This design comes from an exercise in tuning for a short achievable clock period and few clock cycles on the open sky130 flow, not from production work.
Only simulation tests tie the RTL to the original design; equivalence was not proved.
No activity file was given, so power comes from the tool's default toggle rates.

## flow/constraint.sdc

```tcl
create_clock -name core_clock -period 18.0 [get_ports {clk}]
set_input_delay 3.6000 -clock core_clock [delete_from_list [all_inputs] [get_ports {clk}]]
set_output_delay 3.6000 -clock core_clock [all_outputs]
set_load 0.01 [all_outputs]
```

## flow/config.mk

```make
export PLATFORM = sky130hd
export DESIGN_NAME = mycpu_top
export DESIGN_NICKNAME = mycpu_top
export VERILOG_FILES = /design/flow/design.v
export SDC_FILE = /design/flow/constraint.sdc
export NUM_CORES = 4
export LEC_CHECK = 0
export CAP_MARGIN = 20
export CORE_MARGIN = 2
export CORE_UTILIZATION = 40
export SETUP_SLACK_MARGIN = 1.5
export SLEW_MARGIN = 20
```

## flow/design.v

```verilog
`timescale 10ns / 1ns
module MUX_4_32(
    input  [31:0] Src1,
    input  [31:0] Src2,
    input  [31:0] Src3,
    input  [31:0] Src4,
    input  [ 1:0] op,
    output [31:0] Result
  );
    wire [31:0] and1, and2, and3, and4, op1, op1x, op0, op0x;
    assign op1  = {32{ op[1]}};
    assign op1x = {32{~op[1]}};
    assign op0  = {32{ op[0]}};
    assign op0x = {32{~op[0]}};
    assign and1 = Src1   & op1x & op0x;
    assign and2 = Src2   & op1x & op0;
    assign and3 = Src3   & op1  & op0x;
    assign and4 = Src4   & op1  & op0;
    assign Result = (and1 | and2) | (and3 | and4);
endmodule  
`timescale 10ns / 1ns
module ALU(
    input  wire [32 - 1:0] A,
    input  wire [32 - 1:0] B,
    input  wire [              3:0] ALUop,
    input  wire                     is_signed,
    output reg                      Overflow,
    output reg                      CarryOut,
    output reg                      Zero,
    output reg  [32 - 1:0] Result
  );
    reg temp;
    parameter [3:0] 
        AND          = 4'b0000,
        OR           = 4'b0001,
        ADD          = 4'b0010,
        LF_16        = 4'b0011,
        UNSIGNED_SLT = 4'b0100,
        SLL          = 4'b0101,
        SUB          = 4'b0110,
        SIGNED_SLT   = 4'b0111,
        NOR          = 4'b1001,
        XOR          = 4'b1010,
        SRA          = 4'b1011,
        SRL          = 4'b1100;
    always @(*) begin
      case(ALUop)
        AND: begin
              Result = A & B;
              {Overflow,CarryOut,Zero,temp} = 'd0;
             end
        OR:  begin
              Result = A | B;
              {Overflow,CarryOut,Zero,temp} = 'd0;
             end
        ADD:  begin
               {CarryOut,Result} = {A[31],A} + {B[31],B};
               if((CarryOut != Result[31]) && (is_signed == 1))
                   Overflow = 1'b1;
               else 
                   Overflow = 1'b0;
               {CarryOut,Zero,temp} = 'd0;
              end    
        SUB:  begin
               {CarryOut,Result} = {A[31],A} - {B[31],B};
               if((CarryOut != Result[31]) && (is_signed == 1))
                   Overflow = 1'b1;
               else 
                   Overflow = 1'b0;    
               {CarryOut,Zero,temp} = 'd0;
              end
        SIGNED_SLT :  begin    
                    if (A[32 - 2:0] < B[32 - 2:0]) 
                       temp = 1;
                    else 
                       temp = 0;
                    if(~A[32 - 1] && B[32 - 1])
                        Result = 0;
                    else  begin
                      if(A[32 - 1] && ~B[32 - 1])
                        Result = 1;
                      else
                        Result = temp;                      
                    end
                    {CarryOut,Zero,Overflow,temp} = 0;             
                  end
        LF_16   : begin
                  Result = {B[15:0],16'd0};
                  {Overflow,CarryOut,Zero,temp} = 'd0;
                  end    
        UNSIGNED_SLT :  begin
                  Result = A < B ? 32'd1 : 32'd0;
                  {Overflow,CarryOut,Zero,temp} = 'd0;
                  end      
        SLL    :  begin  
                  Result = B << (A[4:0]);
                  {Overflow,CarryOut,Zero,temp} = 'd0;
                  end    
        NOR    :  begin
                  Result = ~(A | B);
                  {Overflow,CarryOut,Zero,temp} = 'd0;
                  end 
        XOR    :  begin
                  Result = A ^ B;
                  {Overflow,CarryOut,Zero,temp} = 'd0;
                  end  
        SRA    :  begin
                  Result = $signed(B) >>> A[4:0];
                  {Overflow,CarryOut,Zero,temp} = 'd0;
                  end  
        SRL    :  begin
                  Result = B >> A[4:0];
                  {Overflow,CarryOut,Zero,temp} = 'd0;
                  end
        default : begin      
                  {Overflow,CarryOut,Zero,temp,Result} = 'd0;                       
                  end
      endcase
    end
endmodule  
`timescale 10ns / 1ns
module reg_file(
    input                      clk,
    input                      rst,
    input  [5 - 1:0] waddr,
    input  [5 - 1:0] raddr1,
    input  [5 - 1:0] raddr2,
    input  [              3:0] wen,
    input  [32 - 1:0] wdata,
    output [32 - 1:0] rdata1,
    output [32 - 1:0] rdata2
);
    reg [32 - 1:0] mem [0:(1 << 5 )- 1];
    integer i;
    always @ (posedge clk)
    begin
    if (rst == 1)
        begin
        for (i = 0; i < 1 << 5  ; i = i + 1)
            mem[i] <= 32'd0;
        end
    else if (wen != 4'd0 && waddr != 5'd0) begin
        mem[waddr][31:24] <= {8{wen[3]}} & wdata[31:24];
        mem[waddr][23:16] <= {8{wen[2]}} & wdata[23:16];
        mem[waddr][15: 8] <= {8{wen[1]}} & wdata[15: 8];
        mem[waddr][ 7: 0] <= {8{wen[0]}} & wdata[ 7: 0];
        end
    end
    assign rdata1 = mem[raddr1];
    assign rdata2 = mem[raddr2];
endmodule  
`timescale 10ns / 1ns
module Control_Unit(
    input  wire       rst,
    input  wire       BranchCond,
    input  wire [4:0] rt,
    input  wire [4:0] rs,
    input  wire [5:0] op,
    input  wire [5:0] func,
    output wire       MemEn,
    output wire       JSrc,
    output wire       MemToReg,
    output wire       is_rs_read,
    output wire       is_rt_read,
    output wire       LB,
    output wire       LBU,
    output wire       LH,
    output wire       LHU,
    output wire [1:0] PCSrc,
    output wire [1:0] RegDst,
    output wire [1:0] ALUSrcA,
    output wire [1:0] ALUSrcB,
    output wire [3:0] ALUop,
    output wire [3:0] RegWrite,
    output wire [3:0] MemWrite,
    output wire [5:0] B_Type,
    output wire [1:0] MULT,
    output wire [1:0] DIV,
    output wire [1:0] MFHL,
    output wire [1:0] MTHL,
    output wire [1:0] LW,
    output wire [1:0] SW,
    output wire       SB,
    output wire       SH,
    output wire       trap,
    output wire       eret,
    output wire       cp0_Write,
    output wire       mfc0,
    output wire       is_signed,
    output wire       is_j_or_br,
    output wire       ri,
    output wire       sys,
    output wire       bp
  );
wire inst_lw      = (op == 6'b100011);
wire inst_sw      = (op == 6'b101011);
wire inst_addiu   = (op == 6'b001001);
wire inst_beq     = (op == 6'b000100);
wire inst_bne     = (op == 6'b000101);
wire inst_j       = (op == 6'b000010);
wire inst_jal     = (op == 6'b000011);
wire inst_slti    = (op == 6'b001010);
wire inst_sltiu   = (op == 6'b001011);
wire inst_lui     = (op == 6'b001111);
wire inst_jr      = (op == 6'b000000) && (func == 6'b001000);
wire inst_sll     = (op == 6'b000000) && (func == 6'b000000);
wire inst_or      = (op == 6'b000000) && (func == 6'b100101);
wire inst_slt     = (op == 6'b000000) && (func == 6'b101010);
wire inst_addu    = (op == 6'b000000) && (func == 6'b100001);
wire inst_addi    = (op == 6'b001000);
wire inst_andi    = (op == 6'b001100);
wire inst_ori     = (op == 6'b001101);
wire inst_xori    = (op == 6'b001110);
wire inst_add     = (op == 6'b000000) && (func == 6'b100000);
wire inst_sub     = (op == 6'b000000) && (func == 6'b100010);
wire inst_subu    = (op == 6'b000000) && (func == 6'b100011);
wire inst_sltu    = (op == 6'b000000) && (func == 6'b101011);
wire inst_and     = (op == 6'b000000) && (func == 6'b100100);
wire inst_nor     = (op == 6'b000000) && (func == 6'b100111);
wire inst_xor     = (op == 6'b000000) && (func == 6'b100110);
wire inst_sllv    = (op == 6'b000000) && (func == 6'b000100);
wire inst_sra     = (op == 6'b000000) && (func == 6'b000011);
wire inst_srav    = (op == 6'b000000) && (func == 6'b000111);
wire inst_srl     = (op == 6'b000000) && (func == 6'b000010);
wire inst_srlv    = (op == 6'b000000) && (func == 6'b000110);
wire inst_div     = (op == 6'b000000) && (func == 6'b011010);
wire inst_divu    = (op == 6'b000000) && (func == 6'b011011);
wire inst_mult    = (op == 6'b000000) && (func == 6'b011000);
wire inst_multu   = (op == 6'b000000) && (func == 6'b011001);
wire inst_mfhi    = (op == 6'b000000) && (func == 6'b010000);
wire inst_mflo    = (op == 6'b000000) && (func == 6'b010010);
wire inst_mthi    = (op == 6'b000000) && (func == 6'b010001);
wire inst_mtlo    = (op == 6'b000000) && (func == 6'b010011);
wire inst_jalr    = (op == 6'b000000) && (func == 6'b001001);
wire inst_bgtz    = (op == 6'b000111) && (rt == 5'd0);
wire inst_blez    = (op == 6'b000110) && (rt == 5'd0);
wire inst_bltz    = (op == 6'b000001) && (rt == 5'd0);
wire inst_bgez    = (op == 6'b000001) && (rt == 5'b00001);
wire inst_bltzal  = (op == 6'b000001) && (rt == 5'b10000);
wire inst_bgezal  = (op == 6'b000001) && (rt == 5'b10001);
wire inst_lb      = (op == 6'b100000);
wire inst_lbu     = (op == 6'b100100);
wire inst_lh      = (op == 6'b100001);
wire inst_lhu     = (op == 6'b100101);
wire inst_lwl     = (op == 6'b100010);
wire inst_lwr     = (op == 6'b100110);
wire inst_sb      = (op == 6'b101000);
wire inst_sh      = (op == 6'b101001);
wire inst_swl     = (op == 6'b101010);
wire inst_swr     = (op == 6'b101110);
wire inst_mtc0    = (op == 6'b010000) && (rs == 5'b00100);
wire inst_mfc0    = (op == 6'b010000) && (rs == 5'b00000);
wire inst_syscall = (op == 6'b000000) && (func == 6'b001100);
wire inst_eret    = (op == 6'b010000) && (func == 6'b011000);
wire inst_break   = (op == 6'b000000) && (func == 6'b001101);
wire is_branch;
assign MemToReg   = ~rst &  (inst_lw   | inst_lb    | inst_lbu  | inst_lh     |
                             inst_lhu  | inst_lwl   | inst_lwr  );
assign JSrc       = ~rst &  (inst_jr   | inst_jalr  );
assign MemEn      = ~rst &  (inst_sw   | inst_lw    | inst_lb   | inst_lbu    |
                             inst_lh   | inst_lhu   | inst_lwl  | inst_lwr    | 
                             inst_sb   | inst_sh    | inst_swl  | inst_swr    );
assign is_rs_read = ~rst & ~(inst_j    | inst_jal   );
assign is_rt_read = ~rst & ~(inst_addi | inst_addiu | inst_slti | inst_sltiu  |
                             inst_andi | inst_lui   | inst_ori  | inst_xori   |
                             inst_j    | inst_jal   | inst_lw   | inst_jalr   |
                             inst_lb   | inst_lbu   | inst_lh   | inst_lhu    );
assign is_branch  = ~rst &  (inst_bne  | inst_blez  | inst_bgez | inst_bgezal |
                             inst_beq  | inst_bltz  | inst_bgtz | inst_bltzal );
assign PCSrc[1]   = ~rst & (is_branch   & BranchCond );
assign PCSrc[0]   = ~rst & (inst_jal    | inst_j     | inst_jr  | inst_jalr );
assign ALUSrcA[1] = ~rst & (inst_sll    | inst_sra   | inst_srl   );
assign ALUSrcA[0] = ~rst & (inst_jal    | inst_jalr  | inst_bltzal|
                            inst_bgezal );
assign ALUSrcB[1] = ~rst & (inst_jal    | inst_ori   | inst_xori   |
                            inst_andi   | inst_jalr  | inst_bgezal |
                            inst_bltzal );
assign ALUSrcB[0] = ~rst & (inst_lw     | inst_sw    | inst_addiu  |
                            inst_slti   | inst_sltiu | inst_lui    |
                            inst_addi   | inst_andi  | inst_ori    |
                            inst_xori   | inst_lb    | inst_lbu    |
                            inst_lh     | inst_lhu   | inst_sb     |
                            inst_sh     | inst_swl   | inst_swr    |
                            inst_lwl    | inst_lwr   );
assign RegDst[1]  = ~rst & (inst_jal    | inst_bgezal | inst_bltzal );
assign RegDst[0]  = ~rst & (inst_addu   | inst_or     | inst_slt    |
                            inst_sll    | inst_add    | inst_sub    |
                            inst_subu   | inst_sltu   | inst_and    |
                            inst_nor    | inst_xor    | inst_sllv   |
                            inst_sra    | inst_srav   | inst_srl    |
                            inst_srlv   | inst_jalr   | inst_mult   |
                            inst_multu  | inst_div    | inst_divu   |
                            inst_mfhi   | inst_mflo   );
assign RegWrite = {4{~rst & (inst_lw    | inst_addiu  | inst_slti  |
                            inst_sltiu  | inst_lui    | inst_addu  |
                            inst_or     | inst_slt    | inst_sll   |
                            inst_jal    | inst_addi   | inst_andi  |
                            inst_ori    | inst_xori   | inst_add   |
                            inst_sub    | inst_subu   | inst_sltu  |
                            inst_and    | inst_nor    | inst_xor   |
                            inst_sllv   | inst_sra    | inst_srav  |
                            inst_srl    | inst_srlv   | inst_jalr  |
                            inst_bltzal | inst_bgezal | inst_mfhi  |
                            inst_mflo   | inst_lb     | inst_lbu   |
                            inst_lh     | inst_lhu    | inst_lwl   |
                            inst_lwr    | inst_mfc0   )}};
assign MemWrite[3] = ~rst & (inst_sw | inst_swl | inst_swr);
assign MemWrite[2] = ~rst & (inst_sw | inst_swl | inst_swr);
assign MemWrite[1] = ~rst & (inst_sw | inst_sh  | inst_swl | inst_swr);
assign MemWrite[0] = ~rst & (inst_sw | inst_sb  | inst_sh  | inst_swl | inst_swr);
assign ALUop[3] = ~rst & (inst_xori   | inst_nor  | inst_xor    |
                          inst_sra    | inst_srav | inst_srl    |
                          inst_srlv   );
assign ALUop[2] = ~rst & (inst_slti   | inst_slt  | inst_sltiu  |
                          inst_sll    | inst_sub  | inst_sltu   |
                          inst_sllv   | inst_srl  | inst_srlv   |
                          inst_subu   );
assign ALUop[1] = ~rst & (inst_lw     | inst_sw   | inst_addiu  |
                          inst_slti   | inst_slt  | inst_lui    |
                          inst_jal    | inst_addu | inst_addi   |
                          inst_xori   | inst_add  | inst_sub    |
                          inst_xor    | inst_sra  | inst_srav   |
                          inst_subu   | inst_jalr | inst_bgezal |
                          inst_bltzal | inst_lb   | inst_lbu    |
                          inst_lh     | inst_lhu  | inst_lwl    |
                          inst_lwr    | inst_sb   | inst_sh     |
                          inst_swl    | inst_swr  );
assign ALUop[0] = ~rst & (inst_slti   | inst_slt  | inst_or     |
                          inst_lui    | inst_sll  | inst_ori    |
                          inst_nor    | inst_sllv | inst_sra    |
                          inst_srav   );
assign B_Type[5] = ~rst & (inst_bltz | inst_bltzal);
assign B_Type[4] = ~rst & (inst_blez);
assign B_Type[3] = ~rst & (inst_bgtz);
assign B_Type[2] = ~rst & (inst_bgez | inst_bgezal);
assign B_Type[1] = ~rst & (inst_beq );
assign B_Type[0] = ~rst & (inst_bne );
assign MULT[1] = ~rst & inst_multu;
assign MULT[0] = ~rst & inst_mult;
assign DIV[1]  = ~rst & inst_divu;
assign DIV[0]  = ~rst & inst_div;
assign MFHL[1] = ~rst & inst_mfhi;
assign MFHL[0] = ~rst & inst_mflo;
assign MTHL[1] = ~rst & inst_mthi;
assign MTHL[0] = ~rst & inst_mtlo;
assign LB  = ~rst & inst_lb;
assign LBU = ~rst & inst_lbu;
assign LH  = ~rst & inst_lh;
assign LHU = ~rst & inst_lhu;
assign LW[1] = ~rst & (inst_lwl | inst_lw);
assign LW[0] = ~rst & (inst_lwr | inst_lw);
assign SW[1] = ~rst & (inst_swl | inst_sw);
assign SW[0] = ~rst & (inst_swr | inst_sw);
assign SB = ~rst & inst_sb;
assign SH = ~rst & inst_sh;
assign mfc0 = ~rst & inst_mfc0;
assign eret = ~rst & inst_eret;
assign trap = ~rst & (inst_syscall | inst_break);
assign sys  = ~rst &  inst_syscall ;
assign bp   = ~rst &  inst_break   ;
assign cp0_Write = ~rst & (inst_mtc0);
assign is_signed = ~rst & (inst_add  | inst_sub     | inst_addi  );
wire  in_inst_set     = rst          |  inst_lw      | 
         inst_sw      |  inst_addiu  |  inst_beq     |  inst_bne   | 
         inst_sltiu   |  inst_lui    |  inst_jr      |  inst_sll   |
         inst_or      |  inst_slt    |  inst_addu    |  inst_addi  |
         inst_andi    |  inst_ori    |  inst_xori    |  inst_add   |
         inst_sub     |  inst_subu   |  inst_sltu    |  inst_and   |
         inst_nor     |  inst_xor    |  inst_sllv    |  inst_sra   |
         inst_srav    |  inst_srl    |  inst_srlv    |  inst_div   |
         inst_divu    |  inst_mult   |  inst_multu   |  inst_mfhi  |
         inst_mflo    |  inst_mthi   |  inst_mtlo    |  inst_jalr  |
         inst_bgtz    |  inst_blez   |  inst_bltz    |  inst_bgez  |
         inst_bltzal  |  inst_bgezal |  inst_lb      |  inst_lbu   |
         inst_lh      |  inst_lhu    |  inst_lwl     |  inst_lwr   |
         inst_sb      |  inst_sh     |  inst_swl     |  inst_swr   |
         inst_mtc0    |  inst_mfc0   |  inst_syscall |  inst_eret  |  
         inst_j       |  inst_jal    |  inst_slti    |  inst_break ;
assign ri = ~in_inst_set;
assign is_j_or_br = ~rst &  (inst_bne  | inst_blez  | inst_bgez | inst_bgezal |
                             inst_beq  | inst_bltz  | inst_bgtz | inst_bltzal |
                             inst_j    | inst_jal   | inst_jalr | inst_jr     );
endmodule  
`timescale 10ns / 1ns
module Bypass_Unit(
    input  wire        clk,
    input  wire        rst,
    input  wire        is_rs_read,
    input  wire        is_rt_read,
    input  wire        MemToReg_ID_EXE,
    input  wire        MemToReg_EXE_MEM,
    input  wire        MemToReg_MEM_WB,
    input  wire [ 4:0] RegWaddr_EXE_MEM,
    input  wire [ 4:0] RegWaddr_MEM_WB,
    input  wire [ 4:0] RegWaddr_ID_EXE,
    input  wire [ 3:0] RegWrite_ID_EXE,
    input  wire [ 3:0] RegWrite_EXE_MEM,
    input  wire [ 3:0] RegWrite_MEM_WB,
    input  wire [ 4:0] rs_ID,
    input  wire [ 4:0] rt_ID,
    input  wire DIV_Busy,
    input  wire DIV,
    output wire        PCWrite,
    output wire        IRWrite,
    output wire        ID_EXE_Stall,
    output wire [ 1:0] RegRdata1_src,
    output wire [ 1:0] RegRdata2_src
  );
    wire [ 4:0] rs_read, rt_read;
    assign rs_read = (is_rs_read) ? rs_ID : 5'd0;
    assign rt_read = (is_rt_read) ? rt_ID : 5'd0;
    wire Haz_ID_EXE_rs, Haz_ID_EXE_rt,
         Haz_ID_MEM_rs, Haz_ID_MEM_rt,
         Haz_ID_WB_rs,  Haz_ID_WB_rt;
    assign Haz_ID_EXE_rs = ((|RegWaddr_ID_EXE) & (|rs_read)) & ((&(rs_read^~RegWaddr_ID_EXE)) & (|RegWrite_ID_EXE));
    assign Haz_ID_EXE_rt = ((|RegWaddr_ID_EXE) & (|rt_read)) & ((&(rt_read^~RegWaddr_ID_EXE)) & (|RegWrite_ID_EXE));
    assign Haz_ID_MEM_rs = ((|RegWaddr_EXE_MEM) & (|rs_read)) & ((&(rs_read^~RegWaddr_EXE_MEM)) & (|RegWrite_EXE_MEM));
    assign Haz_ID_MEM_rt = ((|RegWaddr_EXE_MEM) & (|rt_read)) & ((&(rt_read^~RegWaddr_EXE_MEM)) & (|RegWrite_EXE_MEM));
    assign Haz_ID_WB_rs  = ((|RegWaddr_MEM_WB) & (|rs_read)) & ((&(rs_read^~RegWaddr_MEM_WB)) & (|RegWrite_MEM_WB));
    assign Haz_ID_WB_rt  = ((|RegWaddr_MEM_WB) & (|rt_read)) & ((&(rt_read^~RegWaddr_MEM_WB)) & (|RegWrite_MEM_WB));
    assign RegRdata1_src = Haz_ID_EXE_rs ? 2'b01 :
                          (Haz_ID_MEM_rs ? 2'b10 :
                          (Haz_ID_WB_rs  ? 2'b11 : 2'b00));
    assign RegRdata2_src = Haz_ID_EXE_rt ? 2'b01 :
                          (Haz_ID_MEM_rt ? 2'b10 :
                          (Haz_ID_WB_rt  ? 2'b11 : 2'b00));
    assign ID_EXE_Stall = (((Haz_ID_EXE_rt |  Haz_ID_EXE_rs) & MemToReg_ID_EXE)  |
                          (( Haz_ID_MEM_rt & ~Haz_ID_EXE_rt) | (Haz_ID_MEM_rs & ~Haz_ID_EXE_rs) & MemToReg_EXE_MEM)) |
                          (( Haz_ID_WB_rt & ~Haz_ID_EXE_rt & ~Haz_ID_MEM_rt | Haz_ID_WB_rs & ~Haz_ID_EXE_rs & ~Haz_ID_MEM_rs) & MemToReg_MEM_WB |
                            DIV_Busy  & DIV);
    assign PCWrite = ~ID_EXE_Stall;
    assign IRWrite = ~(ID_EXE_Stall);
endmodule  
`timescale 10ns / 1ns
module HILO(
    input clk,
    input rst,
    input  [31:0] HI_in,
    input  [31:0] LO_in,
    input  [ 1:0] HILO_Write,
    output [31:0] HI_out,
    output [31:0] LO_out
);
    reg [31:0] HI;
    reg [31:0] LO;
    always @ (posedge clk) begin
        if (rst) begin
            HI <= 32'd0;
            LO <= 32'd0;
        end
        else begin
        if (HILO_Write[1]) HI <= HI_in;
        else               HI <= HI;
        if (HILO_Write[0]) LO <= LO_in;
        else               LO <= LO;
        end
    end
    assign HI_out = HI;
    assign LO_out = LO;
endmodule
`timescale 10ns / 1ns
module cp0reg(
    input                      clk,
    input                      rst,
    input                      wen,
    input                      eret,
    input                      Exc_BD,
    input  [              5:0] int_in,
    input  [              6:0] Exc_Vec,  
    input  [5 - 1:0] waddr,
    input  [5 - 1:0] raddr,
    input  [32 - 1:0] wdata,
    input  [32 - 1:0] epc_in,  
    input  [32 - 1:0] Exc_BadVaddr,
    output [32 - 1:0] rdata,
    output [32 - 1:0] epc_value,
    output                     ex_int_handle,
    output                     eret_handle
);
    reg  [31:0] badvaddr;
    wire [31:0] badvaddr_value;
    assign badvaddr_value = badvaddr;
    reg         cycle;
    reg  [31:0] count;
    wire [31:0] count_value;
    assign count_value = count;
    reg  [31:0] compare;
    wire [31:0] compare_value;
    assign compare_value = compare;
    wire count_cmp_eq = (count_value == compare_value) ? 1'b1 : 1'b0;
    wire        status_CU3   = 1'b0;
    wire        status_CU2   = 1'b0;
    wire        status_CU1   = 1'b0;
    wire        status_CU0   = 1'b1;
    wire        status_RP    = 1'b0;
    wire        status_FR    = 1'b0;
    wire        status_RE    = 1'b0;
    wire        status_MX    = 1'b0;
    wire        status_BEV   = 1'b1;
    wire        status_TS    = 1'b0;
    wire        status_SR    = 1'b0;
    wire        status_NMI   = 1'b0;
    wire        status_ASE   = 1'b0;
    reg         status_IM7;
    reg         status_IM6;
    reg         status_IM5;
    reg         status_IM4;
    reg         status_IM3;
    reg         status_IM2;
    reg         status_IM1;
    reg         status_IM0;
    wire [ 1:0] status_KSU   = 2'b00;
    wire        status_ERL   = 1'b0;
    reg         status_EXL;
    reg         status_IE;
    wire [31:0] status_value;
    assign status_value = {status_CU3, status_CU2, status_CU1, status_CU0,
                           status_RP,  status_FR,  status_RE,  status_MX,  
                    1'b0,  status_BEV, status_TS,  status_SR,  status_NMI, status_ASE, 
                    2'd0,  status_IM7, status_IM6, status_IM5, status_IM4, status_IM3,
                           status_IM2, status_IM1, status_IM0, 3'd0,       status_KSU,
                           status_ERL, status_EXL, status_IE };
    reg         cause_BD;
    reg         cause_TI;
    reg         cause_IP7;
    reg         cause_IP6;
    reg         cause_IP5;
    reg         cause_IP4;
    reg         cause_IP3;
    reg         cause_IP2;
    reg         cause_IP1;
    reg         cause_IP0;
    reg  [4:0]  cause_ExcCode;
    wire [31:0] cause_value;
    wire [ 4:0]ExcCode;
    assign cause_value = {cause_BD,  cause_TI, 15'd0, cause_IP7, cause_IP6, 
                          cause_IP5, cause_IP4,       cause_IP3, cause_IP2,
                          cause_IP1, cause_IP0, 1'b0, cause_ExcCode, 2'd0};
    assign ExcCode     =  (Exc_Vec[6]) ? 5'h4 :         
                          (Exc_Vec[5]) ? 5'ha :         
                          (Exc_Vec[4]) ? 5'hc :         
                          (Exc_Vec[3]) ? 5'h8 :         
                          (Exc_Vec[2]) ? 5'h9 :         
                          (Exc_Vec[1]) ? 5'h4 :         
                          (Exc_Vec[0]) ? 5'h5 : 5'hf;   
    reg  [31:0] epc;
    assign epc_value = epc;
    wire [7:0] int_vec;
    wire int_pending = |int_vec & status_IE;
    wire exc_pending = |Exc_Vec;
    assign ex_int_handle = ~status_EXL & (int_pending | exc_pending);
    always @(posedge clk) begin
      if (~status_EXL) begin
        if (|int_vec && status_IE) begin
          cause_ExcCode <= 5'd0;
        end
        else if (|Exc_Vec) begin
          cause_ExcCode <= ExcCode;
          cause_BD      <= Exc_BD;
          if (Exc_Vec[6] | Exc_Vec[1] | Exc_Vec[0])
            badvaddr <= Exc_BadVaddr;
        end
      end
      if(rst) begin
        badvaddr <= 32'd0;
      end
      if(rst) begin
        cycle <= 1'b0;
        count <= 32'd0;
      end
      else if(wen && waddr==5'd9) begin
        count <= wdata;
        cycle <= 1'b0;
      end
      else begin
        cycle <= ~cycle;
        if(cycle) begin
          count <= count + 1'b1;
        end
      end
      if (rst)
        compare <= 32'h0;
      else if (wen && waddr == 5'd11)
        compare <= wdata[31:0];    
      if (rst) begin
        status_IM7   <= 1'b0;
        status_IM6   <= 1'b0;
        status_IM5   <= 1'b0;
        status_IM4   <= 1'b0;
        status_IM3   <= 1'b0;
        status_IM2   <= 1'b0;
        status_IM1   <= 1'b0;
        status_IM0   <= 1'b0;
        status_EXL   <= 1'b0;
        status_IE    <= 1'b0;
      end
      else begin
        if (eret) 
          status_EXL <= 1'b0;
        else if (exc_pending)
          status_EXL <= 1'b1;
        else if (wen && waddr == 5'd12)
          status_EXL <= wdata[1];
        if (wen && waddr == 5'd12) begin
          status_IM7 <= wdata[ 15];
          status_IM6 <= wdata[ 14];
          status_IM5 <= wdata[ 13];
          status_IM4 <= wdata[ 12];
          status_IM3 <= wdata[ 11];
          status_IM2 <= wdata[ 10];
          status_IM1 <= wdata[  9];
          status_IM0 <= wdata[  8];
          status_IE  <= wdata[  0];
        end
      end
      if (rst) begin
        cause_TI <= 1'b0;
      end
      else if (wen && waddr==5'd11) begin  
        cause_TI <= 1'b0;
      end
      else if (count_cmp_eq) begin
        cause_TI <= 1'b1;
      end
      if (rst) begin
        cause_BD      <= 1'b0;
        cause_IP7     <= 1'b0;
        cause_IP6     <= 1'b0;
        cause_IP5     <= 1'b0;
        cause_IP4     <= 1'b0;
        cause_IP3     <= 1'b0;
        cause_IP2     <= 1'b0;
        cause_IP1     <= 1'b0;
        cause_IP0     <= 1'b0;
        cause_ExcCode <= 5'h1f;
      end
      else begin
        if (wen && waddr == 5'd13) begin
          cause_IP1  <= wdata[ 9];
          cause_IP0  <= wdata[ 8];
        end
        cause_IP7    <= int_in[5] | cause_TI;
        cause_IP6    <= int_in[4];
        cause_IP5    <= int_in[3];
        cause_IP4    <= int_in[2];
        cause_IP3    <= int_in[1];
        cause_IP2    <= int_in[0];
      end
      if (rst) 
        epc <= 32'd0;
      else if (!status_EXL)   
        epc <= epc_in;
      else if (wen && waddr == 5'd14)
        epc <= wdata[31:0];
    end
    assign rdata = {32{&(~(raddr ^ 5'b01000))}}  & badvaddr_value |
                   {32{&(~(raddr ^ 5'b01001))}}  &    count_value |
                   {32{&(~(raddr ^ 5'b01011))}}  &  compare_value |
                   {32{&(~(raddr ^ 5'b01100))}}  &   status_value |
                   {32{&(~(raddr ^ 5'b01101))}}  &    cause_value |
                   {32{&(~(raddr ^ 5'b01110))}}  &      epc_value ;
    assign int_vec = {cause_IP7 & status_IM7,
                                     cause_IP6 & status_IM6,
                                     cause_IP5 & status_IM5,
                                     cause_IP4 & status_IM4,
                                     cause_IP3 & status_IM3,
                                     cause_IP2 & status_IM2,
                                     cause_IP1 & status_IM1,
                                     cause_IP0 & status_IM0};
    assign eret_handle = eret; 
endmodule   
`timescale 10ns / 1ns
module mult_signed(
    input  wire        CLK,
    input  wire [32:0] A,
    input  wire [32:0] B,
    output reg  [65:0] P
  );
  always @(posedge CLK) begin
    P <= $signed(A) * $signed(B);
  end
endmodule
`timescale 10ns / 1ns
module multiplyer(
    input  [31:0] x,
    input  [31:0] y,
    input  mul_clk,
    input  resetn,
    input  clken,
    input  mul_signed,
    output [63:0] result
  );
  wire        rst = ~resetn;
  wire        clk = mul_clk;
  wire [65:0] temp_signed_r, temp_unsigned_r;
  reg         temp_sign_r;
  wire [32:0] x_r = mul_signed ? {x[31],x} : {{1'b0}, x};
  wire [32:0] y_r = mul_signed ? {y[31],y} : {{1'b0}, y};
  mult_signed Signed_Muliplier(
      .CLK  (clk),
      .A    (x_r),
      .B    (y_r),
      .P    (temp_signed_r)
  );
  assign result = temp_signed_r[63:0];
endmodule  
`timescale 10ns / 1ns
module divider(
    input   wire            div_clk,
    input   wire            rst,
    input   wire            div,
    input   wire            div_signed,
    input   wire   [31:0]   x,
    input   wire   [31:0]   y,
    output  wire   [31:0]   s,
    output  wire   [31:0]   r,
    output  wire            busy,
    output  wire            complete
  );
reg [5:0] count;
wire sign_x;
wire sign_y;
wire [31:0] abs_x;
wire [31:0] abs_y;
assign sign_x = div_signed & x[31];
assign sign_y = div_signed & y[31];
assign abs_x = sign_x ? ~x+1 : x;
assign abs_y = sign_y ? ~y+1 : y;
wire [63:0] abs_x_63;
wire [63:0] abs_y_63;
assign abs_x_63 = {32'd0, abs_x};
assign abs_y_63 = {1'b0, abs_y, 31'd0};
reg [63:0] rmdr;
reg [31:0] q;
wire [63:0] next_rmdr;
wire [31:0] next_q;
always @(posedge div_clk) begin
    if (rst || complete) begin
        rmdr <= 64'd0;
        count <= 6'd0;
        q <= 32'd0;
    end
    else if (div==1 && count== 0) begin
        rmdr <= abs_x_63;
        count <= count + 1;
        q <= q;
    end
    else if(div==1 ) begin
        rmdr <= next_rmdr;
        count <= count + 1;
        q <= next_q;
    end
end
wire [63:0] diff;
wire [63:0] r_64;
assign diff = rmdr - abs_y_63;
assign next_rmdr = diff[63] ? ({rmdr[62:0], 1'b0}) : ({diff[62:0], 1'b0});
assign r_64 = diff[63] ? (rmdr[63:0]) : (diff[63:0]) ;
assign next_q = {q[30:0], ~diff[63]};
assign complete = (count == 6'd32);
assign busy = ~complete&div;
assign s = {32{ ~sign_x & ~sign_y | sign_x&sign_y }} & next_q
          |{32{ sign_x & ~sign_y | ~sign_x & sign_y }} & (~next_q + 1);
assign r = {32{ ~sign_x }} & r_64[62:31]
          |{32{ sign_x }} & (~r_64[62:31] + 1);
endmodule  
`timescale 10ns / 1ns
module nextpc_gen(
    input  wire        clk,
    input  wire        rst,
    input  wire        PCWrite,   
    input  wire        JSrc,
    input  wire        eret,
    input  wire        ex_int_handle,
    input  wire [ 1:0] PCSrc,
    input  wire [31:0] JR_target,
    input  wire [31:0] J_target,
    input  wire [31:0] Br_addr,
    input  wire [31:0] epc,
    output wire        PC_AdEL,
    output reg  [31:0] PC_next,
    output wire [31:0] inst_sram_addr
  );
    parameter reset_addr  = 32'hbfc00000;
    parameter except_addr = 32'hbfc00380;
    wire [31:0] Jump_addr, inst_addr, PC_mux;
    assign Jump_addr = JSrc ? JR_target : J_target; 
    assign inst_addr = ex_int_handle  ? except_addr : 
                                eret  ? epc         : PC_mux;
    assign inst_sram_addr = PCWrite ? inst_addr  : PC_next;
    assign PC_AdEL = (|inst_sram_addr[1:0]) ? 1'b1 : 1'b0;
    reg [31:0] PC;
    always @(posedge clk) begin
        if(rst) begin
            PC      <= reset_addr;
            PC_next <= reset_addr;
        end
        else if(PCWrite) begin
            PC      <= inst_addr+4;
            PC_next <= inst_addr;
        end
        else begin
            PC      <= PC;
            PC_next <= PC_next;
        end
    end
    MUX_4_32 PCS_MUX(
        .Src1   (         PC),
        .Src2   (  Jump_addr),
        .Src3   (    Br_addr),
        .Src4   (      32'd0),
        .op     (      PCSrc),
        .Result (     PC_mux)
    ); 
endmodule  
`timescale 10ns / 1ns
module fetch_stage(
    input  wire        clk,
    input  wire        rst,
    input  wire      DSI_ID,  
    input  wire     IRWrite,
    input  wire [31:0] PC_next,
    input  wire        PC_AdEL,
    output wire        inst_sram_en,
    input  wire [31:0] inst_sram_rdata,
    output reg  [31:0]       PC_IF_ID,            
    output reg  [31:0] PC_add_4_IF_ID,
    output reg  [31:0]     Inst_IF_ID,            
    output reg          PC_AdEL_IF_ID,
    output reg              DSI_IF_ID
  );
    parameter reset_addr = 32'hbfc00000;
    assign inst_sram_en = ~rst;
    always @ (posedge clk) begin
      if(rst) begin
          DSI_IF_ID      <= 1'b0;
          PC_AdEL_IF_ID  <= 1'b0;
          PC_IF_ID       <= reset_addr;
          PC_add_4_IF_ID <= reset_addr+4;
          Inst_IF_ID     <= 32'd0;      
      end
      else if (IRWrite) begin
          DSI_IF_ID      <= DSI_ID;
          PC_AdEL_IF_ID  <= PC_AdEL;
          PC_IF_ID       <= PC_next;
          PC_add_4_IF_ID <= PC_next+32'd4;
          Inst_IF_ID     <= inst_sram_rdata;
      end
      else begin
          DSI_IF_ID      <=      DSI_IF_ID;
          PC_AdEL_IF_ID  <=  PC_AdEL_IF_ID;
          PC_IF_ID       <=       PC_IF_ID;
          PC_add_4_IF_ID <= PC_add_4_IF_ID;
          Inst_IF_ID     <=     Inst_IF_ID;
      end
    end
endmodule  
`timescale 10ns / 1ns
module decode_stage(
    input  wire                     clk,
    input  wire                     rst,
    input  wire [31:0]       Inst_IF_ID,
    input  wire [31:0]         PC_IF_ID,
    input  wire [31:0]   PC_add_4_IF_ID,
    input  wire           PC_AdEL_IF_ID,   
    input  wire               DSI_IF_ID,   
    output wire [ 4:0]     RegRaddr1_ID,
    output wire [ 4:0]     RegRaddr2_ID,
    input  wire [31:0]     RegRdata1_ID,
    input  wire [31:0]     RegRdata2_ID,
    input  wire        ex_int_handle_ID,
    input  wire [31:0]       Bypass_EXE,
    input  wire [31:0]       Bypass_MEM,
    input  wire [31:0]      RegWdata_WB,
    input  wire [63:0]      MULT_Result,
    input  wire [31:0]               HI,
    input  wire [31:0]               LO,
    input  wire [31:0]           HI_fwd,
    input  wire [31:0]           LO_fwd,
    input  wire [ 1:0]     MFHL_ID_EXE_1,
    input  wire [ 1:0]     MFHL_EXE_MEM,
    input  wire [ 1:0]     MFHL_MEM_WB,
    input  wire [ 1:0]     MULT_EXE_MEM,
    input  wire [ 1:0]     RegRdata1_src,
    input  wire [ 1:0]     RegRdata2_src,
    input  wire             ID_EXE_Stall,
    input  wire             DIV_Complete,
    output wire                    JSrc,
    output wire [ 1:0]            PCSrc,
    output wire [31:0]      J_target_ID,
    output wire [31:0]     JR_target_ID,
    output wire [31:0]     Br_target_ID,
    output reg  [ 1:0]   ALUSrcA_ID_EXE,
    output reg  [ 1:0]   ALUSrcB_ID_EXE,
    output reg  [ 3:0]     ALUop_ID_EXE,
    output reg  [ 3:0]  RegWrite_ID_EXE,
    output reg  [ 3:0]  MemWrite_ID_EXE,
    output reg             MemEn_ID_EXE,
    output reg          MemToReg_ID_EXE,
    output reg  [ 1:0]      MULT_ID_EXE,
    output reg  [ 1:0]       DIV_ID_EXE,
    output reg  [ 1:0]      MFHL_ID_EXE,
    output reg  [ 1:0]      MTHL_ID_EXE,
    output reg                LB_ID_EXE,  
    output reg               LBU_ID_EXE,  
    output reg                LH_ID_EXE,  
    output reg               LHU_ID_EXE,  
    output reg  [ 1:0]        LW_ID_EXE,  
    output reg  [ 1:0]        SW_ID_EXE,  
    output reg                SB_ID_EXE,  
    output reg                SH_ID_EXE,  
    output reg              mfc0_ID_EXE,
    output reg         cp0_Write_ID_EXE,   
    output reg         is_signed_ID_EXE,   
    output reg               DSI_ID_EXE,   
    output reg              eret_ID_EXE,
    output reg  [ 3:0]   Exc_vec_ID_EXE,  
    output reg  [ 4:0]        Rd_ID_EXE,
    output reg  [ 4:0]  RegWaddr_ID_EXE,
    output reg  [31:0]  PC_add_4_ID_EXE,
    output reg  [31:0]        PC_ID_EXE,
    output reg  [31:0] RegRdata1_ID_EXE,
    output reg  [31:0] RegRdata2_ID_EXE,
    output reg  [31:0]        Sa_ID_EXE,
    output reg  [31:0] SgnExtend_ID_EXE,
    output reg  [31:0]   ZExtend_ID_EXE,
    output wire           is_j_or_br_ID,
    output wire           is_rs_read_ID,
    output wire           is_rt_read_ID
  );
    wire                    eret_ID; 
    wire                  cp0_Write;
    wire              BranchCond_ID;
    wire                    Zero_ID;
    wire                MemToReg_ID;
    wire                    JSrc_ID;
    wire                   MemEn_ID;
    wire [ 1:0]          ALUSrcA_ID;
    wire [ 1:0]          ALUSrcB_ID;
    wire [ 1:0]           RegDst_ID;
    wire [ 1:0]            PCSrc_ID;
    wire [ 3:0]            ALUop_ID;
    wire [ 3:0]         MemWrite_ID;
    wire [ 3:0]         RegWrite_ID;
    wire [31:0]        SgnExtend_ID;
    wire [31:0]          ZExtend_ID;
    wire [31:0]    SgnExtend_LF2_ID;
    wire [31:0]         PC_add_4_ID;
    wire [31:0]               Sa_ID;
    wire [31:0]               PC_ID;
    wire [ 4:0]         RegWaddr_ID;
    wire [ 5:0]           B_Type_ID;
    wire [ 1:0]             MULT_ID;
    wire [ 1:0]              DIV_ID;
    wire [ 1:0]             MFHL_ID;
    wire [ 1:0]             MTHL_ID;
    wire                      LB_ID;
    wire                     LBU_ID;
    wire                      LH_ID;
    wire                     LHU_ID;
    wire [ 1:0]               LW_ID;
    wire [ 1:0]               SW_ID;
    wire                      SB_ID;
    wire                      SH_ID;
    wire                    mfc0_ID;
    wire               is_signed_ID;  
    wire                      RI_ID;
    wire                     sys_ID;
    wire                      bp_ID;
    wire [31:0]  RegRdata1_Final_ID;
    wire [31:0]  RegRdata2_Final_ID;
    wire [ 3:0]          Exc_vec_ID;
    reg  [ 2:0]       nop_count;
    wire [ 4:0]       rs,rt,sa,rd;
    wire [31:0]  ID_EXE_data;
    wire [31:0] EXE_MEM_data;
    wire [31:0]  MEM_WB_data;
    assign Exc_vec_ID = {PC_AdEL_IF_ID,RI_ID,sys_ID,bp_ID};
    assign rs = Inst_IF_ID[25:21];
    assign rt = Inst_IF_ID[20:16];
    assign rd = Inst_IF_ID[15:11];
    assign sa = Inst_IF_ID[10: 6];
    assign RegRaddr1_ID = Inst_IF_ID[25:21];
    assign RegRaddr2_ID = Inst_IF_ID[20:16];
    assign     SgnExtend_ID = {{16{Inst_IF_ID[15]}},Inst_IF_ID[15:0]};
    assign       ZExtend_ID = {{16'd0},Inst_IF_ID[15:0]};
    assign            Sa_ID = {{27{1'b0}}, Inst_IF_ID[10: 6]};
    assign SgnExtend_LF2_ID = SgnExtend_ID << 2;
    assign  JSrc =  JSrc_ID;
    assign PCSrc = PCSrc_ID;
    assign  J_target_ID = {{PC_IF_ID[31:28]},{Inst_IF_ID[25:0]},{2'b00}};
    assign JR_target_ID = RegRdata1_Final_ID;
    assign Br_target_ID = PC_add_4_ID + SgnExtend_LF2_ID;
    assign        PC_ID = PC_IF_ID;
    assign  PC_add_4_ID = PC_add_4_IF_ID;
    always @(posedge clk) begin
      if (rst) begin
        {       nop_count,
             MemEn_ID_EXE,  MemToReg_ID_EXE,     ALUop_ID_EXE, RegWrite_ID_EXE, 
          MemWrite_ID_EXE,   ALUSrcA_ID_EXE,   ALUSrcB_ID_EXE,     MULT_ID_EXE, 
               DIV_ID_EXE,      MFHL_ID_EXE,      MTHL_ID_EXE,       LB_ID_EXE,
               LBU_ID_EXE,        LH_ID_EXE,       LHU_ID_EXE,       LW_ID_EXE, 
                SW_ID_EXE,        SB_ID_EXE,        SH_ID_EXE,     mfc0_ID_EXE,
          RegWaddr_ID_EXE,        Sa_ID_EXE,        PC_ID_EXE, PC_add_4_ID_EXE, 
         RegRdata1_ID_EXE, RegRdata2_ID_EXE, SgnExtend_ID_EXE,  ZExtend_ID_EXE, 
         is_signed_ID_EXE,       DSI_ID_EXE,   Exc_vec_ID_EXE,     eret_ID_EXE,
                Rd_ID_EXE, cp0_Write_ID_EXE
        } <= 'd0;
       end
       else if (ex_int_handle_ID || (nop_count != 3'd0)) begin
          if(nop_count == 3'd3)
              nop_count <= 3'd0;
          else begin
              nop_count <= nop_count+3'd1;
          end
          {
               MemEn_ID_EXE,  MemToReg_ID_EXE,     ALUop_ID_EXE, RegWrite_ID_EXE, 
            MemWrite_ID_EXE,   ALUSrcA_ID_EXE,   ALUSrcB_ID_EXE,     MULT_ID_EXE, 
                 DIV_ID_EXE,      MFHL_ID_EXE,      MTHL_ID_EXE,       LB_ID_EXE,
                 LBU_ID_EXE,        LH_ID_EXE,       LHU_ID_EXE,       LW_ID_EXE, 
                  SW_ID_EXE,        SB_ID_EXE,        SH_ID_EXE,     mfc0_ID_EXE,
            RegWaddr_ID_EXE,        Sa_ID_EXE,        PC_ID_EXE, PC_add_4_ID_EXE, 
           RegRdata1_ID_EXE, RegRdata2_ID_EXE, SgnExtend_ID_EXE,  ZExtend_ID_EXE, 
           is_signed_ID_EXE,       DSI_ID_EXE,   Exc_vec_ID_EXE,     eret_ID_EXE,
                  Rd_ID_EXE, cp0_Write_ID_EXE
          } <= 'd0;
       end
       else if (~ID_EXE_Stall) begin
            MemEn_ID_EXE  <=           MemEn_ID;
         MemToReg_ID_EXE  <=        MemToReg_ID;
            ALUop_ID_EXE  <=           ALUop_ID;
         RegWrite_ID_EXE  <=        RegWrite_ID;
         MemWrite_ID_EXE  <=        MemWrite_ID;
          ALUSrcA_ID_EXE  <=         ALUSrcA_ID;
          ALUSrcB_ID_EXE  <=         ALUSrcB_ID;
             MULT_ID_EXE  <=            MULT_ID;
              DIV_ID_EXE  <=             DIV_ID;
             MFHL_ID_EXE  <=            MFHL_ID;
             MTHL_ID_EXE  <=            MTHL_ID;
               LB_ID_EXE  <=              LB_ID;
              LBU_ID_EXE  <=             LBU_ID;
               LH_ID_EXE  <=              LH_ID;
              LHU_ID_EXE  <=             LHU_ID;
               LW_ID_EXE  <=              LW_ID;
               SW_ID_EXE  <=              SW_ID;
               SB_ID_EXE  <=              SB_ID;
               SH_ID_EXE  <=              SH_ID;
             mfc0_ID_EXE  <=            mfc0_ID;
        is_signed_ID_EXE  <=       is_signed_ID;
          Exc_vec_ID_EXE  <=         Exc_vec_ID;
        cp0_Write_ID_EXE  <=          cp0_Write;
              DSI_ID_EXE  <=          DSI_IF_ID;
             eret_ID_EXE  <=            eret_ID;
               Rd_ID_EXE  <=                 rd;
         RegWaddr_ID_EXE  <=        RegWaddr_ID;
               Sa_ID_EXE  <=              Sa_ID;
               PC_ID_EXE  <=           PC_IF_ID;
         PC_add_4_ID_EXE  <=     PC_add_4_IF_ID;
        RegRdata1_ID_EXE  <= RegRdata1_Final_ID;
        RegRdata2_ID_EXE  <= RegRdata2_Final_ID;
        SgnExtend_ID_EXE  <=       SgnExtend_ID;
          ZExtend_ID_EXE  <=         ZExtend_ID;
      end
      else if (~(|DIV_ID_EXE)) begin
        {    MemEn_ID_EXE,  MemToReg_ID_EXE,      ALUop_ID_EXE, RegWrite_ID_EXE, 
          MemWrite_ID_EXE,   ALUSrcA_ID_EXE,    ALUSrcB_ID_EXE,     MULT_ID_EXE,     
               DIV_ID_EXE,      MFHL_ID_EXE,       MTHL_ID_EXE,       LB_ID_EXE,  
               LBU_ID_EXE,        LH_ID_EXE,        LHU_ID_EXE,       LW_ID_EXE, 
                SW_ID_EXE,        SB_ID_EXE,         SH_ID_EXE,     mfc0_ID_EXE,            
          RegWaddr_ID_EXE,        Sa_ID_EXE,         PC_ID_EXE, PC_add_4_ID_EXE, 
         RegRdata1_ID_EXE, RegRdata2_ID_EXE,  SgnExtend_ID_EXE,  ZExtend_ID_EXE, 
         is_signed_ID_EXE,       DSI_ID_EXE,    Exc_vec_ID_EXE,     eret_ID_EXE,
                Rd_ID_EXE, cp0_Write_ID_EXE
        } <= 'd0;
      end
      else if (~DIV_Complete) begin
        {   MemEn_ID_EXE,   MemToReg_ID_EXE,     ALUop_ID_EXE,  RegWrite_ID_EXE,
         MemWrite_ID_EXE,    ALUSrcA_ID_EXE,   ALUSrcB_ID_EXE,      MULT_ID_EXE,
             MFHL_ID_EXE,       MTHL_ID_EXE,        LB_ID_EXE,       LBU_ID_EXE,  
               LH_ID_EXE,        LHU_ID_EXE,        LW_ID_EXE,        SW_ID_EXE, 
               SB_ID_EXE,         SH_ID_EXE,      mfc0_ID_EXE,  RegWaddr_ID_EXE, 
               Sa_ID_EXE,         PC_ID_EXE,  PC_add_4_ID_EXE, SgnExtend_ID_EXE, 
          ZExtend_ID_EXE,  is_signed_ID_EXE,       DSI_ID_EXE,   Exc_vec_ID_EXE,
             eret_ID_EXE,         Rd_ID_EXE, cp0_Write_ID_EXE
        } <= 'd0;  
              DIV_ID_EXE <=       DIV_ID_EXE;
        RegRdata1_ID_EXE <= RegRdata1_ID_EXE;
        RegRdata2_ID_EXE <= RegRdata2_ID_EXE;
      end
      else begin
           MemEn_ID_EXE   <=             MemEn_ID;
        MemToReg_ID_EXE   <=          MemToReg_ID;
           ALUop_ID_EXE   <=             ALUop_ID;
        RegWrite_ID_EXE   <=          RegWrite_ID;
        MemWrite_ID_EXE   <=          MemWrite_ID;
         ALUSrcA_ID_EXE   <=           ALUSrcA_ID;
         ALUSrcB_ID_EXE   <=           ALUSrcB_ID;
            MULT_ID_EXE   <=              MULT_ID;
             DIV_ID_EXE   <=               DIV_ID;
            MFHL_ID_EXE   <=              MFHL_ID;
            MTHL_ID_EXE   <=              MTHL_ID;
              LB_ID_EXE   <=                LB_ID;
             LBU_ID_EXE   <=               LBU_ID;
              LH_ID_EXE   <=                LH_ID;
             LHU_ID_EXE   <=               LHU_ID;
              LW_ID_EXE   <=                LW_ID;
              SW_ID_EXE   <=                SW_ID;
              SB_ID_EXE   <=                SB_ID;
              SH_ID_EXE   <=                SH_ID;
            mfc0_ID_EXE   <=              mfc0_ID;
       is_signed_ID_EXE   <=         is_signed_ID;
         Exc_vec_ID_EXE   <=           Exc_vec_ID;
       cp0_Write_ID_EXE   <=            cp0_Write;
             DSI_ID_EXE   <=            DSI_IF_ID;   
            eret_ID_EXE   <=              eret_ID;
               Rd_ID_EXE  <=                 rd;
         RegWaddr_ID_EXE  <=          RegWaddr_ID;
               Sa_ID_EXE  <=                Sa_ID;
               PC_ID_EXE  <=             PC_IF_ID;
         PC_add_4_ID_EXE  <=       PC_add_4_IF_ID;
        RegRdata1_ID_EXE  <=   RegRdata1_Final_ID;
        RegRdata2_ID_EXE  <=   RegRdata2_Final_ID;
        SgnExtend_ID_EXE  <=         SgnExtend_ID;
          ZExtend_ID_EXE  <=           ZExtend_ID;
      end
    end  
    Branch_Cond Branch_Cond(
        .A           ( RegRdata1_Final_ID),
        .B           ( RegRdata2_Final_ID),
        .B_Type      (          B_Type_ID),
        .Cond        (      BranchCond_ID)
    );
    Control_Unit Control(
        .rst         (                rst),
        .BranchCond  (      BranchCond_ID),
        .op          (  Inst_IF_ID[31:26]),
        .func        (  Inst_IF_ID[ 5: 0]),
        .rs          (  Inst_IF_ID[25:21]),
        .rt          (                 rt),
        .MemEn       (           MemEn_ID),
        .JSrc        (            JSrc_ID),
        .MemToReg    (        MemToReg_ID),
        .ALUop       (           ALUop_ID),
        .PCSrc       (           PCSrc_ID),
        .RegDst      (          RegDst_ID),
        .RegWrite    (        RegWrite_ID),
        .MemWrite    (        MemWrite_ID),
        .ALUSrcA     (         ALUSrcA_ID),
        .ALUSrcB     (         ALUSrcB_ID),
        .is_rs_read  (      is_rs_read_ID),
        .is_rt_read  (      is_rt_read_ID),
        .B_Type      (          B_Type_ID),
        .MULT        (            MULT_ID),
        .DIV         (             DIV_ID),
        .MFHL        (            MFHL_ID),
        .MTHL        (            MTHL_ID),
        .LB          (              LB_ID),
        .LBU         (             LBU_ID),
        .LH          (              LH_ID),
        .LHU         (             LHU_ID),
        .LW          (              LW_ID),
        .SW          (              SW_ID),
        .SB          (              SB_ID),
        .SH          (              SH_ID),
        .mfc0        (            mfc0_ID),
        .eret        (            eret_ID),
        .cp0_Write   (          cp0_Write),
        .is_signed   (       is_signed_ID),
        .ri          (              RI_ID),
        .is_j_or_br  (      is_j_or_br_ID),
        .sys         (             sys_ID),
        .bp          (              bp_ID)
    );
    MUX_4_32 RegRdata1_MUX(
        .Src1        (       RegRdata1_ID),
        .Src2        (        ID_EXE_data),
        .Src3        (       EXE_MEM_data),
        .Src4        (        MEM_WB_data),
        .op          (      RegRdata1_src),
        .Result      ( RegRdata1_Final_ID)
    );
    MUX_4_32 RegRdata2_MUX(
        .Src1        (       RegRdata2_ID),
        .Src2        (        ID_EXE_data),
        .Src3        (       EXE_MEM_data),
        .Src4        (        MEM_WB_data),
        .op          (      RegRdata2_src),
        .Result      ( RegRdata2_Final_ID)
    );
    MUX_3_5 RegWaddr_MUX(
        .Src1        (                 rt),
        .Src2        (                 rd),
        .Src3        (           5'b11111),
        .op          (          RegDst_ID),
        .Result      (        RegWaddr_ID)
    );
  wire [31:0] MULT_HI_LO = {32{MFHL_ID_EXE_1[1]}}  & MULT_Result[63:32] | 
                           {32{MFHL_ID_EXE_1[0]}}  & MULT_Result[31: 0] ;
  wire [31:0]  EXE_HI_LO = {32{MFHL_ID_EXE_1[1]}}  &     HI_fwd         | 
                           {32{MFHL_ID_EXE_1[0]}}  &     LO_fwd         ;
  wire [31:0]  MEM_HI_LO = {32{MFHL_EXE_MEM[1]}}   &         HI         | 
                           {32{MFHL_EXE_MEM[0]}}   &         LO         ;
  wire [31:0]   WB_HI_LO = {32{MFHL_MEM_WB[1]}}    &         HI         | 
                           {32{MFHL_MEM_WB[0]}}    &         LO         ;
  assign ID_EXE_data  =  |MFHL_ID_EXE  ? (MULT_EXE_MEM ? MULT_HI_LO : EXE_HI_LO) : Bypass_EXE;
  assign EXE_MEM_data =  |MFHL_EXE_MEM ? MEM_HI_LO : Bypass_MEM;
  assign MEM_WB_data  =  |MFHL_MEM_WB  ?  WB_HI_LO : RegWdata_WB;
endmodule  
module Branch_Cond(
    input [31:0] A,
    input [31:0] B,
    input [ 5:0] B_Type,    
    output       Cond
);
	wire zero, ge, gt, le, lt;
  assign zero = ~(|(A - B));
  assign ge = ~A[31];
  assign gt = ~A[31] &    |A[30:0];
  assign le =  A[31] | (&(~A[31:0]));
  assign lt =  A[31];
  assign Cond = ((B_Type[0] & ~zero | B_Type[1] & zero) | 
                 (B_Type[2] & ge    | B_Type[3] & gt    ))  | 
                 (B_Type[4] & le    | B_Type[5] & lt    );
endmodule  
`timescale 10ns / 1ns
module execute_stage(
    input  wire                      clk,
    input  wire                      rst, 
    input  wire [31:0]   PC_add_4_ID_EXE,
    input  wire [31:0]         PC_ID_EXE,
    input  wire [31:0]  RegRdata1_ID_EXE,
    input  wire [31:0]  RegRdata2_ID_EXE,
    input  wire [31:0]         Sa_ID_EXE,
    input  wire [31:0]  SgnExtend_ID_EXE,
    input  wire [31:0]    ZExtend_ID_EXE,
    input  wire [ 4:0]   RegWaddr_ID_EXE,
    input  wire               DSI_ID_EXE,
    input  wire [ 3:0]    Exc_vec_ID_EXE,  
    input  wire         cp0_Write_ID_EXE,           
    input  wire             MemEn_ID_EXE,
    input  wire         is_signed_ID_EXE,
    input  wire          MemToReg_ID_EXE,
    input  wire [ 1:0]    ALUSrcA_ID_EXE,
    input  wire [ 1:0]    ALUSrcB_ID_EXE,
    input  wire [ 3:0]      ALUop_ID_EXE,
    input  wire [ 3:0]   MemWrite_ID_EXE,
    input  wire [ 3:0]   RegWrite_ID_EXE,
    input  wire [ 1:0]       MULT_ID_EXE,
    input  wire [ 1:0]       MFHL_ID_EXE,
    input  wire [ 1:0]       MTHL_ID_EXE,
    input  wire                LB_ID_EXE,
    input  wire               LBU_ID_EXE,
    input  wire                LH_ID_EXE,
    input  wire               LHU_ID_EXE,
    input  wire [ 1:0]         LW_ID_EXE,
    input  wire [ 1:0]         SW_ID_EXE,
    input  wire                SB_ID_EXE,
    input  wire                SH_ID_EXE,
    output reg             MemEn_EXE_MEM,
    output reg          MemToReg_EXE_MEM,
    output reg  [ 3:0]  MemWrite_EXE_MEM,
    output reg  [ 3:0]  RegWrite_EXE_MEM,
    output reg  [ 1:0]      MULT_EXE_MEM,
    output reg  [ 1:0]      MFHL_EXE_MEM,
    output reg  [ 1:0]      MTHL_EXE_MEM,
    output reg                LB_EXE_MEM,
    output reg               LBU_EXE_MEM,
    output reg                LH_EXE_MEM,
    output reg               LHU_EXE_MEM,
    output reg  [ 1:0]        LW_EXE_MEM,
    output reg  [ 4:0]  RegWaddr_EXE_MEM,
    output reg  [31:0] ALUResult_EXE_MEM,
    output reg  [31:0]  MemWdata_EXE_MEM,
    output reg  [31:0]        PC_EXE_MEM,
    output reg  [31:0] RegRdata1_EXE_MEM,
    output reg  [31:0] RegRdata2_EXE_MEM,
    output wire [31:0]        Bypass_EXE,  
    input  wire [ 4:0]         Rd_ID_EXE,
    input  wire [31:0]         cp0Rdata,  
    input  wire              mfc0_ID_EXE,
    output reg  [31:0]  cp0Rdata_EXE_MEM,
    output reg              mfc0_EXE_MEM,
    output wire [31:0]      Exc_BadVaddr,   
    output wire [31:0]      Exc_EPC ,
    output wire             Exc_BD,
    output wire [ 6:0]      Exc_Vec,
    input  wire [31:0]      cp0Rdata_EXE
);
    wire        AdEL_EXE,AdES_EXE;
    wire        ACarryOut,AOverflow,AZero;     
    wire [31:0] ALUA,ALUB;
    wire [ 4:0] RegWaddr_EXE;
    wire [31:0] ALUResult_EXE,BadVaddr_EXE;
    wire [ 3:0] MemWrite_Final;
    wire [31:0] MemWdata;
    assign BadVaddr_EXE = ALUResult_EXE & {32{AdEL_EXE|AdES_EXE}};
    assign Exc_BadVaddr = Exc_vec_ID_EXE[3] ? PC_ID_EXE : BadVaddr_EXE;  
    assign Exc_EPC      = DSI_ID_EXE ? PC_ID_EXE - 32'd4: PC_ID_EXE;
    assign Exc_Vec      = {Exc_vec_ID_EXE[3:2], AOverflow,
                           Exc_vec_ID_EXE[1:0], AdEL_EXE,AdES_EXE};
    assign RegWaddr_EXE = RegWaddr_ID_EXE;
    assign   Bypass_EXE = mfc0_ID_EXE ? cp0Rdata : ALUResult_EXE;
    always @(posedge clk)
    if (~rst) begin
        MemWrite_EXE_MEM  <=   MemWrite_Final;
           MemEn_EXE_MEM  <=     MemEn_ID_EXE;
        MemToReg_EXE_MEM  <=  MemToReg_ID_EXE;
        RegWrite_EXE_MEM  <=  RegWrite_ID_EXE;
            MULT_EXE_MEM  <=      MULT_ID_EXE;
            MFHL_EXE_MEM  <=      MFHL_ID_EXE;
            MTHL_EXE_MEM  <=      MTHL_ID_EXE;
              LB_EXE_MEM  <=        LB_ID_EXE;
             LBU_EXE_MEM  <=       LBU_ID_EXE;
              LH_EXE_MEM  <=        LH_ID_EXE;
             LHU_EXE_MEM  <=       LHU_ID_EXE;
              LW_EXE_MEM  <=        LW_ID_EXE;
            mfc0_EXE_MEM  <=      mfc0_ID_EXE;
        RegWaddr_EXE_MEM  <=     RegWaddr_EXE;
       ALUResult_EXE_MEM  <=    ALUResult_EXE;
        MemWdata_EXE_MEM  <=         MemWdata;
              PC_EXE_MEM  <=  PC_add_4_ID_EXE;
       RegRdata1_EXE_MEM  <= RegRdata1_ID_EXE;
       RegRdata2_EXE_MEM  <= RegRdata2_ID_EXE;
        cp0Rdata_EXE_MEM  <=     cp0Rdata_EXE;  
    end
    else begin
      {    MemEn_EXE_MEM,  MemToReg_EXE_MEM,  MemWrite_EXE_MEM, RegWrite_EXE_MEM, 
        RegWaddr_EXE_MEM,      MULT_EXE_MEM,      MFHL_EXE_MEM,     MTHL_EXE_MEM, 
              LB_EXE_MEM,       LBU_EXE_MEM,        LH_EXE_MEM,      LHU_EXE_MEM, 
              LW_EXE_MEM,      mfc0_EXE_MEM, ALUResult_EXE_MEM, MemWdata_EXE_MEM,
              PC_EXE_MEM, RegRdata1_EXE_MEM, RegRdata2_EXE_MEM, cp0Rdata_EXE_MEM
      } <= 'd0;
    end
    MUX_4_32 ALUA_MUX(
        .Src1   (RegRdata1_ID_EXE),
        .Src2   ( PC_add_4_ID_EXE),
        .Src3   (       Sa_ID_EXE),
        .Src4   (           32'd0),
        .op     (  ALUSrcA_ID_EXE),
        .Result (            ALUA)
    );
    MUX_4_32 ALUB_MUX(
        .Src1   (RegRdata2_ID_EXE),
        .Src2   (SgnExtend_ID_EXE),
        .Src3   (           32'd4),
        .Src4   (  ZExtend_ID_EXE),
        .op     (  ALUSrcB_ID_EXE),
        .Result (            ALUB)
    );
    ALU ALU(
         .A         (            ALUA),
         .B         (            ALUB),
         .is_signed (is_signed_ID_EXE),
         .ALUop     (    ALUop_ID_EXE),
         .Overflow  (       AOverflow),
         .CarryOut  (       ACarryOut),
         .Zero      (           AZero),
         .Result    (   ALUResult_EXE)
    );
    MemWrite_Sel MemW (
         .MemWrite_ID_EXE (    MemWrite_ID_EXE),
         .SB_ID_EXE       (          SB_ID_EXE),
         .SH_ID_EXE       (          SH_ID_EXE),
         .SW_ID_EXE       (          SW_ID_EXE),
         .vaddr           ( ALUResult_EXE[1:0]),
         .MemWrite        (     MemWrite_Final)
    );
    Store_sel Store (
         .vaddr        (  ALUResult_EXE[1:0]),
         .SW           (           SW_ID_EXE),
         .SB           (           SB_ID_EXE),
         .SH           (           SH_ID_EXE),
         .Rt_read_data (    RegRdata2_ID_EXE),
         .MemWdata     (            MemWdata)
    );
    Addr_error ADELS(
         .is_lh        (LH_ID_EXE|LHU_ID_EXE),  
         .is_lw        (         &LW_ID_EXE),
         .is_sh        (           SH_ID_EXE),
         .is_sw        (         &SW_ID_EXE),
         .address      (  ALUResult_EXE[1:0]),
         .AdEL_EXE     (            AdEL_EXE),
         .AdES_EXE     (            AdES_EXE)
    );
endmodule  
module MUX_3_5(
    input  [4:0] Src1,
    input  [4:0] Src2,
    input  [4:0] Src3,
    input  [1:0] op,
    output [4:0] Result
);
    wire [4:0] and1, and2, and3, op1, op1x, op0, op0x;
	  assign op1  = {5{ op[1]}};
    assign op1x = {5{~op[1]}};
    assign op0  = {5{ op[0]}};
    assign op0x = {5{~op[0]}};
    assign and1 = Src1   & op1x & op0x;
    assign and2 = Src2   & op1x & op0;
    assign and3 = Src3   & op1  & op0x;
    assign Result = and1 | and2 | and3;
endmodule
module MemWrite_Sel(
    input  [3:0] MemWrite_ID_EXE,
    input  [1:0]       SW_ID_EXE,
    input              SB_ID_EXE,
    input              SH_ID_EXE,
    input  [1:0]           vaddr,
    output [3:0]        MemWrite
);
    wire [3:0] MemW_L, MemW_R, MemW_SB, MemW_SH;
    wire [3:0] v;
    assign MemW_L[3] = &vaddr;
    assign MemW_L[2] = vaddr[1];
    assign MemW_L[1] = |vaddr;
    assign MemW_L[0] = 1'b1;
    assign MemW_R[3] = 1'b1;
    assign MemW_R[2] = ~(&vaddr);
    assign MemW_R[1] = ~vaddr[1];
    assign MemW_R[0] = ~(|vaddr);
    assign v[3] =  vaddr[1] &  vaddr[0];
    assign v[2] =  vaddr[1] & ~vaddr[0];
    assign v[1] = ~vaddr[1] &  vaddr[0];
    assign v[0] = ~vaddr[1] & ~vaddr[0];
    assign MemW_SB = ({4{v[0]}} & 4'b0001 | {4{v[1]}} & 4'b0010) |
                     ({4{v[2]}} & 4'b0100 | {4{v[3]}} & 4'b1000) ;
    assign MemW_SH = ({4{v[0]}} & 4'b0011) | ({4{v[2]}} & 4'b1100);
    assign MemWrite = ( SW_ID_EXE[1] &~SW_ID_EXE[0]) ? MemW_L : 
                      (~SW_ID_EXE[1] & SW_ID_EXE[0]) ? MemW_R : 
                      ( SW_ID_EXE[1] & SW_ID_EXE[0]) ? MemWrite_ID_EXE : 
                       SB_ID_EXE           ? MemW_SB :
                       SH_ID_EXE           ? MemW_SH : MemWrite_ID_EXE;
endmodule  
module Store_sel(
    input  wire [ 1:0] vaddr,
    input  wire [ 1:0] SW,
    input  wire        SB,
    input  wire        SH,
    input  wire [31:0] Rt_read_data,
    output wire [31:0] MemWdata
  );
  wire swr = SW[0] & ~SW[1];
  wire swl = SW[1] & ~SW[0];
  wire sw  = &SW;
  wire [3:0] v;
  wire [31:0] swr_1,swr_2,swr_3,swr_4,swr_data;
  wire [31:0] swl_1,swl_2,swl_3,swl_4,swl_data;
  wire [31:0] sb_data, sh_data;
  assign v[3] =  vaddr[1] &  vaddr[0];
  assign v[2] =  vaddr[1] & ~vaddr[0];
  assign v[1] = ~vaddr[1] &  vaddr[0];
  assign v[0] = ~vaddr[1] & ~vaddr[0];
  assign swl_1 = {24'd0,Rt_read_data[31:24]};
  assign swl_2 = {16'd0,Rt_read_data[31:16]};
  assign swl_3 = { 8'd0,Rt_read_data[31: 8]};
  assign swl_4 = Rt_read_data;
  assign swl_data = (({32{v[0]}} & swl_1) | ({32{v[1]}} & swl_2)) |
                    (({32{v[2]}} & swl_3) | ({32{v[3]}} & swl_4)) ;
  assign swr_1 =  Rt_read_data;
  assign swr_2 = {Rt_read_data[23:0], 8'd0};
  assign swr_3 = {Rt_read_data[15:0],16'd0};
  assign swr_4 = {Rt_read_data[ 7:0],24'd0};
  assign swr_data = (({32{v[0]}} & swr_1) | ({32{v[1]}} & swr_2)) |
                    (({32{v[2]}} & swr_3) | ({32{v[3]}} & swr_4)) ;
  assign sb_data = ({32{v[0]}} & {24'd0,Rt_read_data[7:0]      } |
                    {32{v[1]}} & {16'd0,Rt_read_data[7:0], 8'd0}  )
                                          |
                   ({32{v[2]}} & { 8'd0,Rt_read_data[7:0],16'd0} |
                    {32{v[3]}} & {      Rt_read_data[7:0],24'd0}  ) ;
  assign sh_data = {32{v[0]}} & {16'd0,Rt_read_data[15:0]      } |
                   {32{v[2]}} & {      Rt_read_data[15:0],16'd0} ;
  assign MemWdata = (({32{sw }} & Rt_read_data) |
                     ({32{swl}} & swl_data    ))  |
                    (({32{swr}} & swr_data    ) |
                     ({32{SB }} & sb_data     ))  |
                     ({32{SH }} & sh_data     ) ;
endmodule  
module Addr_error(
    input  wire        is_lh   ,  
    input  wire        is_lw   ,
    input  wire        is_sh   ,
    input  wire        is_sw   ,
    input  wire [ 1:0] address ,
    output wire        AdEL_EXE,
    output wire        AdES_EXE
  );
  wire   AdEL_LH, AdEL_LW, AdES_SH, AdES_SW;
  assign AdEL_LH = address[0] & is_lh;
  assign AdEL_LW = (|address) & is_lw;
  assign AdES_SH = address[0] & is_sh;
  assign AdES_SW = (|address) & is_sw;
  assign AdEL_EXE = AdEL_LH | AdEL_LW;
  assign AdES_EXE = AdES_SH | AdES_SW;
endmodule  
`timescale 10ns / 1ns
module memory_stage(
    input  wire                       clk,
    input  wire                       rst,
    input  wire             MemEn_EXE_MEM,
    input  wire          MemToReg_EXE_MEM,
    input  wire  [ 3:0]  MemWrite_EXE_MEM,
    input  wire  [ 3:0]  RegWrite_EXE_MEM,
    input  wire  [ 1:0]      MFHL_EXE_MEM,
    input  wire                LB_EXE_MEM, 
    input  wire               LBU_EXE_MEM, 
    input  wire                LH_EXE_MEM, 
    input  wire               LHU_EXE_MEM, 
    input  wire  [ 1:0]        LW_EXE_MEM, 
    input  wire  [ 4:0]  RegWaddr_EXE_MEM,
    input  wire  [31:0] ALUResult_EXE_MEM,
    input  wire  [31:0]  MemWdata_EXE_MEM,
    input  wire  [31:0] RegRdata2_EXE_MEM, 
    input  wire  [31:0]        PC_EXE_MEM,
    output wire  [31:0]      MemWdata_MEM,
    output wire                 MemEn_MEM,
    output wire  [ 3:0]      MemWrite_MEM,
    output wire  [31:0]    data_sram_addr,
    output reg            MemToReg_MEM_WB,
    output reg   [ 3:0]   RegWrite_MEM_WB,
    output reg   [ 1:0]       MFHL_MEM_WB,
    output reg                  LB_MEM_WB,
    output reg                 LBU_MEM_WB,
    output reg                  LH_MEM_WB,
    output reg                 LHU_MEM_WB,
    output reg   [ 1:0]         LW_MEM_WB,
    output reg   [ 4:0]   RegWaddr_MEM_WB,
    output reg   [31:0]  ALUResult_MEM_WB,
    output reg   [31:0]  RegRdata2_MEM_WB, 
    output reg   [31:0]         PC_MEM_WB,
    output wire  [31:0]        Bypass_MEM,   
    input  wire  [31:0] cp0Rdata_EXE_MEM,
    input  wire             mfc0_EXE_MEM,
    output reg   [31:0]  cp0Rdata_MEM_WB,
    output reg               mfc0_MEM_WB
  );
    assign MemEn_MEM      =     MemEn_EXE_MEM;
    assign MemWrite_MEM   =  MemWrite_EXE_MEM;
    assign data_sram_addr = ALUResult_EXE_MEM;
    assign MemWdata_MEM   =  MemWdata_EXE_MEM;
    assign Bypass_MEM  = mfc0_EXE_MEM ? cp0Rdata_EXE_MEM : ALUResult_EXE_MEM;
    always @(posedge clk)
    if (~rst) begin
        PC_MEM_WB        <=        PC_EXE_MEM;
        RegWaddr_MEM_WB  <=  RegWaddr_EXE_MEM;
        MemToReg_MEM_WB  <=  MemToReg_EXE_MEM;
        RegWrite_MEM_WB  <=  RegWrite_EXE_MEM;
        ALUResult_MEM_WB <= ALUResult_EXE_MEM;
        RegRdata2_MEM_WB <= RegRdata2_EXE_MEM;
        cp0Rdata_MEM_WB  <=  cp0Rdata_EXE_MEM;
        MFHL_MEM_WB      <=      MFHL_EXE_MEM;
        LB_MEM_WB        <=        LB_EXE_MEM;
        LBU_MEM_WB       <=       LBU_EXE_MEM;
        LH_MEM_WB        <=        LH_EXE_MEM;
        LHU_MEM_WB       <=       LHU_EXE_MEM;
        LW_MEM_WB        <=        LW_EXE_MEM;
        mfc0_MEM_WB      <=      mfc0_EXE_MEM;
    end
    else
        { 
                 PC_MEM_WB,  RegWaddr_MEM_WB, MemToReg_MEM_WB, RegWrite_MEM_WB, 
          ALUResult_MEM_WB, RegRdata2_MEM_WB, cp0Rdata_MEM_WB,     MFHL_MEM_WB, 
                 LB_MEM_WB,       LBU_MEM_WB,       LH_MEM_WB,      LHU_MEM_WB,
                 LW_MEM_WB,      mfc0_MEM_WB
        } <= 'd0;
endmodule  
`timescale 10ns / 1ns
module writeback_stage(
    input wire                       clk,
    input wire                       rst,
    input wire           MemToReg_MEM_WB,
    input wire  [ 3:0]   RegWrite_MEM_WB,
    input wire  [ 1:0]       MFHL_MEM_WB,
    input wire                 LB_MEM_WB, 
    input wire                LBU_MEM_WB, 
    input wire                 LH_MEM_WB, 
    input wire                LHU_MEM_WB, 
    input wire  [ 1:0]         LW_MEM_WB, 
    input  wire [ 1:0]       MFHL_ID_EXE,
    input wire  [ 4:0]   RegWaddr_MEM_WB,
    input wire  [31:0]  ALUResult_MEM_WB,
    input wire  [31:0]  RegRdata2_MEM_WB,
    input wire  [31:0]         PC_MEM_WB,
    input wire  [31:0]   MemRdata_MEM_WB,
    input wire  [31:0]         HI_MEM_WB,
    input wire  [31:0]         LO_MEM_WB,
    output wire [ 4:0]       RegWaddr_WB,
    output wire [31:0]       RegWdata_WB,
    output wire [31:0]       RegWdata_Bypass_WB,
    output wire [ 3:0]       RegWrite_WB,
    output wire [31:0]             PC_WB,  
    input  wire [31:0]   cp0Rdata_MEM_WB,
    input  wire              mfc0_MEM_WB
);
    wire        MemToReg_WB;
    wire  [31:0]  HI_LO_out;
    wire  [31:0] MemRdata_Final;
    assign HI_LO_out = {32{MFHL_MEM_WB[1]}} & HI_MEM_WB |
                       {32{MFHL_MEM_WB[0]}} & LO_MEM_WB ;   
    assign       PC_WB =       PC_MEM_WB;
    assign RegWaddr_WB = RegWaddr_MEM_WB;
    assign MemToReg_WB = MemToReg_MEM_WB;
    assign RegWrite_WB = RegWrite_MEM_WB;
    assign RegWdata_WB = |MFHL_MEM_WB ?      HI_LO_out  : 
                         (MemToReg_WB ? MemRdata_Final  : 
                         (mfc0_MEM_WB ? cp0Rdata_MEM_WB : ALUResult_MEM_WB));
    assign RegWdata_Bypass_WB = |MFHL_MEM_WB ?       HI_LO_out : 
                                (mfc0_MEM_WB ? cp0Rdata_MEM_WB :ALUResult_MEM_WB);
    RegWdata_Sel RegWdata (
          .MemRdata (       MemRdata_MEM_WB),
          .Rt_data  (      RegRdata2_MEM_WB),
          .LW       (             LW_MEM_WB),
          .vaddr    ( ALUResult_MEM_WB[1:0]),
          .LB       (             LB_MEM_WB),
          .LBU      (            LBU_MEM_WB),
          .LH       (             LH_MEM_WB),
          .LHU      (            LHU_MEM_WB),
          .RegWdata (        MemRdata_Final)
    );
endmodule  
module RegWdata_Sel(
    input  [31:0] MemRdata,
    input  [31:0]  Rt_data,
    input  [ 1:0]       LW,
    input  [ 1:0]    vaddr,
    input               LB,
    input              LBU,
    input               LH,
    input              LHU,
    output [31:0] RegWdata
);
    wire [31:0] LWL_data, LWR_data;
    wire [3:0] v;
    wire LWL, LWR;
    wire [7:0]  LB_data;
    wire [15:0] LH_data;
    assign LWL =  LW[1] & ~LW[0];
    assign LWR = ~LW[1] &  LW[0];
    assign v[3] =  vaddr[1] &  vaddr[0];
    assign v[2] =  vaddr[1] & ~vaddr[0];
    assign v[1] = ~vaddr[1] &  vaddr[0];
    assign v[0] = ~vaddr[1] & ~vaddr[0];
    assign LWL_data = ({32{v[0]}} & {MemRdata[ 7:0],Rt_data[23:0]} | {32{v[1]}} & {MemRdata[15:0],Rt_data[15:0]}) |
                      ({32{v[2]}} & {MemRdata[23:0],Rt_data[ 7:0]} | {32{v[3]}} & MemRdata);
    assign LWR_data = ({32{v[3]}} & {Rt_data[31: 8],MemRdata[31:24]} | {32{v[2]}} & {Rt_data[31:16],MemRdata[31:16]}) |
                      ({32{v[1]}} & {Rt_data[31:24],MemRdata[31: 8]} | {32{v[0]}} & MemRdata);
    assign LB_data = ({8{v[0]}} & MemRdata[ 7: 0] | {8{v[1]}} & MemRdata[15: 8]) |
                     ({8{v[2]}} & MemRdata[23:16] | {8{v[3]}} & MemRdata[31:24]) ;
    assign LH_data = {16{v[0]}} & MemRdata[15: 0] |
                     {16{v[2]}} & MemRdata[31:16] ;  
    assign RegWdata = (({32{&LW}} & MemRdata | {32{ LB}} & {{24{LB_data[7]}},  LB_data}) | ({32{LBU}} & {24'd0,LB_data} | {32{ LH}} & {{16{LH_data[15]}}, LH_data})) |
                      (({32{LHU}} & {16'd0,LH_data} | {32{LWL}} & LWL_data) |  {32{LWR}} & LWR_data) ;
endmodule  
`timescale 10ns / 1ns
module mycpu_top(
    input  wire        clk,
    input  wire        resetn,             
    input  wire [ 5:0] int_i,
    output wire        inst_sram_en,
    output wire [ 3:0] inst_sram_wen,
    output wire [31:0] inst_sram_addr,
    output wire [31:0] inst_sram_wdata,
    input  wire [31:0] inst_sram_rdata,
    output wire        data_sram_en,
    output wire [ 3:0] data_sram_wen,
    output wire [31:0] data_sram_addr,
    output wire [31:0] data_sram_wdata,
    input  wire [31:0] data_sram_rdata
   ,output wire [31:0] debug_wb_pc,
    output wire [ 3:0] debug_wb_rf_wen,
    output wire [ 4:0] debug_wb_rf_wnum,
    output wire [31:0] debug_wb_rf_wdata
);
assign inst_sram_wen   = 4'b0;
assign inst_sram_wdata = 32'b0;
wire rst = ~resetn;
wire         JSrc;
wire [ 1:0] PCSrc;
wire [ 4:0] RegRaddr1;
wire [ 4:0] RegRaddr2;
wire [31:0] RegRdata1;
wire [31:0] RegRdata2;
wire                   DSI_ID;
wire                DSI_IF_ID;
wire [31:0]           PC_next;
wire [31:0]          PC_IF_ID;
wire [31:0]    PC_add_4_IF_ID;
wire            PC_AdEL_IF_ID;
wire                  PC_AdEL;
wire [31:0]        Inst_IF_ID;
wire                  PCWrite;
wire                  IRWrite;
wire [31:0]       J_target_ID;
wire [31:0]      JR_target_ID;
wire [31:0]      Br_target_ID;
wire [31:0]       PC_add_4_ID;
wire [ 1:0]     RegRdata1_src;
wire [ 1:0]     RegRdata2_src;
wire               is_rs_read;
wire               is_rt_read;
wire             ID_EXE_Stall;
wire [31:0]         PC_ID_EXE;
wire [31:0]   PC_add_4_ID_EXE;
wire [ 1:0]     RegDst_ID_EXE;
wire [ 1:0]    ALUSrcA_ID_EXE;
wire [ 1:0]    ALUSrcB_ID_EXE;
wire [ 3:0]      ALUop_ID_EXE;
wire [ 3:0]   RegWrite_ID_EXE;
wire [ 3:0]   MemWrite_ID_EXE;
wire         is_signed_ID_EXE;
wire             MemEn_ID_EXE;
wire          MemToReg_ID_EXE;
wire [ 1:0]       MULT_ID_EXE;
wire [ 1:0]        DIV_ID_EXE;
wire [ 1:0]       MFHL_ID_EXE;
wire [ 1:0]       MTHL_ID_EXE;
wire                LB_ID_EXE; 
wire               LBU_ID_EXE; 
wire                LH_ID_EXE; 
wire               LHU_ID_EXE; 
wire [ 1:0]         LW_ID_EXE; 
wire [ 1:0]         SW_ID_EXE; 
wire                SB_ID_EXE; 
wire                SH_ID_EXE; 
wire [ 4:0]   RegWaddr_ID_EXE;
wire [31:0]     ALUResult_EXE;
wire [31:0]     ALUResult_MEM;
wire [31:0]  RegRdata1_ID_EXE;
wire [31:0]  RegRdata2_ID_EXE;
wire [31:0]         Sa_ID_EXE;
wire [31:0]  SgnExtend_ID_EXE;
wire [31:0]    ZExtend_ID_EXE;
wire            MemEn_EXE_MEM;
wire         MemToReg_EXE_MEM;
wire [ 3:0]  MemWrite_EXE_MEM;
wire [ 3:0]  RegWrite_EXE_MEM;
wire [ 3:0]      RegWrite_EXE;
wire [ 4:0]  RegWaddr_EXE_MEM;
wire [ 1:0]      MULT_EXE_MEM;
wire [ 1:0]      MFHL_EXE_MEM;
wire [ 1:0]      MTHL_EXE_MEM;
wire               LB_EXE_MEM; 
wire              LBU_EXE_MEM; 
wire               LH_EXE_MEM; 
wire              LHU_EXE_MEM; 
wire [ 1:0]        LW_EXE_MEM; 
wire [31:0] ALUResult_EXE_MEM;
wire [31:0]  MemWdata_EXE_MEM;
wire [31:0]        PC_EXE_MEM;
wire [31:0] RegRdata1_EXE_MEM;
wire [31:0] RegRdata2_EXE_MEM;
wire          MemToReg_MEM_WB;
wire [ 3:0]   RegWrite_MEM_WB;
wire [ 4:0]   RegWaddr_MEM_WB;
wire [ 1:0]       MFHL_MEM_WB;
wire                LB_MEM_WB; 
wire               LBU_MEM_WB; 
wire                LH_MEM_WB; 
wire               LHU_MEM_WB; 
wire [ 1:0]         LW_MEM_WB; 
wire [31:0]  ALUResult_MEM_WB;
wire [31:0]  RegRdata2_MEM_WB;
wire [31:0]         PC_MEM_WB;
wire [31:0]             PC_WB;
wire [31:0]       RegWdata_WB;
wire [ 4:0]       RegWaddr_WB;
wire [ 3:0]       RegWrite_WB;
wire [31:0] RegWdata_Bypass_WB;
wire [63:0]  MULT_Result;
wire [31:0]  DIV_quotient;
wire [31:0]  DIV_remainder;
wire DIV_Busy;
wire DIV_Complete;
wire [31:0] HI_in;
wire [31:0] LO_in;
wire [ 1:0] HILO_Write;
wire [31:0] HI_out;
wire [31:0] LO_out;
wire [31:0] CP0Raddr;
wire [31:0] CP0Rdata;
wire [31:0] CP0Waddr;
wire [31:0] CP0Wdata;
wire [ 3:0] CP0Write;
wire [31:0]      epc;
wire [ 4:0] rd;
wire [31:0] RegRdata2_Final;
wire [31:0] cp0Rdata_ID_EXE;
wire [31:0] cp0Rdata_EXE_MEM;
wire [31:0] cp0Rdata_MEM_WB;
wire           mfc0_ID_EXE;
wire           mfc0_EXE_MEM;
wire           mfc0_MEM_WB;
wire [31:0] Bypass_EXE;
wire [31:0] Bypass_MEM;
wire [31:0] Exc_BadVaddr;
wire [31:0] Exc_EPC;
wire [ 5:0] Exc_Cause;
wire ex_int_handle;
wire eret_handle;
wire [ 6:0] Exc_Vec;
wire DSI_ID_EXE,eret_ID_EXE,cp0_Write_ID_EXE,Exc_BD;
wire [ 4:0] Rd_ID_EXE;
wire [ 3:0] Exc_vec_ID_EXE;
nextpc_gen nextpc_gen(
    .clk               (               clk),  
    .rst               (               rst),  
    .PCWrite           (           PCWrite),  
    .JSrc              (              JSrc),  
    .PCSrc             (             PCSrc),  
    .eret              (       eret_handle),  
    .epc               (               epc),  
    .JR_target         (      JR_target_ID),  
    .J_target          (       J_target_ID),  
    .Br_addr           (      Br_target_ID),  
    .inst_sram_addr    (    inst_sram_addr),  
    .PC_next           (           PC_next),  
    .PC_AdEL           (           PC_AdEL),  
    .ex_int_handle     (     ex_int_handle)   
  );
fetch_stage fe_stage(
    .clk               (              clk),  
    .rst               (              rst),  
    .DSI_ID            (           DSI_ID),  
    .IRWrite           (          IRWrite),  
    .PC_AdEL           (          PC_AdEL),  
    .PC_next           (          PC_next),  
    .inst_sram_en      (     inst_sram_en),  
    .inst_sram_rdata   (  inst_sram_rdata),  
    .PC_IF_ID          (         PC_IF_ID),  
    .PC_add_4_IF_ID    (   PC_add_4_IF_ID),  
    .Inst_IF_ID        (       Inst_IF_ID),  
    .PC_AdEL_IF_ID     (    PC_AdEL_IF_ID),  
    .DSI_IF_ID         (        DSI_IF_ID)   
  );
decode_stage de_stage(
    .clk               (               clk),  
    .rst               (               rst),  
    .Inst_IF_ID        (        Inst_IF_ID),  
    .PC_IF_ID          (          PC_IF_ID),  
    .PC_add_4_IF_ID    (    PC_add_4_IF_ID),  
    .DSI_IF_ID         (         DSI_IF_ID),  
    .PC_AdEL_IF_ID     (     PC_AdEL_IF_ID),  
    .ex_int_handle_ID  (     ex_int_handle),  
    .RegRaddr1_ID      (         RegRaddr1),  
    .RegRaddr2_ID      (         RegRaddr2),  
    .RegRdata1_ID      (         RegRdata1),  
    .RegRdata2_ID      (         RegRdata2),  
    .Bypass_EXE        (        Bypass_EXE),  
    .Bypass_MEM        (        Bypass_MEM),  
    .RegWdata_WB       (RegWdata_Bypass_WB),  
    .MULT_Result       (       MULT_Result),  
    .HI                (            HI_out),  
    .LO                (            LO_out),  
    .HI_fwd            (HILO_Write[1] ? HI_in : HI_out),  
    .LO_fwd            (HILO_Write[0] ? LO_in : LO_out),  
    .MFHL_ID_EXE_1     (       MFHL_ID_EXE),  
    .MFHL_EXE_MEM      (      MFHL_EXE_MEM),  
    .MFHL_MEM_WB       (       MFHL_MEM_WB),  
    .MULT_EXE_MEM      (      MULT_EXE_MEM),  
    .RegRdata1_src     (     RegRdata1_src),  
    .RegRdata2_src     (     RegRdata2_src),  
    .ID_EXE_Stall      (      ID_EXE_Stall),  
    .DIV_Complete      (      DIV_Complete),  
    .JSrc              (              JSrc),  
    .PCSrc             (             PCSrc),  
    .J_target_ID       (       J_target_ID),  
    .JR_target_ID      (      JR_target_ID),  
    .Br_target_ID      (      Br_target_ID),  
    .ALUSrcA_ID_EXE    (    ALUSrcA_ID_EXE),  
    .ALUSrcB_ID_EXE    (    ALUSrcB_ID_EXE),  
    .ALUop_ID_EXE      (      ALUop_ID_EXE),  
    .RegWrite_ID_EXE   (   RegWrite_ID_EXE),  
    .MemWrite_ID_EXE   (   MemWrite_ID_EXE),  
    .MemEn_ID_EXE      (      MemEn_ID_EXE),  
    .MemToReg_ID_EXE   (   MemToReg_ID_EXE),  
    .is_signed_ID_EXE  (  is_signed_ID_EXE),  
    .MULT_ID_EXE       (       MULT_ID_EXE),  
    .DIV_ID_EXE        (        DIV_ID_EXE),  
    .MFHL_ID_EXE       (       MFHL_ID_EXE),  
    .MTHL_ID_EXE       (       MTHL_ID_EXE),  
    .LB_ID_EXE         (         LB_ID_EXE),  
    .LBU_ID_EXE        (        LBU_ID_EXE),  
    .LH_ID_EXE         (         LH_ID_EXE),  
    .LHU_ID_EXE        (        LHU_ID_EXE),  
    .LW_ID_EXE         (         LW_ID_EXE),  
    .SW_ID_EXE         (         SW_ID_EXE),  
    .SB_ID_EXE         (         SB_ID_EXE),  
    .SH_ID_EXE         (         SH_ID_EXE),  
    .DSI_ID_EXE        (        DSI_ID_EXE),  
    .eret_ID_EXE       (       eret_ID_EXE),  
    .Rd_ID_EXE         (         Rd_ID_EXE),  
    .Exc_vec_ID_EXE    (    Exc_vec_ID_EXE),  
    .RegWaddr_ID_EXE   (   RegWaddr_ID_EXE),  
    .PC_add_4_ID_EXE   (   PC_add_4_ID_EXE),  
    .PC_ID_EXE         (         PC_ID_EXE),  
    .RegRdata1_ID_EXE  (  RegRdata1_ID_EXE),  
    .RegRdata2_ID_EXE  (  RegRdata2_ID_EXE),  
    .Sa_ID_EXE         (         Sa_ID_EXE),  
    .SgnExtend_ID_EXE  (  SgnExtend_ID_EXE),  
    .ZExtend_ID_EXE    (    ZExtend_ID_EXE),  
    .cp0_Write_ID_EXE  (  cp0_Write_ID_EXE),  
    .mfc0_ID_EXE       (       mfc0_ID_EXE),  
    .is_rs_read_ID     (        is_rs_read),  
    .is_rt_read_ID     (        is_rt_read),  
    .is_j_or_br_ID     (            DSI_ID)   
  );
execute_stage exe_stage(
    .clk               (              clk),  
    .rst               (              rst),  
    .PC_add_4_ID_EXE   (  PC_add_4_ID_EXE),  
    .cp0_Write_ID_EXE  ( cp0_Write_ID_EXE),  
    .PC_ID_EXE         (        PC_ID_EXE),  
    .RegRdata1_ID_EXE  ( RegRdata1_ID_EXE),  
    .RegRdata2_ID_EXE  ( RegRdata2_ID_EXE),  
    .Sa_ID_EXE         (        Sa_ID_EXE),  
    .SgnExtend_ID_EXE  ( SgnExtend_ID_EXE),  
    .ZExtend_ID_EXE    (   ZExtend_ID_EXE),  
    .RegWaddr_ID_EXE   (  RegWaddr_ID_EXE),  
    .MemEn_ID_EXE      (     MemEn_ID_EXE),  
    .MemToReg_ID_EXE   (  MemToReg_ID_EXE),  
    .is_signed_ID_EXE  ( is_signed_ID_EXE),  
    .DSI_ID_EXE        (       DSI_ID_EXE),  
    .Rd_ID_EXE         (        Rd_ID_EXE),  
    .Exc_vec_ID_EXE    (   Exc_vec_ID_EXE),  
    .ALUSrcA_ID_EXE    (   ALUSrcA_ID_EXE),  
    .ALUSrcB_ID_EXE    (   ALUSrcB_ID_EXE),  
    .ALUop_ID_EXE      (     ALUop_ID_EXE),  
    .MemWrite_ID_EXE   (  MemWrite_ID_EXE),  
    .RegWrite_ID_EXE   (  RegWrite_ID_EXE),  
    .MULT_ID_EXE       (      MULT_ID_EXE),  
    .MFHL_ID_EXE       (      MFHL_ID_EXE),  
    .MTHL_ID_EXE       (      MTHL_ID_EXE),  
    .LB_ID_EXE         (        LB_ID_EXE),  
    .LBU_ID_EXE        (       LBU_ID_EXE),  
    .LH_ID_EXE         (        LH_ID_EXE),  
    .LHU_ID_EXE        (       LHU_ID_EXE),  
    .LW_ID_EXE         (        LW_ID_EXE),  
    .SW_ID_EXE         (        SW_ID_EXE),  
    .SB_ID_EXE         (        SB_ID_EXE),  
    .SH_ID_EXE         (        SH_ID_EXE),  
    .MemEn_EXE_MEM     (    MemEn_EXE_MEM),  
    .MemToReg_EXE_MEM  ( MemToReg_EXE_MEM),  
    .MemWrite_EXE_MEM  ( MemWrite_EXE_MEM),  
    .RegWrite_EXE_MEM  ( RegWrite_EXE_MEM),  
    .MULT_EXE_MEM      (     MULT_EXE_MEM),  
    .MFHL_EXE_MEM      (     MFHL_EXE_MEM),  
    .MTHL_EXE_MEM      (     MTHL_EXE_MEM),  
    .LB_EXE_MEM        (       LB_EXE_MEM),  
    .LBU_EXE_MEM       (      LBU_EXE_MEM),  
    .LH_EXE_MEM        (       LH_EXE_MEM),  
    .LHU_EXE_MEM       (      LHU_EXE_MEM),  
    .LW_EXE_MEM        (       LW_EXE_MEM),  
    .RegWaddr_EXE_MEM  ( RegWaddr_EXE_MEM),  
    .ALUResult_EXE_MEM (ALUResult_EXE_MEM),  
    .MemWdata_EXE_MEM  ( MemWdata_EXE_MEM),  
    .PC_EXE_MEM        (       PC_EXE_MEM),  
    .RegRdata1_EXE_MEM (RegRdata1_EXE_MEM),  
    .RegRdata2_EXE_MEM (RegRdata2_EXE_MEM),  
    .Bypass_EXE        (       Bypass_EXE),  
    .cp0Rdata_EXE      (         CP0Rdata),  
    .mfc0_ID_EXE       (      mfc0_ID_EXE),  
    .mfc0_EXE_MEM      (     mfc0_EXE_MEM),  
    .cp0Rdata_EXE_MEM  ( cp0Rdata_EXE_MEM),  
    .Exc_BadVaddr      (     Exc_BadVaddr),  
    .Exc_EPC           (          Exc_EPC),  
    .Exc_Vec           (          Exc_Vec),  
    .Exc_BD            (          Exc_BD )   
    );
memory_stage mem_stage(
    .clk               (              clk),  
    .rst               (              rst),  
    .MemEn_EXE_MEM     (    MemEn_EXE_MEM),  
    .MemToReg_EXE_MEM  ( MemToReg_EXE_MEM),  
    .MemWrite_EXE_MEM  ( MemWrite_EXE_MEM),  
    .RegWrite_EXE_MEM  ( RegWrite_EXE_MEM),  
    .RegWaddr_EXE_MEM  ( RegWaddr_EXE_MEM),  
    .ALUResult_EXE_MEM (ALUResult_EXE_MEM),  
    .MemWdata_EXE_MEM  ( MemWdata_EXE_MEM),  
    .RegRdata2_EXE_MEM (RegRdata2_EXE_MEM),  
    .PC_EXE_MEM        (       PC_EXE_MEM),  
    .MFHL_EXE_MEM      (     MFHL_EXE_MEM),  
    .LB_EXE_MEM        (       LB_EXE_MEM),  
    .LBU_EXE_MEM       (      LBU_EXE_MEM),  
    .LH_EXE_MEM        (       LH_EXE_MEM),  
    .LHU_EXE_MEM       (      LHU_EXE_MEM),  
    .LW_EXE_MEM        (       LW_EXE_MEM),  
    .MemEn_MEM         (     data_sram_en),  
    .MemWrite_MEM      (    data_sram_wen),  
    .data_sram_addr    (   data_sram_addr),  
    .MemWdata_MEM      (  data_sram_wdata),  
    .MemToReg_MEM_WB   (  MemToReg_MEM_WB),  
    .RegWrite_MEM_WB   (  RegWrite_MEM_WB),  
    .LB_MEM_WB         (        LB_MEM_WB),  
    .LBU_MEM_WB        (       LBU_MEM_WB),  
    .LH_MEM_WB         (        LH_MEM_WB),  
    .LHU_MEM_WB        (       LHU_MEM_WB),  
    .LW_MEM_WB         (        LW_MEM_WB),  
    .RegWaddr_MEM_WB   (  RegWaddr_MEM_WB),  
    .ALUResult_MEM_WB  ( ALUResult_MEM_WB),  
    .RegRdata2_MEM_WB  ( RegRdata2_MEM_WB),  
    .PC_MEM_WB         (        PC_MEM_WB),  
    .MFHL_MEM_WB       (      MFHL_MEM_WB),  
    .Bypass_MEM        (       Bypass_MEM),  
    .cp0Rdata_MEM_WB   (  cp0Rdata_MEM_WB),  
    .mfc0_MEM_WB       (      mfc0_MEM_WB),  
    .mfc0_EXE_MEM      (     mfc0_EXE_MEM),  
    .cp0Rdata_EXE_MEM  ( cp0Rdata_EXE_MEM)   
  );
writeback_stage wb_stage(
    .clk               (              clk),  
    .rst               (              rst),  
    .MemToReg_MEM_WB   (  MemToReg_MEM_WB),  
    .RegWrite_MEM_WB   (  RegWrite_MEM_WB),  
    .MFHL_MEM_WB       (      MFHL_MEM_WB),  
    .LB_MEM_WB         (        LB_MEM_WB),  
    .LBU_MEM_WB        (       LBU_MEM_WB),  
    .LH_MEM_WB         (        LH_MEM_WB),  
    .LHU_MEM_WB        (       LHU_MEM_WB),  
    .LW_MEM_WB         (        LW_MEM_WB),  
    .RegWaddr_MEM_WB   (  RegWaddr_MEM_WB),  
    .ALUResult_MEM_WB  ( ALUResult_MEM_WB),  
    .RegRdata2_MEM_WB  ( RegRdata2_MEM_WB),  
    .MemRdata_MEM_WB   (  data_sram_rdata),  
    .PC_MEM_WB         (        PC_MEM_WB),  
    .HI_MEM_WB         (           HI_out),  
    .LO_MEM_WB         (           LO_out),  
    .RegWdata_WB       (      RegWdata_WB),  
    .RegWdata_Bypass_WB(RegWdata_Bypass_WB),
    .RegWaddr_WB       (      RegWaddr_WB),  
    .RegWrite_WB       (      RegWrite_WB),  
    .PC_WB             (            PC_WB),  
    .cp0Rdata_MEM_WB   (  cp0Rdata_MEM_WB),  
    .mfc0_MEM_WB       (      mfc0_MEM_WB)   
);
Bypass_Unit bypass_unit(
    .clk                (              clk),
    .rst                (              rst),
    .is_rs_read         (       is_rs_read),
    .is_rt_read         (       is_rt_read),
    .MemToReg_ID_EXE    (  MemToReg_ID_EXE),
    .MemToReg_EXE_MEM   ( MemToReg_EXE_MEM),
    .MemToReg_MEM_WB    (  MemToReg_MEM_WB),
    .RegWaddr_EXE_MEM   ( RegWaddr_EXE_MEM),
    .RegWaddr_MEM_WB    (  RegWaddr_MEM_WB),
    .RegWaddr_ID_EXE    (  RegWaddr_ID_EXE),
    .rs_ID              (Inst_IF_ID[25:21]),
    .rt_ID              (Inst_IF_ID[20:16]),
    .RegWrite_ID_EXE    (  RegWrite_ID_EXE),
    .RegWrite_EXE_MEM   ( RegWrite_EXE_MEM),
    .RegWrite_MEM_WB    (  RegWrite_MEM_WB),
    .DIV_Busy           (         DIV_Busy),
    .DIV                (      |DIV_ID_EXE),
    .PCWrite            (          PCWrite),
    .IRWrite            (          IRWrite),
    .ID_EXE_Stall       (     ID_EXE_Stall),
    .RegRdata1_src      (    RegRdata1_src),
    .RegRdata2_src      (    RegRdata2_src)
);
reg_file RegFile(
    .clk               (              clk),  
    .rst               (              rst),  
    .waddr             (      RegWaddr_WB),  
    .raddr1            (        RegRaddr1),  
    .raddr2            (        RegRaddr2),  
    .wen               (      RegWrite_WB),  
    .wdata             (      RegWdata_WB),  
    .rdata1            (        RegRdata1),  
    .rdata2            (        RegRdata2)   
);
cp0reg cp0(
    .clk               (              clk),  
    .rst               (              rst),  
    .eret              (      eret_ID_EXE),  
    .int_in            (            int_i),  
    .Exc_BD            (           Exc_BD),  
    .Exc_Vec           (          Exc_Vec),  
    .waddr             (         CP0Waddr),  
    .raddr             (         CP0Raddr),  
    .wen               ( cp0_Write_ID_EXE),  
    .wdata             (         CP0Wdata),  
    .epc_in            (          Exc_EPC),  
    .Exc_BadVaddr      (     Exc_BadVaddr),  
    .rdata             (         CP0Rdata),  
    .epc_value         (              epc),  
    .ex_int_handle     (    ex_int_handle),  
    .eret_handle       (      eret_handle)   
);
multiplyer mul(
    .x          (              RegRdata1_ID_EXE),
    .y          (              RegRdata2_ID_EXE),
    .mul_clk    (                           clk),
    .resetn     (                        resetn),
    .clken      (                  |MULT_ID_EXE),
    .mul_signed (MULT_ID_EXE[0]&~MULT_ID_EXE[1]),
    .result     (                   MULT_Result)
);
divider div(
    .div_clk    (                           clk),
    .rst        (                           rst),
    .x          (              RegRdata1_ID_EXE),
    .y          (              RegRdata2_ID_EXE),
    .div        (                   |DIV_ID_EXE),
    .div_signed (  DIV_ID_EXE[0]&~DIV_ID_EXE[1]),
    .s          (                  DIV_quotient),
    .r          (                 DIV_remainder),
    .busy       (                      DIV_Busy),
    .complete   (                  DIV_Complete)
);
HILO HILO(
    .clk        (                           clk),
    .rst        (                           rst),
    .HI_in      (                         HI_in),
    .LO_in      (                         LO_in),
    .HILO_Write (                    HILO_Write),
    .HI_out     (                        HI_out),
    .LO_out     (                        LO_out)
);
assign HI_in = |MULT_EXE_MEM    ? MULT_Result[63:32] :
                MTHL_EXE_MEM[1] ? RegRdata1_EXE_MEM  :
                DIV_Complete    ? DIV_remainder      : 'd0;
assign LO_in = |MULT_EXE_MEM    ? MULT_Result[31: 0] :
                MTHL_EXE_MEM[0] ? RegRdata1_EXE_MEM  :
                DIV_Complete    ? DIV_quotient       : 'd0;
assign HILO_Write[1] = |MULT_EXE_MEM | DIV_Complete | MTHL_EXE_MEM[1];
assign HILO_Write[0] = |MULT_EXE_MEM | DIV_Complete | MTHL_EXE_MEM[0];
assign CP0Waddr = Rd_ID_EXE;
assign CP0Wdata = RegRdata2_ID_EXE;
assign CP0Raddr = Rd_ID_EXE;
assign debug_wb_pc       = PC_WB;
assign debug_wb_rf_wen   = RegWrite_WB;
assign debug_wb_rf_wnum  = RegWaddr_WB;
assign debug_wb_rf_wdata = RegWdata_WB;
endmodule  
```

## flow/run.sh

```bash
#!/bin/bash
# synth_recipe.tcl (not shown) runs the flow's synth.tcl, then flattens the netlist and writes it again
# the make line also repeats each setting of config.mk as NAME=value (left out here)
make -C /OpenROAD-flow-scripts/flow DESIGN_CONFIG=/design/flow/config.mk WORK_HOME=/design/flow/orfs CLKGATE_MAP_FILE= SYNTH_SCRIPT=/design/flow/synth_recipe.tcl finish
```

Fig. 1: nets reached from selected ports
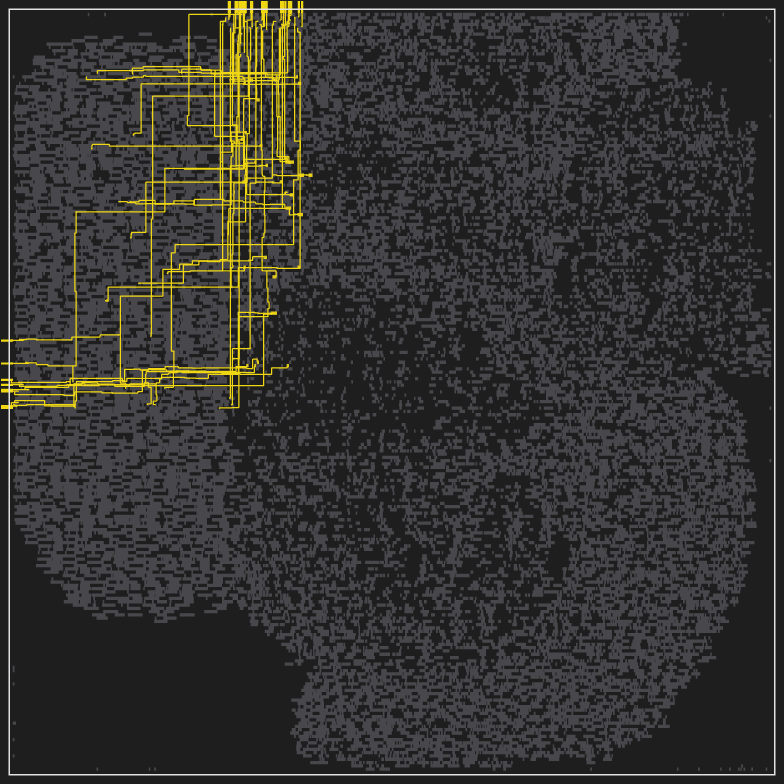
legend:
  yellow:
    port: debug_wb_rf_wdata
    bits: 32
    direction: output
    end_cells: 32
    buffers: 38
    wire: 9320 um
port buffer count: 246
IO Pins: 283

Fig. 2: the clock tree on the layout
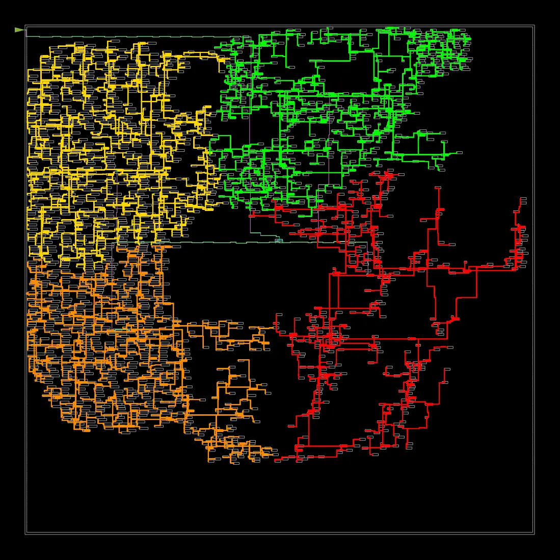
Root Driver: clkbuf_16
TritonCTS Buffers: 235
Seq cells: 2128

==> metrics.md <==
| Metric | Value |
|---|---|
| Status | `no timing/DRC/antenna violations` |
| Die X-Extent | `633 um` |
| DR WL met2 | `336 mm` |
| Hold_buf cts | `0` |
| Slowest cell on crit path | `nor3_2` |
| Antenna viol nets, final | `0` |
| Overall Global Routing Usage | `37.8%` |
| Worst reg2reg setup slack | `4.56 ns` |
| Critical path's most frequent cell | `buf_4` |
| Met3 routed WL | `~81 mm` |
| Post-synth top area share | `19.4%` |
| Synth top area cells | `edfxtp_1, fa_1, dfxtp_1` |
| Max reg flops | `just over 1000` |
| Number of synthesized flops with an enable pin | `1024` |
| Uppermost layer routed | `met5` |
| Maximum clock rate | `61.2 MHz` |
| Seq pwr share | `32.2%` |
| Overall power consumption | `approximately 0.018 W` |
| Hold Crit Endpoint | `mem_stage.RegRdata2_MEM_WB[16]$_SDFF_PN0_` |
| Area Overhead vs Synth | `11.8%` |
| Max incr delay on CP | `0.62 ns` |
| LEAKAGE | `~66 nW` |
| CP Capture Type | `output port` |
| Post-route setup TNS | `0 ns` |
| Power Density | `about 100 mW/mm^2` |
| Dpl cells | `approximately 21000` |
| DRT Wirelength | `just under 800 mm` |
| Num rows | `231` |
| Netlist Area Pre-Place | `0.158 sq mm` |
| Startpoint types | `flip-flop` |
| Biggest registers after layout | `RegFile.mem (1024), div.rmdr (64), mul.Signed_Muliplier.P (64)` |
| Sequential fraction of the synthesis area | `between 30 and 40%` |
| Routability congestion estimate | `roughly 1.0` |
| Final min period | `16.34 ns` |
| Comb pwr share | `39.8%` |
| Core Region | `0.395 sq mm` |
| Post-detail-place hpwl | `560 mm` |
| Hold-critical path depth | `1` |
| RSZ-0062 raised after global routing | `true` |
| Slew @ Worst Pin | `roughly 1.2 ns` |
| Top reg by flops | `RegFile.mem` |
| Final nets | `17900` |
| Seq cells post-synth | `2128` |
| Vias | `roughly 140k` |
| Global-route wire length before repair | `about 1100 mm` |
| Vias/cell | `6.29` |
| Worst slew margin | `~14%` |
| Top-count cell post-synth | `nor2_1` |
Testbench counts, summed over its fixed seeds: cycles 60,284.
Fig. 3: gate-type map
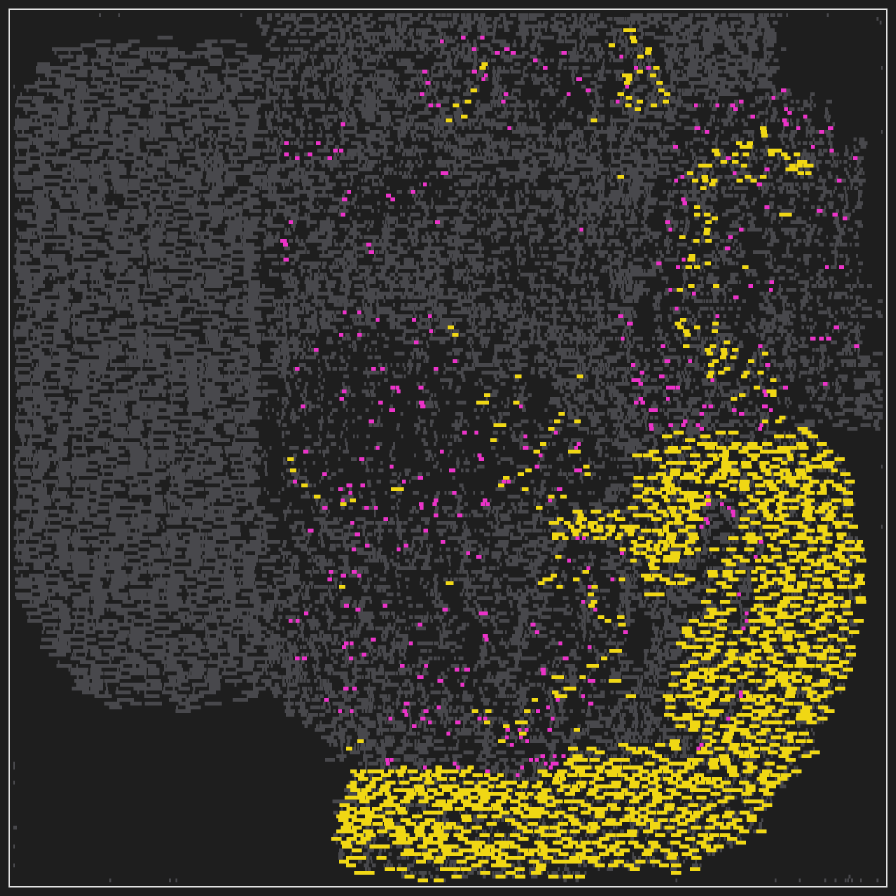
legend:
  magenta:
    family: non-inverting ao/oa cells
    cells: 361
    most_used: a21o_1
  yellow:
    family: fa/ha/maj cells
    cells: 1543
    most_used: fa_1
fraction of area in multi-input gates: 54.9%
commonest non-fill, non-tap cell in the layout: nor2_1
Post-Layout Cell Count: 21800

Fig. 4: routed clock nets over the placement
Bar = 200 um.
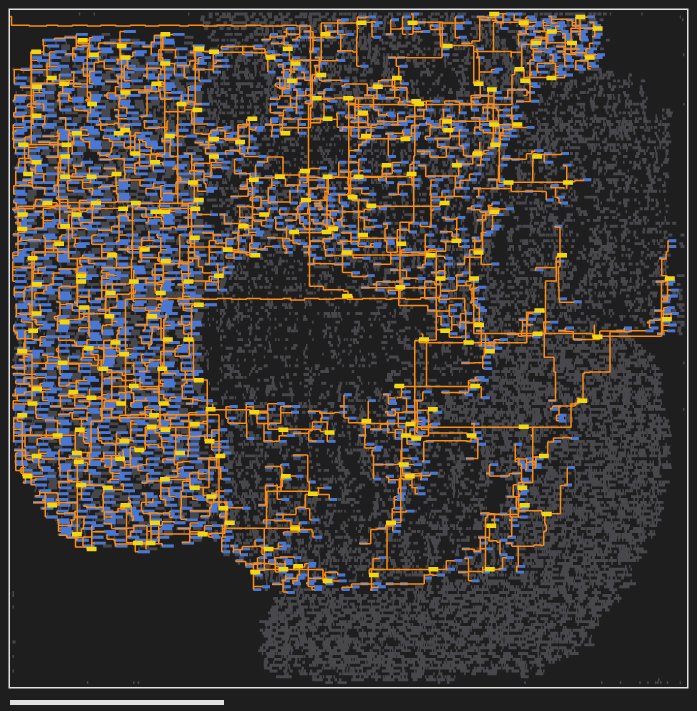
legend:
  blue:
    item: flip-flops
    count: 2128
  yellow:
    item: clock-net drivers
    count: 235
  orange:
    item: clock wires
    length: 30.3 mm
flops lie: all over the die
Setup Skew: 0.127 ns
clk pwr: 0.00515 W
Worst-Skew Late Latency: 0.99 ns
Clk pwr share: 28.0%

==> worst max-delay path: cells and delay by family (launching register included) <==
family                     cells  cell delay (ns)
buffers and inverters          7             1.29
and+or+nand+nor               21             5.27
DFF                            1             0.36
muxes                          2             0.57
adders and majority gates      3             0.67
xor gates and xnor gates       1             0.22
AOI/OAI and AO/OA             15             3.41
==> power by group through the flow <==
stage               Sequential, W  Combinational [W]  Clock, W
finish                    0.00592            0.00733   0.00515
global route              0.00590            0.00772   0.00533
CTS                       0.00588            0.00707   0.00515
detailed placement        0.00598            0.00694         0
global placement          0.00598            0.00699         0
floorplan                 0.00560            0.00411         0
==> final cells by class <==
type	instances	area [sq um]	share of cell area (%)
multi-input cells	11800	97300	54.9
clock inverters	124	1500	0.847
flip-flops and latches	2128	53000	29.9
clock buffers	312	6500	3.67
repair buffers	881	7540	4.26
diodes	99	248	0.140
well taps	5242	6560	3.70
inverters	1205	4530	2.56
==> cells by family (layout without fill, tap and decap cells) <==
group	Yosys count	after routing	synth area share [%]
adders and majority gates	1543	1543	17.5
buffers and inverters	2575	2522	6.27
xor gates and xnor gates	407	407	2.25
other	1	167	0.00237
AOI/OAI and AO/OA	2921	2921	12.2
and+or+nand+nor	5839	5840	16.6
muxes	1057	1058	11.8
DFF	2128	2128	33.4
==> routing by layer <==
| layer | up-vias | GRT usage [%] |
|---|---|---|
| li1 | 56700 | - |
| met1 | 68700 | 46.7 |
| met2 | 9288 | 57.0 |
| met3 | 2475 | 9.08 |
| met4 | 36 | 29.1 |
| met5 | - | 0 |
==> worst max-delay path by stage <==
| stage | to | depth (start not counted) | slack [ns] |
|---|---|---|---|
| 3_5_place_dp | inst_sram_addr[14] | 50 | -0.16 |
| 2_1_floorplan | inst_sram_addr[30] | 56 | 2.48 |
| 6_report | inst_sram_addr[7] | 49 | 1.66 |
| 5_1_grt | inst_sram_addr[24] | 51 | 1.41 |
| 3_3_place_gp | inst_sram_addr[1] | 53 | -0.11 |
| 4_1_cts | inst_sram_addr[24] | 52 | 1.44 |
==> metrics by stage <==
stage          setup slack, ns  instance area [sq um]  hold WS, ns  util [%]
6_report                  1.66                 177000        0.418      44.8
4_1_cts                   1.44                 176000        0.418      44.6
3_3_place_gp            -0.109                 167000        0.414      42.4
5_1_grt                   1.41                 177000        0.442      44.8
2_1_floorplan             2.48                 159000        0.412         -
3_5_place_dp            -0.160                 168000        0.418      42.4
==> cells in the final DEF (no fill, tap or decap), drive strengths merged, types with 128 or more instances in the layout <==
cell              n
nand2b          128
buf             636
mux4            641
dfxtp          1104
nand2          1948
edfxtp         1024
nand3           184
inv            1211
ha              413
a21oi           796
a211oi          234
clkbuf          312
and2            643
nor3            217
mux2i           337
fa             1130
a22oi           211
o21ai           558
nor2           2122
xnor2           248
clkdlybuf4s50   224
xor2            159
==> repair_timing <==
| item | 4_1_cts | 5_1_grt |
|---|---|---|
| pin swaps | 32 | 31 |
| setup endpoints to repair | 32 | 32 |
| cloned | 2 | 0 |
| buffers inserted | 22 | 21 |
| gates resized for setup | 111 | 104 |

[afterwards: timing with drivers on the ports]
The flow's constraints put no driver on any port. The routed layout listed below was extracted and timed again, unchanged, in two steps.
Step 1 assumes that a clkbuf_16 drives the clock port and a buf_2 every other input.
Step 2 moves the port delays by t, midway between the first and last clock arrival at a register: inputs arrive t later, outputs are due t later. That takes back most of the time a late clock gives input paths.
Slacks: ideal / step 1 / step 2; pairs: ideal / step 1.
shift t [ns]: 1.046
setup slack, ns: 1.665 / 1.546 / 1.805
worst setup path at the end: input to output
After both steps setup and hold are still met in this run. For this run, drivers alone change the setup slack by -0.119 ns; drivers and shift together by +0.140 ns.
